Source: an optimization exercise on an open RTL-to-GDS flow (aim: small area and a short achievable clock period). Production flows keep margins and buffers that such runs may drop. Only simulation tests tie the RTL to the original design; equivalence was not proved. Not every run is shown, and edits may drop behaviour that the tests do not exercise. Power is estimated from default activity; no workload was simulated.

==> flow/design.v <==
`timescale 1ns / 1ps
module ALU(
    input [31:0] A,
    input [31:0] B,
    input [3:0] Op,
    output [31:0] C
    );
	wire sub = Op[0] | Op[2];
	wire [31:0] Bx = B ^ {32{sub}};
	wire [33:0] sumc = {1'b0,A,1'b1} + {1'b0,Bx,sub};
	wire [32:0] sum = sumc[33:1];
	wire ltu = ~sum[32];
	wire lts = (A[31]^B[31]) ? A[31] : sum[31];
	wire lt = Op[0] ? ltu : lts;
	wire left = ~Op[1] & ~Op[0];
	wire [4:0] shamt = A[4:0];
	reg [31:0] Brev, Rrev;
	integer i;
	always @(*)
		for (i=0;i<32;i=i+1)
			Brev[i] = B[31-i];
	wire [31:0] Sin = left ? Brev : B;
	wire [31:0] Sr = $signed({Op[1]&B[31],Sin}) >>> shamt;
	always @(*)
		for (i=0;i<32;i=i+1)
			Rrev[i] = Sr[31-i];
	wire [31:0] Sh = left ? Rrev : Sr;
	reg [31:0] Lg;
	always @(*)
		case (Op[1:0])
			2'b00: Lg = A^B;
			2'b01: Lg = ~(A|B);
			2'b10: Lg = A&B;
			default: Lg = A|B;
		endcase
	assign C = Op[3] ? (Op[2] ? {31'b0,lt} : Sh) :
			   (Op[2] | Op[1]) ? Lg :
			   sum[31:0];
endmodule
`timescale 1ns / 1ps
module BJPC(
    input [31:0] PCin,
    output [31:0] PCout,
    input Branch,
    input jump,
    input [31:0] BOffset,
    input [31:0] JAddr
    );
	wire [30:0] BTargetC = {PCin[31:2],1'b1} + {BOffset[29:0],1'b1};
	wire [29:0] BTarget = BTargetC[30:1];
	assign PCout=(jump)?JAddr:{BTarget,PCin[1:0]};
endmodule
`timescale 1ns / 1ps
module CMP( 
			Br,
			A,
			B,
			Op);
	input [31:0] A;
	input [31:0] B;
	input [2:0] Op;
	output Br;
	assign Br = (Op==3'b000)?(A[31]):
					(Op==3'b001)?(A[31]|(A==32'b0)):
					(Op==3'b010)?(~A[31]&(A!=32'b0)):
					(Op==3'b011)?(~A[31]):
					(Op==3'b100)?(A==B):
					(Op==3'b101)?(A!=B):1'b0;
endmodule
`timescale 1ns / 1ps
module CP0( 
			IntReq,
			Dout,
			EPC,
			clk,
			rst,
			Addr,
			We,
			Din,
			PC,
			HWInt,
			EXLClr);
	input clk;
	input rst;
	input [4:0] Addr;
	input We;
	input [31:0] Din;
	input [31:0] PC;
	input [15:10] HWInt;
	input EXLClr;
	output IntReq;
	output [31:0] Dout;
	output reg [31:0] EPC;
	reg [15:10] IP;
	reg [15:10] IM;
	reg EXL,IE;
	wire [31:0] SR,Cause,PRId;
	assign IntReq=(|(HWInt&IM))&~EXL&IE;
	always @(posedge clk) begin
		if (rst) begin
			IM<=6'b111111;
			EXL<=1'b0;
			IE<=1'b1;	
		end
		else if (IntReq) begin
			EXL<=1'b1;
		end
		else if (EXLClr) begin
			EXL<=1'b0;
		end
		else if(We&&(Addr==5'd12)) begin
			IM<=Din[15:10];
			EXL<=Din[1];
			IE<=Din[0];
		end 
	end
	assign SR={16'b0,IM,8'b0,EXL,IE};
	always @(posedge clk) begin
		if (rst) begin
			IP<=6'b0;			
		end
		else if (IntReq) begin
			IP<=HWInt;
		end		
	end
	assign Cause={16'b0,IP,10'b0};
	always @(posedge clk) begin
		if (rst) begin
			EPC<=32'b0;			
		end
		else if (IntReq) begin
			EPC<=PC;
		end
		else if(We&&(Addr==5'd14)) begin
			EPC<=Din;
		end
	end
	assign PRId = 32'h14061139;
	assign Dout = (Addr==5'd12)?SR:
				  (Addr==5'd13)?Cause:
				  (Addr==5'd14)?EPC:
				  (Addr==5'd15)?PRId:
				  32'b0;
endmodule
`timescale 1ns / 1ps
module DMIN( 
			WDOut,
			DMWe,
			BE,
			WDIn,
			Addr,
			MemWrite);
	input [31:0] WDIn;
	input [1:0] Addr;
	input [1:0] MemWrite;
	output [31:0] WDOut;
	output DMWe;
	output [3:0] BE;
	wire sw,sh,sb;
	assign sw=(MemWrite==2'b11);
	assign sh=(MemWrite==2'b01);
	assign sb=(MemWrite==2'b10);
	assign BE[3]=sw|(sh&Addr[1])|(sb&Addr[1]&Addr[0]);
	assign BE[2]=sw|(sh&Addr[1])|(sb&Addr[1]&~Addr[0]);
	assign BE[1]=sw|(sh&~Addr[1])|(sb&~Addr[1]&Addr[0]);
	assign BE[0]=sw|(sh&~Addr[1])|(sb&~Addr[1]&~Addr[0]);
	assign DMWe=sw|sh|sb;
	assign WDOut[7:0]=WDIn[7:0];
	assign WDOut[15:8]=MemWrite[0]?WDIn[15:8]:WDIn[7:0];
	assign WDOut[23:16]=sw?WDIn[23:16]:WDIn[7:0];
	assign WDOut[31:24]=sw?WDIn[31:24]:MemWrite[0]?WDIn[15:8]:WDIn[7:0];
endmodule
`timescale 1ns / 1ps
module EXT(
    input [15:0] imm16,
    input [1:0] EXTOp,
    output [31:0] imm32
    );
	assign imm32=(EXTOp==2'b00)?{16'b0,imm16}:
					 (EXTOp==2'b01)?{{16{imm16[15]}},imm16}:
					 ((EXTOp==2'b10)||(EXTOp==2'b11))?{imm16,16'b0}:
					 32'hffff_ffff;
endmodule
`timescale 1ns / 1ps
module HazardUnit( 
			Forward_rs_D,
			Forward_rs_E,
			Forward_rt_D,
			Forward_rt_E,
			Forward_rt_M,
			stall_D,
			stall_E,
			RegWrite_E,
			RegWrite_M,
			RegWrite_W,
			RegWriteSrcE_E,
			RegWriteSrcM_E,
			RegWriteSrcM_M,
			RFA3_E,
			RFA3_M,
			RFA3_W,
			rs_D,
			rs_E,
			rt_D,
			rt_E,
			rt_M,
			rsUseInID_D,
			rsUseInEXE_D,
			rsUseInEXE_E,
			rtUseInID_D,
			rtUseInEXE_D,
			rtUseInEXE_E,
			MnDStart_E,
			MnDBusy_E,
			MnDWe_D,
			MnDMove_D,
			MnDStart_D);
	input RegWrite_E,RegWrite_M,RegWrite_W;
	input [1:0] RegWriteSrcE_E,RegWriteSrcM_M,RegWriteSrcM_E;
	input [4:0] RFA3_E,RFA3_M,RFA3_W;
	input [4:0] rs_D,rs_E;
	input [4:0] rt_D,rt_E,rt_M;
	input rsUseInID_D,rsUseInEXE_D,rsUseInEXE_E;
	input rtUseInID_D,rtUseInEXE_D,rtUseInEXE_E;
	input MnDStart_E,MnDBusy_E;
	input MnDWe_D,MnDMove_D,MnDStart_D;
	output reg [1:0] Forward_rs_D,Forward_rs_E;
	output reg [1:0] Forward_rt_D,Forward_rt_E;
	output reg Forward_rt_M;
	output reg stall_D,stall_E;
	always@(*)
		begin
			if(RegWrite_E&&rs_D==RFA3_E&&RFA3_E!=5'b0&&RegWriteSrcE_E==2'b11)			 
				Forward_rs_D=2'b01;										
			else if(RegWrite_M&&rs_D==RFA3_M&&RFA3_M!=5'b0&&RegWriteSrcM_M==2'b11) 		 
				Forward_rs_D=2'b10;										
			else
				Forward_rs_D=2'b00; 							 
			if(RegWrite_E&&rt_D==RFA3_E&&RFA3_E!=5'b0&&RegWriteSrcE_E==2'b11)
				Forward_rt_D=2'b01;
			else if(RegWrite_M&&rt_D==RFA3_M&&RFA3_M!=5'b0&&RegWriteSrcM_M==2'b11)
				Forward_rt_D=2'b10;
			else
				Forward_rt_D=2'b00;
			if(RegWrite_M&&rs_E==RFA3_M&&RFA3_M!=5'b0&&RegWriteSrcM_M==2'b11) 			 
				Forward_rs_E=2'b01; 											 
			else if(RegWrite_W&&rs_E==RFA3_W&&RFA3_W!=5'b0)										 
				Forward_rs_E=2'b10;											 
			else
				Forward_rs_E=2'b00; 							 
			if(RegWrite_M&&rt_E==RFA3_M&&RFA3_M!=5'b0)
				Forward_rt_E=2'b01;
			else if(RegWrite_W&&rt_E==RFA3_W&&RFA3_W!=5'b0)
				Forward_rt_E=2'b10;
			else
				Forward_rt_E=2'b00;
			if(RegWrite_W&&rt_M==RFA3_W&&RFA3_W!=5'b0) 			 
				Forward_rt_M=1; 								 
			else
				Forward_rt_M=0;
			if(RegWrite_E&&rs_D==RFA3_E&&RFA3_E!=5'b0&&RegWriteSrcE_E!=2'b11&&rsUseInID_D)
				stall_D=1;
			else if(RegWrite_M&&rs_D==RFA3_M&&RFA3_M!=5'b0&&RegWriteSrcM_M!=2'b11&&rsUseInID_D)
				stall_D=1;
			else if(RegWrite_E&&rt_D==RFA3_E&&RFA3_E!=5'b0&&RegWriteSrcE_E!=2'b11&&rtUseInID_D)
				stall_D=1;
			else if(RegWrite_M&&rt_D==RFA3_M&&RFA3_M!=5'b0&&RegWriteSrcM_M!=2'b11&&rtUseInID_D)
				stall_D=1;
			else if((MnDStart_E||MnDBusy_E)&&(MnDWe_D||MnDMove_D||MnDStart_D))		 
				stall_D=1;
			else if(RegWrite_E && RegWriteSrcM_E!=2'b11 &&
			   ((rsUseInEXE_D && RFA3_E==rs_D && rs_D!=5'b0)||
			   	(rtUseInEXE_D && RFA3_E==rt_D && rt_D!=5'b0)))
				stall_D=1;
			else
				stall_D=0;
			if(RegWrite_M&&rs_E==RFA3_M&&RFA3_M!=5'b0&&RegWriteSrcM_M!=2'b11&&rsUseInEXE_E)
				stall_E=1;
			else if(RegWrite_M&&rt_E==RFA3_M&&RFA3_M!=5'b0&&RegWriteSrcM_M!=2'b11&&rtUseInEXE_E)
				stall_E=1;
			else
				stall_E=0;
		end
endmodule
`timescale 1ns / 1ps
module LOADOUT( 
			Dout,
			A,
			Din,
			Op);
	input [1:0] A;
	input [31:0] Din;
	input [2:0] Op;
	output [31:0] Dout;
	wire lh,lb,lhu,lbu;
	wire [7:0] Byte;
	wire [15:0] Half;
	assign Byte=(A==2'b00)?Din[7:0]:
				(A==2'b01)?Din[15:8]:
				(A==2'b10)?Din[23:16]:
				(A==2'b11)?Din[31:24]:
				8'b0;
	assign Half=(A[1])?Din[31:16]:Din[15:0];
	assign lb=(Op==3'b010);
	assign lh=(Op==3'b100);
	assign lbu=(Op==3'b001);
	assign lhu=(Op==3'b011);
	assign Dout = (lbu)?{24'b0,Byte}:
				  (lhu)?{16'b0,Half}:
				  (lb)?{{24{Byte[7]}},Byte}:
				  (lh)?{{16{Half[15]}},Half}:
				  Din;
endmodule
`timescale 1ns / 1ps
module MULandDIV( 
			Busy,
			HI,
			LO,
			clk,
			rst,
			D1,
			D2,
			HiLo,
			Op,
			Start,
			We);
	input clk,rst;
	input [31:0] D1,D2;
	input HiLo;
	input [1:0] Op;
	input Start;
	input We;
	output reg Busy;
	output reg [31:0] HI,LO;
	reg [31:0] M;
	reg [5:0] count;
	reg [1:0] OpReg;
	reg DivZ,NegQ,NegR,Rs,L0;
	reg c0,mlast,dstep,fixC,fixR,fixQ,cend;
	reg sXm,sXd,sXc,sY0,sYp,sYn,sYneg,sNegHI,sZ,sWp,sWn;
	wire sgn = OpReg[0];
	wire isdiv = OpReg[1];
	wire [35:0] Aext = {{4{sgn&M[31]}},M};
	wire [35:0] A8 = {Aext[32:0],3'b0};
	wire [35:0] Hext = {{4{sgn&HI[31]}},HI};
	wire [31:0] NegSrc = sNegHI ? HI : LO;
	wire [35:0] X = ({36{sXm}} & Hext) |
					({36{sXd}} & {HI,LO[31],3'b0}) |
					({36{sXc}} & {Rs,HI,3'b0});
	wire [35:0] Y = ({36{sY0}} & Aext) |
					({36{sYp}} & A8) |
					({36{sYn}} & ~A8) |
					({36{sYneg}} & {1'b1,~NegSrc,3'b111});
	wire [35:0] Z = {36{sZ}} & {Aext[34:0],1'b0};
	wire [35:0] W = ({36{sWp}} & {Aext[33:0],2'b0}) |
					({36{sWn}} & ~{Aext[33:0],2'b0});
	wire cin = sWn | sYn | sYneg;
	wire [35:0] sum = X + Y + Z + W + {35'b0,cin};
	wire start = Start & ~Busy;
	wire done = Busy & (isdiv ? cend : mlast);
	wire [5:0] count_n = (rst | done) ? 6'd0 :
						 (~We & ~start & Busy) ? count+6'd1 : count;
	reg [31:0] HI_n,LO_n,M_n;
	reg [1:0] OpReg_n;
	reg Busy_n,DivZ_n,NegQ_n,NegR_n,Rs_n,L0_n;
	always@(*)
		begin
			HI_n=HI; LO_n=LO; M_n=M; OpReg_n=OpReg; Busy_n=Busy;
			DivZ_n=DivZ; NegQ_n=NegQ; NegR_n=NegR; Rs_n=Rs; L0_n=L0;
			if(rst)
				begin
					HI_n=32'b0;
					LO_n=32'b0;
					Busy_n=1'b0;
				end
			else if(We)
				begin
					if(HiLo)
						HI_n=D1;
					else
						LO_n=D1;
				end
			else if(start)
				begin
					Busy_n=1'b1;
					OpReg_n=Op;
					DivZ_n=(D2==32'b0);
					L0_n=1'b0;
					if(Op[1])
						begin
							M_n=D2;
							if(D2!=32'b0)
								LO_n=D1;
						end
					else
						begin
							M_n=D1;
							LO_n=D2;
							HI_n=32'b0;
						end
				end
			else if(Busy)
				begin
					if(done)
						Busy_n=1'b0;
					if(!isdiv)
						begin
							HI_n=sum[34:3];
							LO_n={sum[2:0],LO[31:3]};
							L0_n=LO[2];
						end
					else
						begin
							if(c0)
								begin
									NegQ_n=sgn&(LO[31]^M[31]);
									NegR_n=sgn&LO[31];
									Rs_n=1'b0;
								end
							if(!DivZ)
								begin
									if(c0)
										begin
											HI_n=32'b0;
											if(sgn&LO[31])
												LO_n=sum[34:3];
										end
									else if(dstep)
										begin
											HI_n=sum[34:3];
											Rs_n=sum[35];
											LO_n={LO[30:0],~sum[35]};
										end
									else if(fixC)
										begin
											if(Rs)
												HI_n=sum[34:3];
										end
									else if(fixR)
										begin
											if(NegR)
												HI_n=sum[34:3];
										end
									else if(fixQ)
										begin
											if(NegQ)
												LO_n=sum[34:3];
										end
								end
						end
				end
		end
	wire isdiv_n = OpReg_n[1];
	wire dstep_n = (count_n>=6'd1)&&(count_n<=6'd32);
	wire fixC_n = (count_n==6'd33);
	wire addM_n = Rs_n^(OpReg_n[0]&M_n[31]);
	always@(posedge clk)
		begin
			HI<=HI_n; LO<=LO_n; M<=M_n; OpReg<=OpReg_n; Busy<=Busy_n;
			DivZ<=DivZ_n; NegQ<=NegQ_n; NegR<=NegR_n; Rs<=Rs_n; L0<=L0_n;
			count<=count_n;
			c0<=(count_n==6'd0);
			mlast<=(count_n==6'd10);
			dstep<=dstep_n;
			fixC<=fixC_n;
			fixR<=(count_n==6'd34);
			fixQ<=(count_n==6'd35);
			cend<=(count_n==6'd40);
			sXm<=~isdiv_n;
			sXd<=isdiv_n&dstep_n;
			sXc<=isdiv_n&fixC_n;
			sY0<=~isdiv_n&L0_n;
			sYp<=isdiv_n&(dstep_n|fixC_n)&addM_n;
			sYn<=isdiv_n&(dstep_n|fixC_n)&~addM_n;
			sYneg<=isdiv_n&((count_n==6'd0)|(count_n==6'd34)|(count_n==6'd35));
			sNegHI<=(count_n==6'd34);
			sZ<=~isdiv_n&LO_n[0];
			sWp<=~isdiv_n&LO_n[1]&~((count_n==6'd10)&OpReg_n[0]);
			sWn<=~isdiv_n&LO_n[1]&(count_n==6'd10)&OpReg_n[0];
		end
endmodule
`timescale 1ns / 1ps
module PC(
    input clk,
    input rst,
    input en,
    input [31:0] nextPC,
    output reg [31:0] currentPC
    );
	always@(posedge clk)
		begin
			if(rst)
				currentPC<=32'h0000_3000;
			else if(en)
				currentPC<=nextPC;
		end
endmodule
`timescale 1ns / 1ps
module PR_EXE_MEM(
	input clk,
	input PR_EXE_MEM_Clr,
	input [31:0] ALUResult_E,
	input [31:0] RD2_Forward_E,
	input [4:0] RFA3_E,
	input [4:0] rt_E,
	input [1:0] MemWrite_E,
	input [2:0] LoadOp_E,
	input RegWrite_E,
	input [1:0] RegWriteSrcM_E,
	input [31:0] currentPC_E,
	input [4:0] rd_E,
	input EXLClr_E,
	input CP0_We_E,
	input BorJ_E,
	output reg [31:0] ALUResult_M,
	output reg [31:0] RD2_M,
	output reg [4:0] RFA3_M,
	output reg [4:0] rt_M,
	output reg [1:0] MemWrite_M,
	output reg [2:0] LoadOp_M,
	output reg RegWrite_M,
	output reg [1:0] RegWriteSrcM_M,
	output reg [31:0] currentPC_M,
	output reg [4:0] rd_M,
	output reg EXLClr_M,
	output reg CP0_We_M,
	output reg BorJ_M);
	always@(posedge clk)
		begin
			ALUResult_M<=ALUResult_E;
			currentPC_M<=currentPC_E;
			if(PR_EXE_MEM_Clr)
				begin
					RegWrite_M<=1'b0;
					MemWrite_M<=2'b0;
				end
			else
				begin
					RD2_M<=RD2_Forward_E;
					RFA3_M<=RFA3_E;
					rt_M<=rt_E;
					MemWrite_M<=MemWrite_E;
					LoadOp_M<=LoadOp_E;
					RegWrite_M<=RegWrite_E;
					RegWriteSrcM_M<=RegWriteSrcM_E;
					EXLClr_M<=EXLClr_E;
					CP0_We_M<=CP0_We_E;
					rd_M<=rd_E;
					BorJ_M<=BorJ_E;
				end
		end
endmodule
`timescale 1ns / 1ps
module PR_ID_EXE( 
			ALUSrcA_E,
			ALUSrcB_E,
			ALUOp_E,
			MemWrite_E,
			LoadOp_E,
			RegWrite_E,
			RegWriteSrcD_E,
			RegWriteSrcE_E,
			RegWriteSrcM_E,
			RD1_E,
			RD2_E,
			imm16_E,
			EXTOp_E,
			rs_E,
			rt_E,
			RFA3_E,
			rsUseInEXE_E,
			rtUseInEXE_E,
			MnDOp_E,
			MnDWe_E,
			MnDStart_E,
			MnDHiLo_E,
			currentPC_E,
			EXLClr_E,
			CP0_We_E,
			BorJ_E,
			clk,
			PR_ID_EXE_En,
			PR_ID_EXE_Clr,
			RD1_Forward_D,
			RD2_Forward_D,
			imm16_D,
			EXTOp_D,
			rs_D,
			rt_D,
			RFA3_D,
			ALUSrcA_D,
			ALUSrcB_D,
			ALUOp_D,
			MemWrite_D,
			LoadOp_D,
			RegWrite_D,
			RegWriteSrcD_D,
			RegWriteSrcE_D,
			RegWriteSrcM_D,
			rsUseInEXE_D,
			rtUseInEXE_D,
			MnDOp_D,
			MnDWe_D,
			MnDStart_D,
			MnDHiLo_D,
			currentPC_D,
			EXLClr_D,
			CP0_We_D,
			BorJ_D);
	input clk;
	input PR_ID_EXE_En;
	input PR_ID_EXE_Clr;
	input [31:0] RD1_Forward_D,RD2_Forward_D;
	input [15:0] imm16_D;
	input [1:0] EXTOp_D;
	input [4:0] rs_D,rt_D,RFA3_D;
	input ALUSrcA_D;
	input ALUSrcB_D;
	input [3:0] ALUOp_D;
	input [1:0] MemWrite_D;
	input [2:0] LoadOp_D;
	input RegWrite_D;
	input RegWriteSrcD_D;
	input [1:0] RegWriteSrcE_D;
	input [1:0] RegWriteSrcM_D;
	input rsUseInEXE_D,rtUseInEXE_D;
	input [1:0] MnDOp_D;
	input MnDWe_D;
	input MnDStart_D;
	input MnDHiLo_D;
	input [31:0] currentPC_D;
	input EXLClr_D;
	input CP0_We_D;
	input BorJ_D;
	output reg ALUSrcA_E;
	output reg ALUSrcB_E;
	output reg [3:0] ALUOp_E;
	output reg [1:0] MemWrite_E;
	output reg [2:0] LoadOp_E;
	output reg RegWrite_E;
	output reg RegWriteSrcD_E;
	output reg [1:0] RegWriteSrcE_E;
	output reg [1:0] RegWriteSrcM_E;
	output reg [31:0] RD1_E,RD2_E;
	output reg [15:0] imm16_E;
	output reg [1:0] EXTOp_E;
	output reg [4:0] rs_E,rt_E,RFA3_E;
	output reg rsUseInEXE_E,rtUseInEXE_E;
	output reg [1:0] MnDOp_E;
	output reg MnDWe_E;
	output reg MnDStart_E;
	output reg MnDHiLo_E;
	output reg [31:0] currentPC_E;
	output reg EXLClr_E;
	output reg CP0_We_E;
	output reg BorJ_E;
	always@(posedge clk)
		begin
			if (PR_ID_EXE_Clr)
				begin
					RegWrite_E<=1'b0;
					MemWrite_E<=2'b0;
					MnDStart_E<=1'b0;
					MnDWe_E<=1'b0;
					rs_E<=5'b0;
					rt_E<=5'b0;
					RFA3_E<=5'b0;
					currentPC_E<=currentPC_D;
				end
			else if(PR_ID_EXE_En)
				begin
					RD1_E<=RD1_Forward_D;
					RD2_E<=RD2_Forward_D;
					imm16_E<=imm16_D;
					EXTOp_E<=EXTOp_D;
					rs_E<=rs_D;
					rt_E<=rt_D;
					RFA3_E<=RFA3_D;
					ALUSrcA_E<=ALUSrcA_D;
					ALUSrcB_E<=ALUSrcB_D;
					ALUOp_E<=ALUOp_D;
					MemWrite_E<=MemWrite_D;
					LoadOp_E<=LoadOp_D;
					RegWrite_E<=RegWrite_D;
					RegWriteSrcD_E<=RegWriteSrcD_D;
					RegWriteSrcE_E<=RegWriteSrcE_D;
					RegWriteSrcM_E<=RegWriteSrcM_D;
					rsUseInEXE_E<=rsUseInEXE_D;
					rtUseInEXE_E<=rtUseInEXE_D;
					MnDOp_E<=MnDOp_D;
					MnDWe_E<=MnDWe_D;
					MnDStart_E<=MnDStart_D;
					MnDHiLo_E<=MnDHiLo_D;
					currentPC_E<=currentPC_D;
					EXLClr_E<=EXLClr_D;
					CP0_We_E<=CP0_We_D;
					BorJ_E<=BorJ_D;
				end
		end
endmodule
`timescale 1ns / 1ps
module PR_IF_ID( 
			Instr_D,
			currentPC_D,
			S1_D,
			S2_D,
			clk,
			rst,
			PR_IF_ID_Clr,
			PR_IF_ID_En,
			Instr_F,
			currentPC_F);
	input clk,rst;
	input PR_IF_ID_Clr;
	input PR_IF_ID_En;
	input [31:0]Instr_F;
	input [31:0]currentPC_F;
	output reg [31:0]Instr_D;
	output reg [31:0]currentPC_D;
	output reg [31:0]S1_D,S2_D;
	wire [31:0] S1_F = 32'b1 << Instr_F[25:21];
	wire [31:0] S2_F = 32'b1 << Instr_F[20:16];
	always@(posedge clk)
		begin
			if(PR_IF_ID_Clr||rst)
				begin
					Instr_D<=32'h0000_0000;
					currentPC_D<=32'h0000_3000;
					S1_D<=32'b1;
					S2_D<=32'b1;
				end
			else if(PR_IF_ID_En)
				begin
					Instr_D<=Instr_F;
					currentPC_D<=currentPC_F;
					S1_D<=S1_F;
					S2_D<=S2_F;
				end
		end
endmodule
`timescale 1ns / 1ps
module PR_MEM_WB(
	input clk,
	input PR_MEM_WB_Clr,
	input [4:0] RFA3_M,
	input [31:0] RFWD_M,
	input RegWrite_M,
	input [31:0] currentPC_M,
	input BorJ_M,
	input EXLClr_M,
	output reg [4:0] RFA3_W,
	output reg [31:0] RFWDM_W,
	output reg RegWrite_W,
	output reg [31:0] currentPC_W,
	output reg BorJ_W,
	output reg EXLClr_W);
	always@(posedge clk)
		begin
			RFA3_W<=RFA3_M;
			RFWDM_W<=RFWD_M;
			if(PR_MEM_WB_Clr)
				begin
					RegWrite_W<=0;
				end
			else
				begin
					RegWrite_W<=RegWrite_M;
					currentPC_W<=currentPC_M;
					BorJ_W<=BorJ_M;
					EXLClr_W<=EXLClr_M;
				end
		end
endmodule
`timescale 1ns / 1ps
module RegFile(
    input Clk,
    input Rst,
    input B1,
    input B2,
    input [31:0] S1,
    input [31:0] S2,
    input [4:0] A3,
    input [31:0] WD,
    input We,
    output [31:0] RD1,
    output [31:0] RD2
    );
	wire [31:0] wdata = WD & {32{~Rst}};
	reg [31:0] o1, o2;
	wire [31:0] r [1:31];
	genvar i;
	generate for (i=1;i<32;i=i+1) begin : g
		reg [31:0] q;
		always @(posedge Clk)
			if (Rst | (We && A3==i))
				q <= wdata;
		assign r[i] = q;
	end endgenerate
	integer k;
	always @(*) begin
		o1 = 32'b0; o2 = 32'b0;
		for (k=1;k<32;k=k+1) begin
			o1 = o1 | (r[k] & {32{S1[k]}});
			o2 = o2 | (r[k] & {32{S2[k]}});
		end
	end
	assign RD1 = B1 ? WD : o1;
	assign RD2 = B2 ? WD : o2;
endmodule
`timescale 1ns / 1ps
module Controller( 
			RegWrite,
			jump,
			JumpSrc,
			RegWriteSrcD,
			RegWriteSrcE,
			RegWriteSrcM,
			Branch,
			CMPOp,
			MemWrite,
			LoadOp,
			ALUOp,
			ALUSrcB,
			ALUSrcA,
			RegDst,
			EXTOp,
			rsUseInID,
			rsUseInEXE,
			rtUseInID,
			rtUseInEXE,
			MnDOp,
			MnDWe,
			MnDStart,
			MnDHiLo,
			MnDMove,
			EXLClr,
			CP0_We,
			op,
			funct,
			rs,
			rt);
	input [5:0] op,funct;
	input [4:0] rs,rt;
	output RegWrite,jump,JumpSrc;
	output RegWriteSrcD;
	output [1:0] RegWriteSrcE;
	output [1:0] RegWriteSrcM;
	output Branch;
	output [2:0] CMPOp;
	output [1:0] MemWrite;
	output [2:0] LoadOp;
	output [3:0] ALUOp;
	output ALUSrcB,ALUSrcA;
	output [1:0] RegDst,EXTOp;
	output rsUseInID,rsUseInEXE;
	output rtUseInID,rtUseInEXE;
	output [1:0] MnDOp;
	output MnDWe,MnDStart,MnDHiLo,MnDMove;
	output EXLClr,CP0_We;
	wire R,add,addu,sub,subu,And,Or,Xor,Nor,sll,srl,sra,sllv,srlv,srav,slt,sltu,jr,jalr;
	wire R_Shift,R_Arithmetic;
	wire addi,addiu,andi,ori,xori,lui,slti,sltiu,I_Arithmetic;
	wire lw,lh,lb,lhu,lbu,Load;
	wire sw,sh,sb,Store;
	wire beq,bne,bltz,blez,bgtz,bgez,branch,REGIMM;
	wire j,jal;
	wire mult,multu,div,divu,mfhi,mflo,mthi,mtlo;
	wire COP0,eret,mfc0,mtc0;
	assign R    =(op==6'b000000);
	assign add  =R&(funct==6'b100000);
	assign addu =R&(funct==6'b100001);
	assign sub  =R&(funct==6'b100010);
	assign subu =R&(funct==6'b100011); 
	assign And  =R&(funct==6'b100100);
	assign Or   =R&(funct==6'b100101);
	assign Xor  =R&(funct==6'b100110);
	assign Nor  =R&(funct==6'b100111);
	assign sll  =R&(funct==6'b000000);
	assign srl  =R&(funct==6'b000010);
	assign sra  =R&(funct==6'b000011);
	assign sllv =R&(funct==6'b000100);
	assign srlv =R&(funct==6'b000110);
	assign srav =R&(funct==6'b000111);
	assign slt  =R&(funct==6'b101010);	
	assign sltu =R&(funct==6'b101011);
	assign mult =R&(funct==6'b011000);
	assign multu=R&(funct==6'b011001);
	assign div  =R&(funct==6'b011010);
	assign divu =R&(funct==6'b011011);
	assign mfhi =R&(funct==6'b010000);
	assign mflo =R&(funct==6'b010010);
	assign mthi =R&(funct==6'b010001);
	assign mtlo =R&(funct==6'b010011);
	assign R_Shift=sll|srl|sra|sllv|srlv|srav;
	assign R_Arithmetic=add|addu|sub|subu|And|Or|Xor|Nor|sllv|srlv|srav|slt|sltu;
	assign jr   =R&(funct==6'b001000);
	assign jalr =R&(funct==6'b001001);
	assign addi =(op==6'b001000);
	assign addiu=(op==6'b001001);
	assign andi =(op==6'b001100);
	assign ori  =(op==6'b001101);
	assign xori =(op==6'b001110);
	assign lui  =(op==6'b001111);
	assign slti =(op==6'b001010);
	assign sltiu=(op==6'b001011);
	assign I_Arithmetic=addi|addiu|andi|ori|xori|lui|slti|sltiu;
	assign lw   =(op==6'b100011);
	assign lh   =(op==6'b100001);
	assign lb   =(op==6'b100000);
	assign lhu  =(op==6'b100101);
	assign lbu  =(op==6'b100100);
	assign sw   =(op==6'b101011);
	assign sh   =(op==6'b101001);
	assign sb   =(op==6'b101000);
	assign Load=lw|lh|lb|lhu|lbu;
	assign Store=sw|sh|sb;
	assign REGIMM=(op==6'b000001);
	assign beq  =(op==6'b000100);
	assign bne  =(op==6'b000101);
	assign bltz =REGIMM&(rt==5'b00000);
	assign blez =(op==6'b000110);
	assign bgtz =(op==6'b000111);
	assign bgez =REGIMM&(rt==5'b00001);
	assign branch=beq|bne|bltz|blez|bgtz|bgez;
	assign j    =(op==6'b000010);
	assign jal  =(op==6'b000011);
	assign COP0 =(op==6'b010000);
	assign eret =COP0&(funct==6'b011000);
	assign mfc0 =COP0&(rs==5'b00000);
	assign mtc0 =COP0&(rs==5'b00100);
	assign RegDst[1]=jal;
	assign RegDst[0]=I_Arithmetic|Load|mfc0;
	assign RegWrite=R_Arithmetic|R_Shift|I_Arithmetic|Load|jal|jalr|mfhi|mflo|mfc0;
	assign ALUSrcB=I_Arithmetic|Load|Store;
	assign ALUSrcA=sll|srl|sra;
	assign ALUOp[3]=R_Shift|slt|sltu|slti|sltiu;
	assign ALUOp[2]=Xor|Nor|xori|slt|sltu|slti|sltiu;
	assign ALUOp[1]=And|andi|Or|ori|sra|srav;
	assign ALUOp[0]=sub|subu|Or|ori|Nor|beq|srl|srlv|sltu|sltiu;
	assign EXTOp[1]=lui;
	assign EXTOp[0]=addi|addiu|slti|sltiu|Load|Store|branch;
	assign CMPOp[2]=beq|bne;
	assign CMPOp[1]=bgtz|bgez;
	assign CMPOp[0]=bne|blez|bgez;
	assign RegWriteSrcD=jal|jalr;
	assign RegWriteSrcE[1]=jal|jalr|lui|mfhi;
	assign RegWriteSrcE[0]=jal|jalr|lui|mflo;
	assign RegWriteSrcM[1]=~Load;
	assign RegWriteSrcM[0]=~Load&~mfc0;
	assign MemWrite[1]=sw|sb;
	assign MemWrite[0]=sw|sh;
	assign LoadOp[2]=lh;
	assign LoadOp[1]=lb|lhu;
	assign LoadOp[0]=lhu|lbu;
	assign Branch=branch;
	assign jump=j|jr|jal|jalr;
	assign JumpSrc=jr|jalr;
	assign rsUseInID=branch|jr|jalr;
	assign rtUseInID=beq|bne;
	assign rsUseInEXE=R_Arithmetic|I_Arithmetic|Load|Store|mult|multu|div|divu|mthi|mtlo;
	assign rtUseInEXE=R_Arithmetic|sll|srl|sra|mult|multu|div|divu|mtc0;
	assign MnDOp[1] = div|divu;
	assign MnDOp[0] = mult|div;
	assign MnDWe = mthi|mtlo;
	assign MnDStart = mult|multu|div|divu;
	assign MnDHiLo = mthi;
	assign MnDMove = mfhi|mflo;
	assign EXLClr = eret;
	assign CP0_We = mtc0;
endmodule
`timescale 1ns / 1ps
module CPU(
    input clk,
    input rst,
    input [31:0] PrRD,
    input [15:10] HWInt,
    output [31:0] PrAddr,
    output [31:0] PrWD,
    output PrWe,
    output [12:2] IAddr,
    input [31:0] IRD,
    output [11:2] DAddr,
    output [3:0] DBE,
    output [31:0] DWD,
    output DWe,
    input [31:0] DRD
    );
	wire [31:0]currentPC_F,nextPC_F,NormalnextPC_F,eretPC_F;
	wire [31:0]Instr_F;
	wire NormalPCSrc_F;
	wire [1:0] PCSrc_F;
	wire [31:0]IMaddr_F;
	wire [31:0]Instr_D;
	wire [31:0]S1_D,S2_D;
	wire [5:0] op_D,funct_D;
	wire [4:0] rs_D,rt_D,rd_D;
	wire [4:0] shamt_D;
	wire [15:0]imm16_D;
	wire [25:0]imm26_D;
	wire [31:0]currentPC_D,PCplus8_D;
	wire [31:0]JAddr_D,JImm_D;
	wire [31:0]BorJPC_D;
	wire BorJ_D;
	wire CMPResult_D;
	wire [31:0] RD1_D,RD2_D;
	wire [4:0] RFA3_D;
	wire [31:0] RD1_Forward_D,RD2_Forward_D;
	wire [31:0]imm32_D;
	wire [31:0]currentPC_E;
	wire [31:0] RD1_E,RD2_E,imm32_E;
	wire [31:0] RD1_Forward_E,RD2_Forward_E;
	wire [4:0] rs_E,rt_E,rd_E,RFA3_E;
	wire [31:0] ALUinA_E,ALUinB_E;
	wire [4:0] shamt_E;
	wire [31:0] ALUResult_E;
	wire [31:0] PCplus8_E;
	wire [31:0] RFWD_E;
	wire MnDBusy_E;
	wire [31:0] HI_E,LO_E;
	wire BorJ_E;
	wire [31:0]currentPC_M;
	wire [31:0]ALUResult_M;
	wire [31:0]RD2_M,RD2_Forward_M;
	wire [4:0]RFA3_M;
	wire [4:0]rt_M,rd_M;
	wire [31:0] DMRD_M;
	wire [31:0] RFWD_M,RFWDE_M;
	wire DMWe_M;
	wire [31:0] DMWD_M;
	wire [3:0] BE_M;
	wire [31:0] DMlowAddr_M;
	wire [31:0] HI_M,LO_M;
	wire [31:0] LoadOut_M;
	wire [1:0] ByteAddr_M;
	wire BorJ_M;
	wire [31:0]LoadOut_W;
	wire [31:0]LoadResult_W;
	wire [31:0]DMRD_W;
	wire [1:0] ByteAddr_W;
	wire [4:0]RFA3_W;
	wire [31:0]RFWD_W,RFWDM_W;
	wire [31:0] currentPC_W;
	wire BorJ_W;
	wire [1:0]EXTOp_D;
	wire Branch_D; 
	wire jump_D;
	wire JumpSrc_D;
	wire [1:0]RegDst_D;
	wire ALUSrcA_D;
	wire ALUSrcB_D;
	wire [3:0]ALUOp_D;
	wire [1:0]MemWrite_D;
	wire [2:0]LoadOp_D;
	wire RegWrite_D;
	wire RegWriteSrcD_D;
	wire [1:0]RegWriteSrcE_D;
	wire [1:0]RegWriteSrcM_D;
	wire rsUseInID_D,rsUseInEXE_D;
	wire rtUseInID_D,rtUseInEXE_D;
	wire [2:0] CMPOp_D;
	wire [1:0] MnDOp_D;
	wire MnDWe_D,MnDStart_D,MnDHiLo_D,MnDMove_D;
	wire EXLClr_D;
	wire CP0_We_D;
	wire ALUSrcA_E;
	wire ALUSrcB_E;
	wire [3:0]ALUOp_E;
	wire [1:0]MemWrite_E;
	wire [2:0]LoadOp_E;
	wire RegWrite_E;
	wire RegWriteSrcD_E;
	wire [1:0]RegWriteSrcE_E;
	wire [1:0]RegWriteSrcM_E;
	wire rsUseInEXE_E;
	wire rtUseInEXE_E;
	wire [1:0] MnDOp_E;
	wire MnDWe_E,MnDStart_E,MnDHiLo_E;
	wire EXLClr_E;
	wire CP0_We_E;
	wire [1:0]MemWrite_M;
	wire [2:0]LoadOp_M;
	wire RegWrite_M;
	wire [1:0]RegWriteSrcE_M;
	wire [1:0]RegWriteSrcM_M;
	wire EXLClr_M;
	wire CP0_We_M;
	wire RegWrite_W;
	wire [1:0]RegWriteSrcM_W;
	wire [2:0]LoadOp_W;
	wire EXLClr_W;
	wire [1:0] Forward_rs_D,Forward_rs_E;
	wire [1:0] Forward_rt_D,Forward_rt_E;
	wire Forward_rt_M;
	wire stall_D,stall_E;
	wire PC_En;
	wire PR_IF_ID_En,PR_ID_EXE_En;
	wire PR_IF_ID_Clr,PR_ID_EXE_Clr,PR_EXE_MEM_Clr,PR_MEM_WB_Clr;
	wire IntReq;
	wire [31:0] CP0_Out_M,CP0_Out_W; 
	wire [31:0] CP0_PCin;
	wire [31:0] EPC;
	assign NormalPCSrc_F=(Branch_D&CMPResult_D)|jump_D;
	assign NormalnextPC_F=(NormalPCSrc_F)?BorJPC_D:(currentPC_F+4);
	assign eretPC_F=(CP0_We_E&&(rd_E==5'd14))?RD2_Forward_E:
					(CP0_We_M&&(rd_M==5'd14))?RD2_Forward_M:
					EPC;
	assign PCSrc_F[1]=IntReq|EXLClr_D;
	assign PCSrc_F[0]=EXLClr_D;	
	assign nextPC_F=(PCSrc_F[1]==1'b1)?
						((PCSrc_F[0]==1'b1)?eretPC_F:32'h0000_4180):
						NormalnextPC_F;
	assign IMaddr_F=currentPC_F-32'h0000_3000;
	PC PC(.clk(clk),.rst(rst),.en(PC_En),.nextPC(nextPC_F),.currentPC(currentPC_F));
	assign IAddr=IMaddr_F[12:2];
	assign Instr_F=IRD;
PR_IF_ID IF_ID( 
			.Instr_D(Instr_D[31:0]),
			.currentPC_D(currentPC_D[31:0]),
			.S1_D(S1_D),
			.S2_D(S2_D),
			.clk(clk),
			.rst(rst),
			.PR_IF_ID_Clr(PR_IF_ID_Clr),
			.PR_IF_ID_En(PR_IF_ID_En),
			.Instr_F(Instr_F[31:0]),
			.currentPC_F(currentPC_F[31:0]));
	assign op_D=Instr_D[31:26];
	assign funct_D=Instr_D[5:0];
	assign rs_D=Instr_D[25:21];
	assign rt_D=Instr_D[20:16];
	assign rd_D=Instr_D[15:11];
	assign shamt_D=Instr_D[10:6];
	assign imm16_D=Instr_D[15:0];
	assign imm26_D=Instr_D[25:0];
	RegFile RF(.Clk(clk),.Rst(rst),.B1(Byp_rs_D),.B2(Byp_rt_D),.S1(S1_D),.S2(S2_D),.A3(RFA3_W),
				  .WD(RFWD_W),.We(RegWrite_W),.RD1(RD1_D),.RD2(RD2_D));
	assign RD1_Forward_D=(Fwd_rs_D==2'b01)?RFWD_E:
						 (Fwd_rs_D==2'b10)?RFWD_M:
						 RD1_D;
	assign RD2_Forward_D=(Fwd_rt_D==2'b01)?RFWD_E:
						 (Fwd_rt_D==2'b10)?RFWD_M:
						 RD2_D;
	EXT EXT(.imm16(imm16_D),.EXTOp(EXTOp_D),.imm32(imm32_D));
	assign JImm_D={currentPC_D[31:28],imm26_D,2'b00};
	assign JAddr_D=(JumpSrc_D)?RD1_Forward_D:JImm_D;
	CMP CMP(.A(RD1_Forward_D),.B(RD2_Forward_D),.Op(CMPOp_D),.Br(CMPResult_D));
	BJPC BJPC(.PCin(currentPC_D),.PCout(BorJPC_D),
				 .Branch(Branch_D),.jump(jump_D),.BOffset(imm32_D),.JAddr(JAddr_D));
	assign BorJ_D = Branch_D|jump_D;
	assign RFA3_D=(RegDst_D[1])?5'b11111:
				  (RegDst_D[0])?rt_D:rd_D;
PR_ID_EXE ID_EXE( 
			.ALUSrcA_E(ALUSrcA_E),
			.ALUSrcB_E(ALUSrcB_E),
			.ALUOp_E(ALUOp_E[3:0]),
			.MemWrite_E(MemWrite_E[1:0]),
			.LoadOp_E(LoadOp_E[2:0]),
			.RegWrite_E(RegWrite_E),
			.RegWriteSrcE_E(RegWriteSrcE_E[1:0]),
			.RegWriteSrcD_E(RegWriteSrcD_E),
			.RegWriteSrcM_E(RegWriteSrcM_E[1:0]),
			.RD1_E(RD1_E[31:0]),
			.RD2_E(RD2_E[31:0]),
			.imm16_E(imm16_E),
			.EXTOp_E(EXTOp_E),
			.rs_E(rs_E[4:0]),
			.rt_E(rt_E[4:0]),
			.RFA3_E(RFA3_E[4:0]),
			.rsUseInEXE_E(rsUseInEXE_E),
			.rtUseInEXE_E(rtUseInEXE_E),
			.MnDOp_E(MnDOp_E[1:0]),
			.MnDWe_E(MnDWe_E),
			.MnDStart_E(MnDStart_E),
			.MnDHiLo_E(MnDHiLo_E),
			.currentPC_E(currentPC_E[31:0]),
			.EXLClr_E(EXLClr_E),
			.CP0_We_E(CP0_We_E),
			.BorJ_E(BorJ_E),
			.clk(clk),
			.PR_ID_EXE_En(PR_ID_EXE_En),
			.PR_ID_EXE_Clr(PR_ID_EXE_Clr),
			.RD1_Forward_D(RD1_Forward_D[31:0]),
			.RD2_Forward_D(RD2_Forward_D[31:0]),
			.imm16_D(imm16_D),
			.EXTOp_D(EXTOp_D),
			.rs_D(rs_D[4:0]),
			.rt_D(rt_D[4:0]),
			.RFA3_D(RFA3_D[4:0]),
			.ALUSrcA_D(ALUSrcA_D),
			.ALUSrcB_D(ALUSrcB_D),
			.ALUOp_D(ALUOp_D[3:0]),
			.MemWrite_D(MemWrite_D[1:0]),
			.LoadOp_D(LoadOp_D[2:0]),
			.RegWrite_D(RegWrite_D),
			.RegWriteSrcD_D(RegWriteSrcD_D),
			.RegWriteSrcE_D(RegWriteSrcE_D[1:0]),
			.RegWriteSrcM_D(RegWriteSrcM_D[1:0]),
			.rsUseInEXE_D(rsUseInEXE_D),
			.rtUseInEXE_D(rtUseInEXE_D),
			.MnDOp_D(MnDOp_D[1:0]),
			.MnDWe_D(MnDWe_D),
			.MnDStart_D(MnDStart_D),
			.MnDHiLo_D(MnDHiLo_D),
			.currentPC_D(currentPC_D[31:0]),
			.EXLClr_D(EXLClr_D),
			.CP0_We_D(CP0_We_D),
			.BorJ_D(BorJ_D));
	assign RD1_Forward_E=(Fwd_rs_E==2'b01)?RFWD_M:
						 (Fwd_rs_E==2'b10)?RFWD_W:
						 RD1_E;
	assign RD2_Forward_E=(Fwd_rt_E==2'b01)?RFWD_M:
						 (Fwd_rt_E==2'b10)?RFWD_W:
						 RD2_E;
	wire [15:0] imm16_E;
	wire [1:0] EXTOp_E;
	assign shamt_E=imm16_E[10:6];
	assign rd_E=imm16_E[15:11];
	EXT EXT_E(.imm16(imm16_E),.EXTOp(EXTOp_E),.imm32(imm32_E));
	assign ALUinA_E={RD1_Forward_E[31:5],(ALUSrcA_E)?shamt_E:RD1_Forward_E[4:0]};
	assign ALUinB_E=(ALUSrcB_E)?imm32_E:RD2_Forward_E;
	assign PCplus8_E=currentPC_E+32'd8;
	assign RFWD_E=(RegWriteSrcD_E)?PCplus8_E:imm32_E;
	wire [31:0] Res_E=(RegWriteSrcE_E==2'b00)?ALUResult_E:
				  (RegWriteSrcE_E==2'b01)?LO_E:
				  (RegWriteSrcE_E==2'b10)?HI_E:
				  RFWD_E;
	ALU ALU(.A(ALUinA_E),.B(ALUinB_E),.Op(ALUOp_E),.C(ALUResult_E));
	MULandDIV MULandDIV( 
			.Busy(MnDBusy_E),
			.HI(HI_E),
			.LO(LO_E),
			.clk(clk),
			.rst(rst),
			.D1(RD1_Forward_E),
			.D2(RD2_Forward_E),
			.HiLo(MnDHiLo_E),
			.Op(MnDOp_E),
			.Start(MnDStart_E&(~IntReq)),
			.We(MnDWe_E&(~IntReq)));
PR_EXE_MEM EXE_MEM( 
			.ALUResult_M(ALUResult_M[31:0]),
			.RD2_M(RD2_M[31:0]),
			.RFA3_M(RFA3_M[4:0]),
			.rt_M(rt_M[4:0]),
			.MemWrite_M(MemWrite_M[1:0]),
			.LoadOp_M(LoadOp_M[2:0]),
			.RegWrite_M(RegWrite_M),
			.RegWriteSrcM_M(RegWriteSrcM_M[1:0]),
			.currentPC_M(currentPC_M[31:0]),
			.rd_M(rd_M[4:0]),
			.EXLClr_M(EXLClr_M),
			.CP0_We_M(CP0_We_M),
			.BorJ_M(BorJ_M),
			.clk(clk),
			.PR_EXE_MEM_Clr(PR_EXE_MEM_Clr),
			.ALUResult_E(Res_E),
			.RD2_Forward_E(RD2_Forward_E[31:0]),
			.RFA3_E(RFA3_E[4:0]),
			.rt_E(rt_E[4:0]),
			.MemWrite_E(MemWrite_E[1:0]),
			.LoadOp_E(LoadOp_E[2:0]),
			.RegWrite_E(RegWrite_E),
			.RegWriteSrcM_E(RegWriteSrcM_E[1:0]),
			.currentPC_E(currentPC_E[31:0]),
			.rd_E(rd_E[4:0]),
			.EXLClr_E(EXLClr_E),
			.CP0_We_E(CP0_We_E),
			.BorJ_E(BorJ_E));
	reg Forward_rt_M_r;
	always@(posedge clk)
		Forward_rt_M_r<=~PR_MEM_WB_Clr&RegWrite_M&(RFA3_M!=5'b0)&
						((PR_EXE_MEM_Clr?rt_M:rt_E)==RFA3_M);
	assign RD2_Forward_M=(Forward_rt_M_r)?RFWD_W:RD2_M;
	assign RFWD_M=ALUResult_M;
	wire [31:0] Res_M=(RegWriteSrcM_M[1])?
					((RegWriteSrcM_M[0])?RFWD_M:CP0_Out_M):
					LoadResult_M;
	assign DMlowAddr_M=ALUResult_M;
	assign ByteAddr_M=DMlowAddr_M[1:0];
	assign PrWD = RD2_Forward_M;
	assign PrAddr = DMlowAddr_M;
	assign PrWe = (MemWrite_M[1]&MemWrite_M[0])&(~IntReq);
	DMIN DMIN(.WDOut(DMWD_M),
			  .DMWe(DMWe_M),
			  .BE(BE_M),
			  .WDIn(RD2_Forward_M),
			  .Addr(DMlowAddr_M[1:0]),
			  .MemWrite(MemWrite_M));
	assign DAddr=DMlowAddr_M[11:2];
	assign DBE=BE_M;
	assign DWD=DMWD_M;
	assign DWe=DMWe_M&(~IntReq)&(DMlowAddr_M[31:8]!=24'h0000_7f);
	assign DMRD_M=DRD;
	assign LoadOut_M = (DMlowAddr_M[31:8]==24'h0000_7f)?PrRD:DMRD_M;
	wire [31:0] LoadResult_M;
	LOADOUT LOADOUT( 
			.Dout(LoadResult_M),
			.A(ByteAddr_M),
			.Din(LoadOut_M),
			.Op(LoadOp_M));
PR_MEM_WB MEM_WB( 
			.RFA3_W(RFA3_W[4:0]),
			.RFWDM_W(RFWDM_W[31:0]),
			.RegWrite_W(RegWrite_W),
			.currentPC_W(currentPC_W[31:0]),
			.BorJ_W(BorJ_W),
			.EXLClr_W(EXLClr_W),
			.clk(clk),
			.PR_MEM_WB_Clr(PR_MEM_WB_Clr),
			.RFA3_M(RFA3_M[4:0]),
			.RFWD_M(Res_M),
			.RegWrite_M(RegWrite_M),
			.currentPC_M(currentPC_M[31:0]),
			.BorJ_M(BorJ_M),
			.EXLClr_M(EXLClr_M));
	assign RFWD_W=RFWDM_W;
Controller Controller( 
			.RegWrite(RegWrite_D),
			.jump(jump_D),
			.JumpSrc(JumpSrc_D),
			.RegWriteSrcD(RegWriteSrcD_D),
			.RegWriteSrcE(RegWriteSrcE_D),
			.RegWriteSrcM(RegWriteSrcM_D),
			.Branch(Branch_D),
			.CMPOp(CMPOp_D),
			.MemWrite(MemWrite_D),
			.LoadOp(LoadOp_D),
			.ALUOp(ALUOp_D),
			.ALUSrcB(ALUSrcB_D),
			.ALUSrcA(ALUSrcA_D),
			.RegDst(RegDst_D),
			.EXTOp(EXTOp_D),
			.rsUseInID(rsUseInID_D),
			.rsUseInEXE(rsUseInEXE_D),
			.rtUseInID(rtUseInID_D),
			.rtUseInEXE(rtUseInEXE_D),
			.MnDOp(MnDOp_D),
			.MnDWe(MnDWe_D),
			.MnDStart(MnDStart_D),
			.MnDHiLo(MnDHiLo_D),
			.MnDMove(MnDMove_D),
			.EXLClr(EXLClr_D),
			.CP0_We(CP0_We_D),
			.op(op_D),
			.funct(funct_D),
			.rs(rs_D),
			.rt(rt_D));
HazardUnit HazardUnit( 
			.Forward_rs_D(Forward_rs_D[1:0]),
			.Forward_rs_E(Forward_rs_E[1:0]),
			.Forward_rt_D(Forward_rt_D[1:0]),
			.Forward_rt_E(Forward_rt_E[1:0]),
			.Forward_rt_M(Forward_rt_M),
			.stall_D(stall_D),
			.stall_E(stall_E),
			.RegWrite_E(RegWrite_E),
			.RegWrite_M(RegWrite_M),
			.RegWrite_W(RegWrite_W),
			.RegWriteSrcE_E(RegWriteSrcE_E[1:0]),
			.RegWriteSrcM_M(RegWriteSrcM_M[1:0]),
			.RegWriteSrcM_E(RegWriteSrcM_E[1:0]),
			.RFA3_E(RFA3_E[4:0]),
			.RFA3_M(RFA3_M[4:0]),
			.RFA3_W(RFA3_W[4:0]),
			.rs_D(rs_D[4:0]),
			.rs_E(rs_E[4:0]),
			.rt_D(rt_D[4:0]),
			.rt_E(rt_E[4:0]),
			.rt_M(rt_M[4:0]),
			.rsUseInID_D(rsUseInID_D),
			.rsUseInEXE_D(rsUseInEXE_D),
			.rsUseInEXE_E(rsUseInEXE_E),
			.rtUseInID_D(rtUseInID_D),
			.rtUseInEXE_D(rtUseInEXE_D),
			.rtUseInEXE_E(rtUseInEXE_E),
			.MnDStart_E(MnDStart_E),
			.MnDBusy_E(MnDBusy_E),
			.MnDWe_D(MnDWe_D),
			.MnDMove_D(MnDMove_D),
			.MnDStart_D(MnDStart_D));
	assign PC_En=(~(stall_D|stall_E))|IntReq;
	assign PR_IF_ID_En=~(stall_D|stall_E);
	wire [4:0] rs_D_n=PR_IF_ID_Clr?5'b0:PR_IF_ID_En?Instr_F[25:21]:rs_D;
	wire [4:0] rt_D_n=PR_IF_ID_Clr?5'b0:PR_IF_ID_En?Instr_F[20:16]:rt_D;
	wire RegWrite_E_n=PR_ID_EXE_Clr?1'b0:PR_ID_EXE_En?RegWrite_D:RegWrite_E;
	wire [4:0] RFA3_E_n=PR_ID_EXE_Clr?5'b0:PR_ID_EXE_En?RFA3_D:RFA3_E;
	wire [1:0] RWSE_E_n=(~PR_ID_EXE_Clr&PR_ID_EXE_En)?RegWriteSrcE_D:RegWriteSrcE_E;
	wire [4:0] rs_E_n=PR_ID_EXE_Clr?5'b0:PR_ID_EXE_En?rs_D:rs_E;
	wire [4:0] rt_E_n=PR_ID_EXE_Clr?5'b0:PR_ID_EXE_En?rt_D:rt_E;
	wire RegWrite_M_n=PR_EXE_MEM_Clr?1'b0:RegWrite_E;
	wire [4:0] RFA3_M_n=PR_EXE_MEM_Clr?RFA3_M:RFA3_E;
	wire [1:0] RWSM_M_n=PR_EXE_MEM_Clr?RegWriteSrcM_M:RegWriteSrcM_E;
	wire RegWrite_W_n=PR_MEM_WB_Clr?1'b0:RegWrite_M;
	wire [4:0] RFA3_W_n=RFA3_M;
	wire E_ok_n=RegWrite_E_n&&RFA3_E_n!=5'b0&&RWSE_E_n==2'b11;
	wire M_ok_n=RegWrite_M_n&&RFA3_M_n!=5'b0;
	wire W_ok_n=RegWrite_W_n&&RFA3_W_n!=5'b0;
	reg [1:0] Fwd_rs_D,Fwd_rt_D,Fwd_rs_E,Fwd_rt_E;
	reg Byp_rs_D,Byp_rt_D;
	always@(posedge clk)
		begin
			Fwd_rs_D<=(E_ok_n&&rs_D_n==RFA3_E_n)?2'b01:
					  (M_ok_n&&RWSM_M_n==2'b11&&rs_D_n==RFA3_M_n)?2'b10:2'b00;
			Fwd_rt_D<=(E_ok_n&&rt_D_n==RFA3_E_n)?2'b01:
					  (M_ok_n&&RWSM_M_n==2'b11&&rt_D_n==RFA3_M_n)?2'b10:2'b00;
			Fwd_rs_E<=(M_ok_n&&RWSM_M_n==2'b11&&rs_E_n==RFA3_M_n)?2'b01:
					  (W_ok_n&&rs_E_n==RFA3_W_n)?2'b10:2'b00;
			Fwd_rt_E<=(M_ok_n&&rt_E_n==RFA3_M_n)?2'b01:
					  (W_ok_n&&rt_E_n==RFA3_W_n)?2'b10:2'b00;
			Byp_rs_D<=W_ok_n&&rs_D_n==RFA3_W_n;
			Byp_rt_D<=W_ok_n&&rt_D_n==RFA3_W_n;
		end
	assign PR_ID_EXE_En=~stall_E;
	assign PR_IF_ID_Clr=rst|IntReq|EXLClr_D;
	assign PR_ID_EXE_Clr=stall_D&~stall_E|IntReq;
	assign PR_EXE_MEM_Clr=stall_E|IntReq;
	assign PR_MEM_WB_Clr=(IntReq&~EXLClr_E);
	assign CP0_PCin = (BorJ_W)?currentPC_W:
					  (EXLClr_E)?currentPC_F:
					  (EXLClr_M)?currentPC_D:
					  (EXLClr_W)?currentPC_E:
					  currentPC_M;
	CP0 CP0( 
			.IntReq(IntReq),
			.Dout(CP0_Out_M),
			.EPC(EPC[31:0]),
			.clk(clk),
			.rst(rst),
			.Addr(rd_M),
			.We(CP0_We_M&(~IntReq)),
			.Din(RD2_Forward_M),
			.PC(CP0_PCin),
			.HWInt(HWInt),
			.EXLClr(EXLClr_D));
endmodule
==> flow/flow/run.sh <==
#!/bin/bash
# Own flow: the standard layout (standard.sh, standard synthesis
# unchanged) with two changes to how the layout is made:
#  - the port buffers that placement inserts are buf_2 cells (ORFS's
#    default choice here is a delay cell, clkdlybuf4s50_1);
#  - timing repair aims for a setup slack margin of 5.8 ns.
# The SDC, clock period, IO delays and loads are the standard flow's, unchanged.
set -euo pipefail
export BUFFER_PORTS_ARGS="-buffer_cell sky130_fd_sc_hd__buf_2"
bash standard.sh SETUP_SLACK_MARGIN=5.8 finish > standard_flow.log 2>&1
==> flow/standard.sh <==
#!/bin/bash
# synth_recipe.tcl (not shown) runs the flow's synth.tcl, then flattens the netlist and writes it again
# the make line also repeats each setting of config.mk as NAME=value (left out here)
make -C /OpenROAD-flow-scripts/flow DESIGN_CONFIG=/design/flow/config.mk WORK_HOME=/design/flow/orfs CLKGATE_MAP_FILE= SYNTH_SCRIPT=/design/flow/synth_recipe.tcl "${@:-finish}"
==> flow/config.mk <==
export PLATFORM = sky130hd
export DESIGN_NAME = CPU
export DESIGN_NICKNAME = CPU
export VERILOG_FILES = /design/flow/design.v
export SDC_FILE = /design/flow/constraint.sdc
export NUM_CORES = 4
export LEC_CHECK = 0
export CAP_MARGIN = 20
export CORE_MARGIN = 2
export CORE_UTILIZATION = 50
export GPL_ROUTABILITY_DRIVEN = 1
export PLACE_DENSITY = 0.6
export SLEW_MARGIN = 20
==> flow/constraint.sdc <==
create_clock -name core_clock -period 12.0 [get_ports {clk}]
set_input_delay 2.4000 -clock core_clock [delete_from_list [all_inputs] [get_ports {clk}]]
set_output_delay 2.4000 -clock core_clock [all_outputs]
set_load 0.01 [all_outputs]
==> flow_summary.json, run 1 <==
{
  "cts_buffers": 179,
  "syn_area_mm2": 0.09406,
  "clk_latency_ps": 910,
  "cp.depth": 17,
  "path_buf_inv": 2,
  "clk_path_buf_depth": 3,
  "design.seq.count": 1684,
  "maxPowerGroup": "registers",
  "die_w_um": 437.7,
  "ctsHoldBuffers": 0,
  "fin_crit_ps": 6442,
  "synth_xor_area_frac": 0.02607,
  "yosys.area_share.simple": 0.1143,
  "remaining_drc_errors": 0,
  "worst_r2r_path_depth": 17,
  "fmax_mhz": 155.2,
  "cts.sinks": 1684,
  "ys_async_sr_fraction": 0,
  "dieArea_mm2": 0.1916,
  "p_per_area_mw_per_mm2": 160.5,
  "yosysUniqueCellTypes": 102,
  "h-tree-depth": 4,
  "timing_worst_setup_path_type": "register to register",
  "final_common_cell": "edfxtp_1",
  "grt_pass1_wl_um": 671400,
  "hold_violations": 0,
  "dp_cells": 11426,
  "globalRoute.busiestLayer": "met2",
  "pg_comb_mw": 3.57,
  "r2r-end": "PC.currentPC[31]",
  "cp_cell_sequence": "buf_4 > a22o_1 > a221oi_1 > nand4_1 > o221a_2 > a311oi_2 > xnor2_1 > nand3b_1 > nor4_1 > and4_1 > nand4_1 > o32a_1 > a31oi_1 > o31a_2 > clkbuf_8 > o31ai_1 > a211o_1",
  "die_h_um": 437.7,
  "largest_register": "RF.g.q",
  "diodes": 26,
  "wl_met2_um": 202400,
  "finalMaxSlewViolations": 0,
  "largest_class": "flip-flops and latches",
  "first_global_vias": 81663,
  "synth.avg_cell_area_um2": 10.41,
  "yosysMostFrequentCell": "edfxtp_1",
  "pwr-share-seq": 0.443,
  "synth.area.top_cells": "edfxtp_1, dfxtp_1, mux2i_1",
  "clkbuf_count": 213,
  "ys.flop_type": "edfxtp_1",
  "stdcell_area_mm2": 0.1056,
  "start_util": 0.5019,
  "synth_compound_area_frac": 0.2158,
  "buffer_area_frac": 0.04118,
  "outcome": "timing/DRC/antenna clean",
  "synth_fa_ha_area_frac": 0.03714,
  "inv_count": 335,
  "multi_input_area_share": 0.4208,
  "globalRouteMet2Util": 0.7160,
  "place_area_mm2": 0.09898,
  "p_clk_frac": 0.346,
  "setup_tns_ps": 0,
  "netlist.area_leader.share": 0.3956,
  "endpoint_kind": "register",
  "swShare": 0.3375
}
run_1/metal_stack.png
(1 px per um)
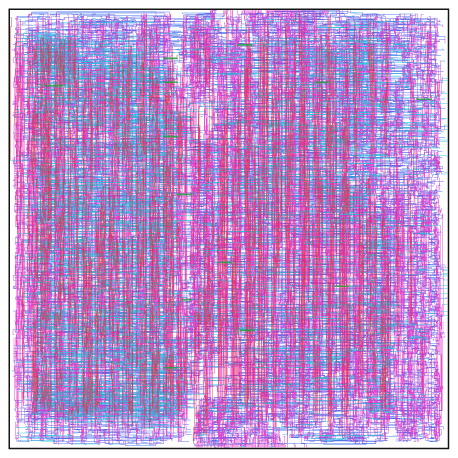
- met4: red (wire length 55.8 mm)
- met3: cyan (wire length 72.0 mm)
- met2: magenta (wire length 202 mm)
- met1: blue (wire length 169 mm)
- met5: green (wire length 168 um)
DR vias: 88793
DR WL/cell: 42.27 um
Routed Wire Length: 499200 um

run_1/registers.png
(2 px per um) Other sequential cells in the stronger gray, the rest of the logic in the fainter gray.
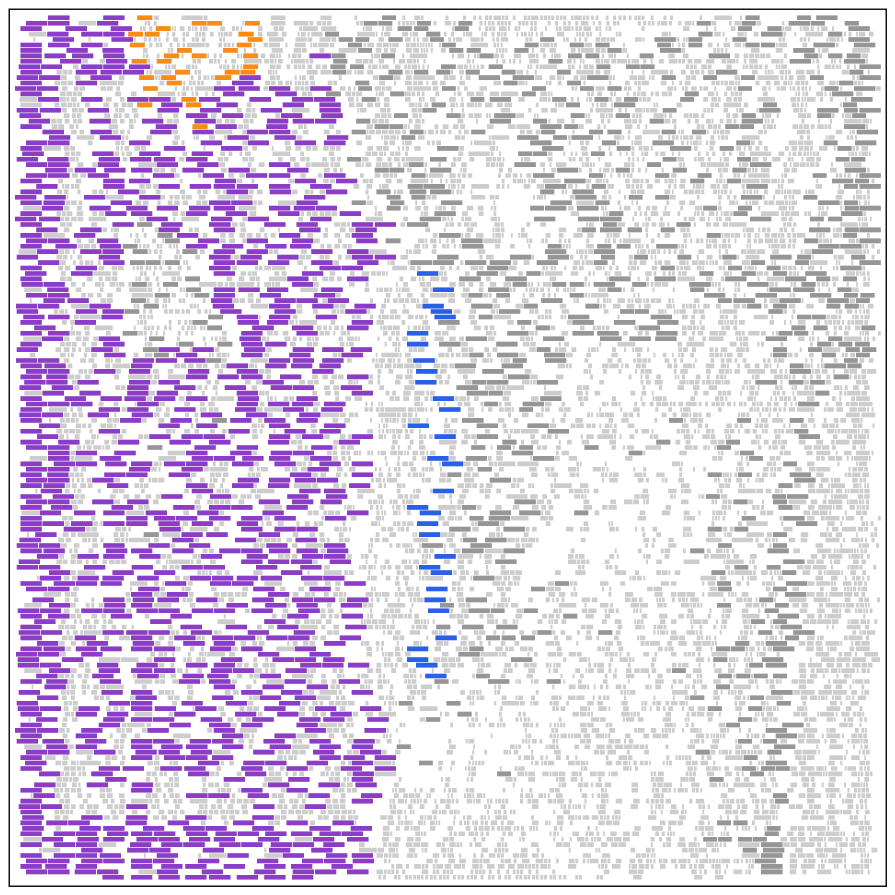
- RF.g.q: purple (sequential cells 992)
- ID_EXE.RD2_E: blue (sequential cells 32; where middle)
- IF_ID.S2_D: orange (sequential cells 31; where top left)
- not colored: 629
Final Util: 0.5633
Reg area: 0.04622 mm^2

run_1/final_routing.png
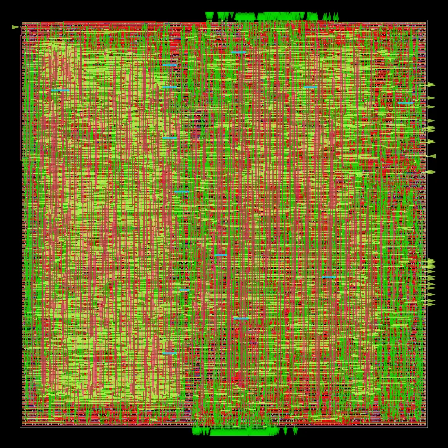
WL met1: 168900 um
Highest Signal Layer: met5
All-Layer GR Usage: 0.5032

==> inputs of run 2 (changes only) <==
==> flow/flow/run.sh (replaced) <==
#!/bin/bash
# Own flow: the standard layout (standard.sh, standard synthesis
# unchanged) with two changes to how the layout is made:
#  - the port buffers that placement inserts are buf_2 cells (ORFS's
#    default choice here is a delay cell, clkdlybuf4s50_1);
#  - timing repair aims for a setup slack margin of 6.25 ns.
# The SDC, clock period, IO delays and loads are the standard flow's, unchanged.
set -euo pipefail
export BUFFER_PORTS_ARGS="-buffer_cell sky130_fd_sc_hd__buf_2"
bash standard.sh SETUP_SLACK_MARGIN=6.25 finish > standard_flow.log 2>&1
--- a/flow/config.mk
+++ b/flow/config.mk
@@ -7,7 +7,7 @@
 export LEC_CHECK = 0
 export CAP_MARGIN = 20
 export CORE_MARGIN = 2
-export CORE_UTILIZATION = 50
+export CORE_UTILIZATION = 45
 export GPL_ROUTABILITY_DRIVEN = 1
-export PLACE_DENSITY = 0.6
+export PLACE_DENSITY = 0.55
 export SLEW_MARGIN = 20
run_2/cell_classes.png
(1 px per um) Fill, decap, tap and diode cells in gray.
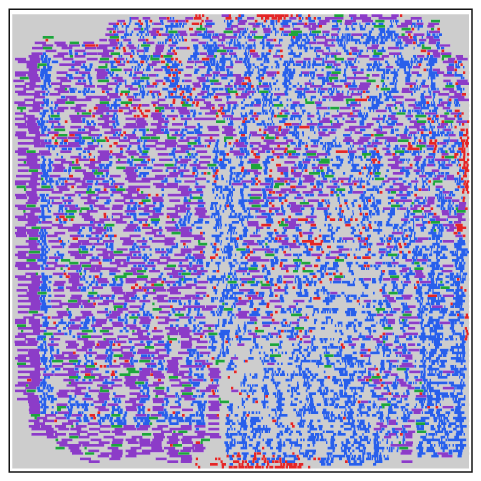
- other buffers and delay cells: red (cells 723; share of their area 5.2%)
- flops: purple (cells 1684; share of their area 44%)
- clock drivers and dummy loads: green (cells 341; share of their area 6.0%)
- all other logic: blue (cells 6625; share of their area 44%)
fraction of area in registers: 0.4295
Final Util: 0.5190

run_2/metal_stack.png
(1 px per um)
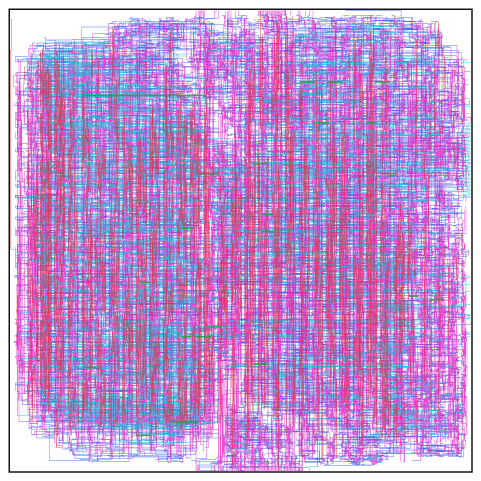
- met5: green (wire length 389 um)
- met4: red (wire length 55.7 mm)
- met2: magenta (wire length 216 mm)
- met3: cyan (wire length 74.2 mm)
- met1: blue (wire length 173 mm)
All-Layer GR Usage: 0.4732
DR vias: 89886
DR WL/cell: 42.56 um

==> flow_summary.json, run 2 <==
{
  "p_per_area_mw_per_mm2": 160.7,
  "ys.flop_type": "edfxtp_1",
  "cp.depth": 18,
  "worst_r2r_path_depth": 18,
  "fmax_mhz": 167.7,
  "buffer_area_frac": 0.05021,
  "endpoint_kind": "register",
  "yosysMostFrequentCell": "edfxtp_1",
  "pwr-share-seq": 0.433,
  "timing_worst_setup_path_type": "register to register",
  "syn_area_mm2": 0.09406,
  "r2r-end": "PC.currentPC[20]",
  "first_global_vias": 82814,
  "fin_crit_ps": 5964,
  "highest_layer": "met5",
  "diodes": 31,
  "synth.area.top_cells": "edfxtp_1, dfxtp_1, mux2i_1",
  "dieArea_mm2": 0.2127,
  "ctsHoldBuffers": 0,
  "p_clk_frac": 0.352,
  "remaining_drc_errors": 0,
  "clk_path_buf_depth": 3,
  "stdcell_area_mm2": 0.1077,
  "clk_latency_ps": 890,
  "final_common_cell": "edfxtp_1",
  "ys_async_sr_fraction": 0,
  "dp_cells": 11753,
  "hold_violations": 0,
  "finalMaxSlewViolations": 0,
  "synth_compound_area_frac": 0.2158,
  "globalRouteMet2Util": 0.6923,
  "pg_comb_mw": 3.72,
  "yosys.area_share.simple": 0.1143,
  "netlist.area_leader.share": 0.3956,
  "die_h_um": 461.2,
  "multi_input_area_share": 0.4170,
  "outcome": "timing/DRC/antenna clean",
  "globalRoute.busiestLayer": "met2",
  "die_w_um": 461.2,
  "largest_register": "RF.g.q",
  "largest_class": "flip-flops and latches"
}
run_2/registers.png
(1.5 px per um) Other sequential cells in the stronger gray, the rest of the logic in the fainter gray.
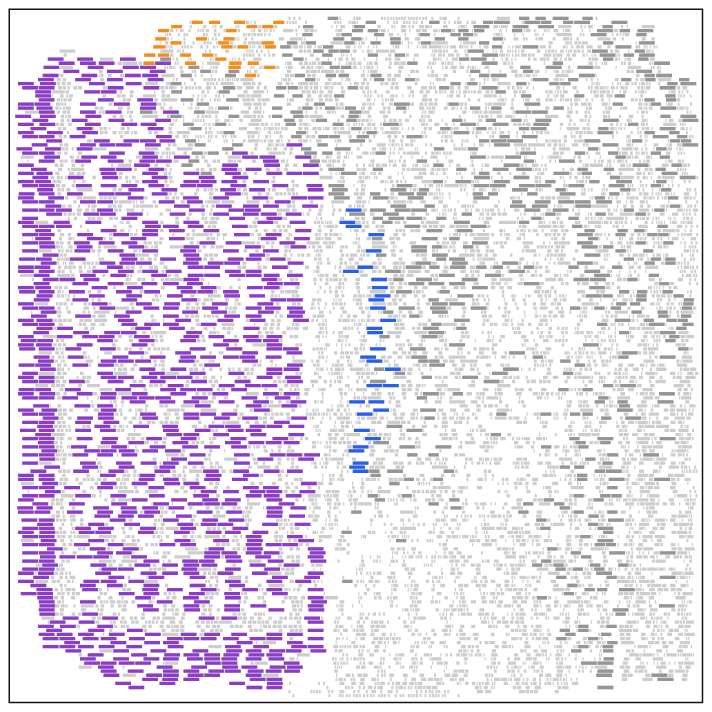
- RF.g.q: purple (sequential cells 992)
- ID_EXE.RD2_E: blue (sequential cells 32; where middle)
- IF_ID.S2_D: orange (sequential cells 31)
Seq. pwr: 7.50 mW
Reg area: 0.04625 mm^2

run_2/final_routing.png
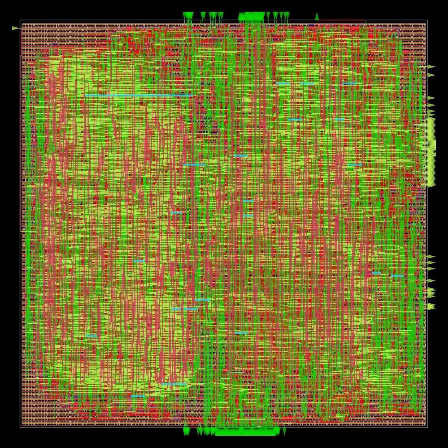
Routed Wire Length: 518900 um
Met2 Wirelength: 216100 um
met3 wire length: 74150 um
WL met1: 172600 um

==> inputs of run 3 (changes only) <==
--- a/flow/config.mk
+++ b/flow/config.mk
@@ -8,6 +8,8 @@
 export CAP_MARGIN = 20
 export CORE_MARGIN = 2
 export CORE_UTILIZATION = 45
+export CTS_CLUSTER_DIAMETER = 70
+export CTS_CLUSTER_SIZE = 20
 export GPL_ROUTABILITY_DRIVEN = 1
 export PLACE_DENSITY = 0.55
 export SLEW_MARGIN = 20
run_3/metal_stack.png
(1 px per um)
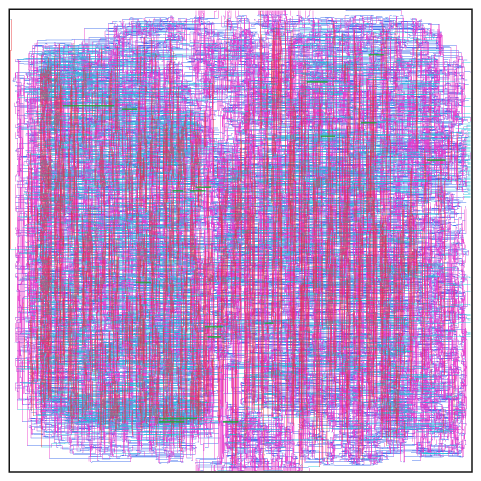
- met4: red (wire length 55.5 mm)
- met2: magenta (wire length 215 mm)
- met5: green (wire length 301 um)
- met3: cyan (wire length 71.9 mm)
- met1: blue (wire length 174 mm)
Routed Wire Length: 517400 um
All-Layer GR Usage: 0.4717
DR vias: 89552
DR WL/cell: 42.76 um

run_3/cell_classes.png
(1 px per um) Fill, decap, tap and diode cells in gray.
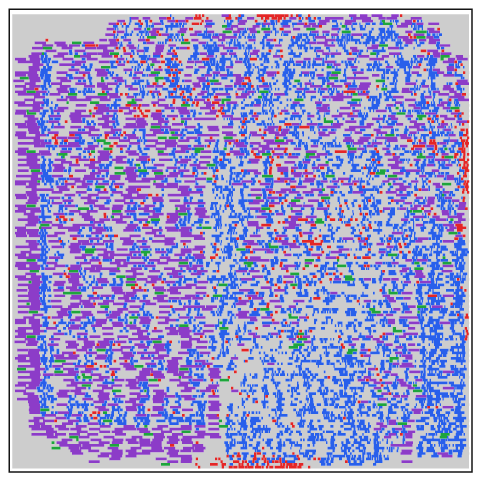
- all other logic: blue (cells 6625; share of their area 45%)
- flops: purple (cells 1684; share of their area 45%)
- other buffers and delay cells: red (cells 729; share of their area 5.4%)
- clock drivers and dummy loads: green (cells 241; share of their area 4.5%)
core area: 0.2075 mm^2
fraction of area in registers: 0.4355
design area: 0.1062 mm^2

==> flow_summary.json, run 3 <==
{
  "die_w_um": 461.2,
  "fin_crit_ps": 5966,
  "synth.avg_cell_area_um2": 10.41,
  "path_buf_inv": 4,
  "largest_class": "flip-flops and latches",
  "h-tree-depth": 4,
  "grt_pass1_wl_um": 691900,
  "swShare": 0.3533,
  "final_common_cell": "edfxtp_1",
  "cts_buffers": 136,
  "finalMaxSlewViolations": 0,
  "ys.flop_type": "edfxtp_1",
  "maxPowerGroup": "registers",
  "synth_fa_ha_area_frac": 0.03714,
  "hold_violations": 0,
  "cp.depth": 8,
  "yosysMostFrequentCell": "edfxtp_1",
  "inv_count": 335,
  "ys_async_sr_fraction": 0,
  "p_clk_frac": 0.304,
  "clkbuf_count": 161,
  "p_per_area_mw_per_mm2": 151.7,
  "highest_layer": "met5",
  "start_util": 0.4533,
  "worst_r2r_path_depth": 16,
  "largest_register": "RF.g.q",
  "first_global_vias": 82263,
  "pwr-share-seq": 0.465,
  "synth_xor_area_frac": 0.02607,
  "netlist.area_leader.share": 0.3956,
  "outcome": "timing/DRC/antenna clean",
  "diodes": 33,
  "remaining_drc_errors": 0,
  "setup_tns_ps": 0,
  "syn_area_mm2": 0.09406,
  "timing_worst_setup_path_type": "primary input to output pin",
  "route.met3.wl_um": 71900,
  "fmax_mhz": 167.6,
  "multi_input_area_share": 0.4234,
  "endpoint_kind": "output pin",
  "dieArea_mm2": 0.2127,
  "buffer_area_frac": 0.05221,
  "cp_cell_sequence": "buf_6 > a22oi_2 > nand3_2 > nor3b_4 > buf_12 > buf_8 > nor2_4 > buf_6",
  "cts.sinks": 1684
}
run_3/final_routing.png
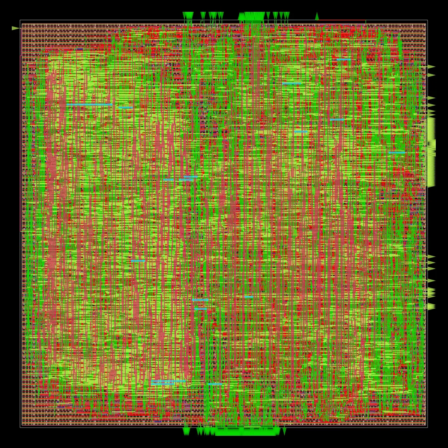
Met2 Wirelength: 215300 um
WL met1: 174400 um

run_3/registers.png
(1.5 px per um) Other sequential cells in the stronger gray, the rest of the logic in the fainter gray.
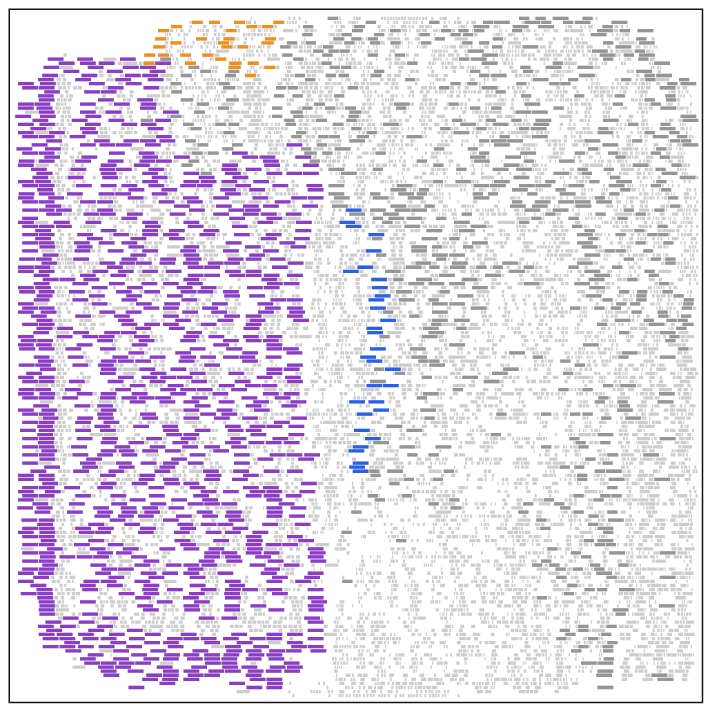
- RF.g.q: purple (sequential cells 992)
- ID_EXE.RD2_E: blue (sequential cells 32; where middle)
- IF_ID.S2_D: orange (sequential cells 31)
Final Util: 0.5118
Seq. pwr: 7.49 mW
Reg area: 0.04625 mm^2

==> static timing again, ports no longer ideal <==
Ports are ideal in the flow. The routed layouts listed here were re-timed in OpenROAD. Step 1 assumes that a clkbuf_16 drives the clock port and a buf_2 every other input. Step 2 moves the port delays by t, midway between the first and last clock arrival at a register: inputs arrive t later, outputs are due t later. That takes back most of the time a late clock gives input paths. Three values: no drivers, after step 1, after step 2; two values: the first two.
| run | t, ns | slack for setup (ns) | worst setup path after step 2 | latest minus earliest clock arrival (ns) |
|---|---|---|---|---|
| run 1 | 0.962 | 5.558 / 5.558 / 5.558 | register to register | 0.088 / 0.089 |
| run 2 | 0.959 | 6.036 / 6.008 / 5.606 | input to register | 0.049 / 0.049 |
| run 3 | 0.948 | 6.034 / 5.998 / 5.615 | input to register | 0.083 / 0.082 |
After both steps every run listed still meets setup and hold. For run 2, which loses most, drivers alone change the setup slack by -0.028 ns; drivers and shift together by -0.430 ns.
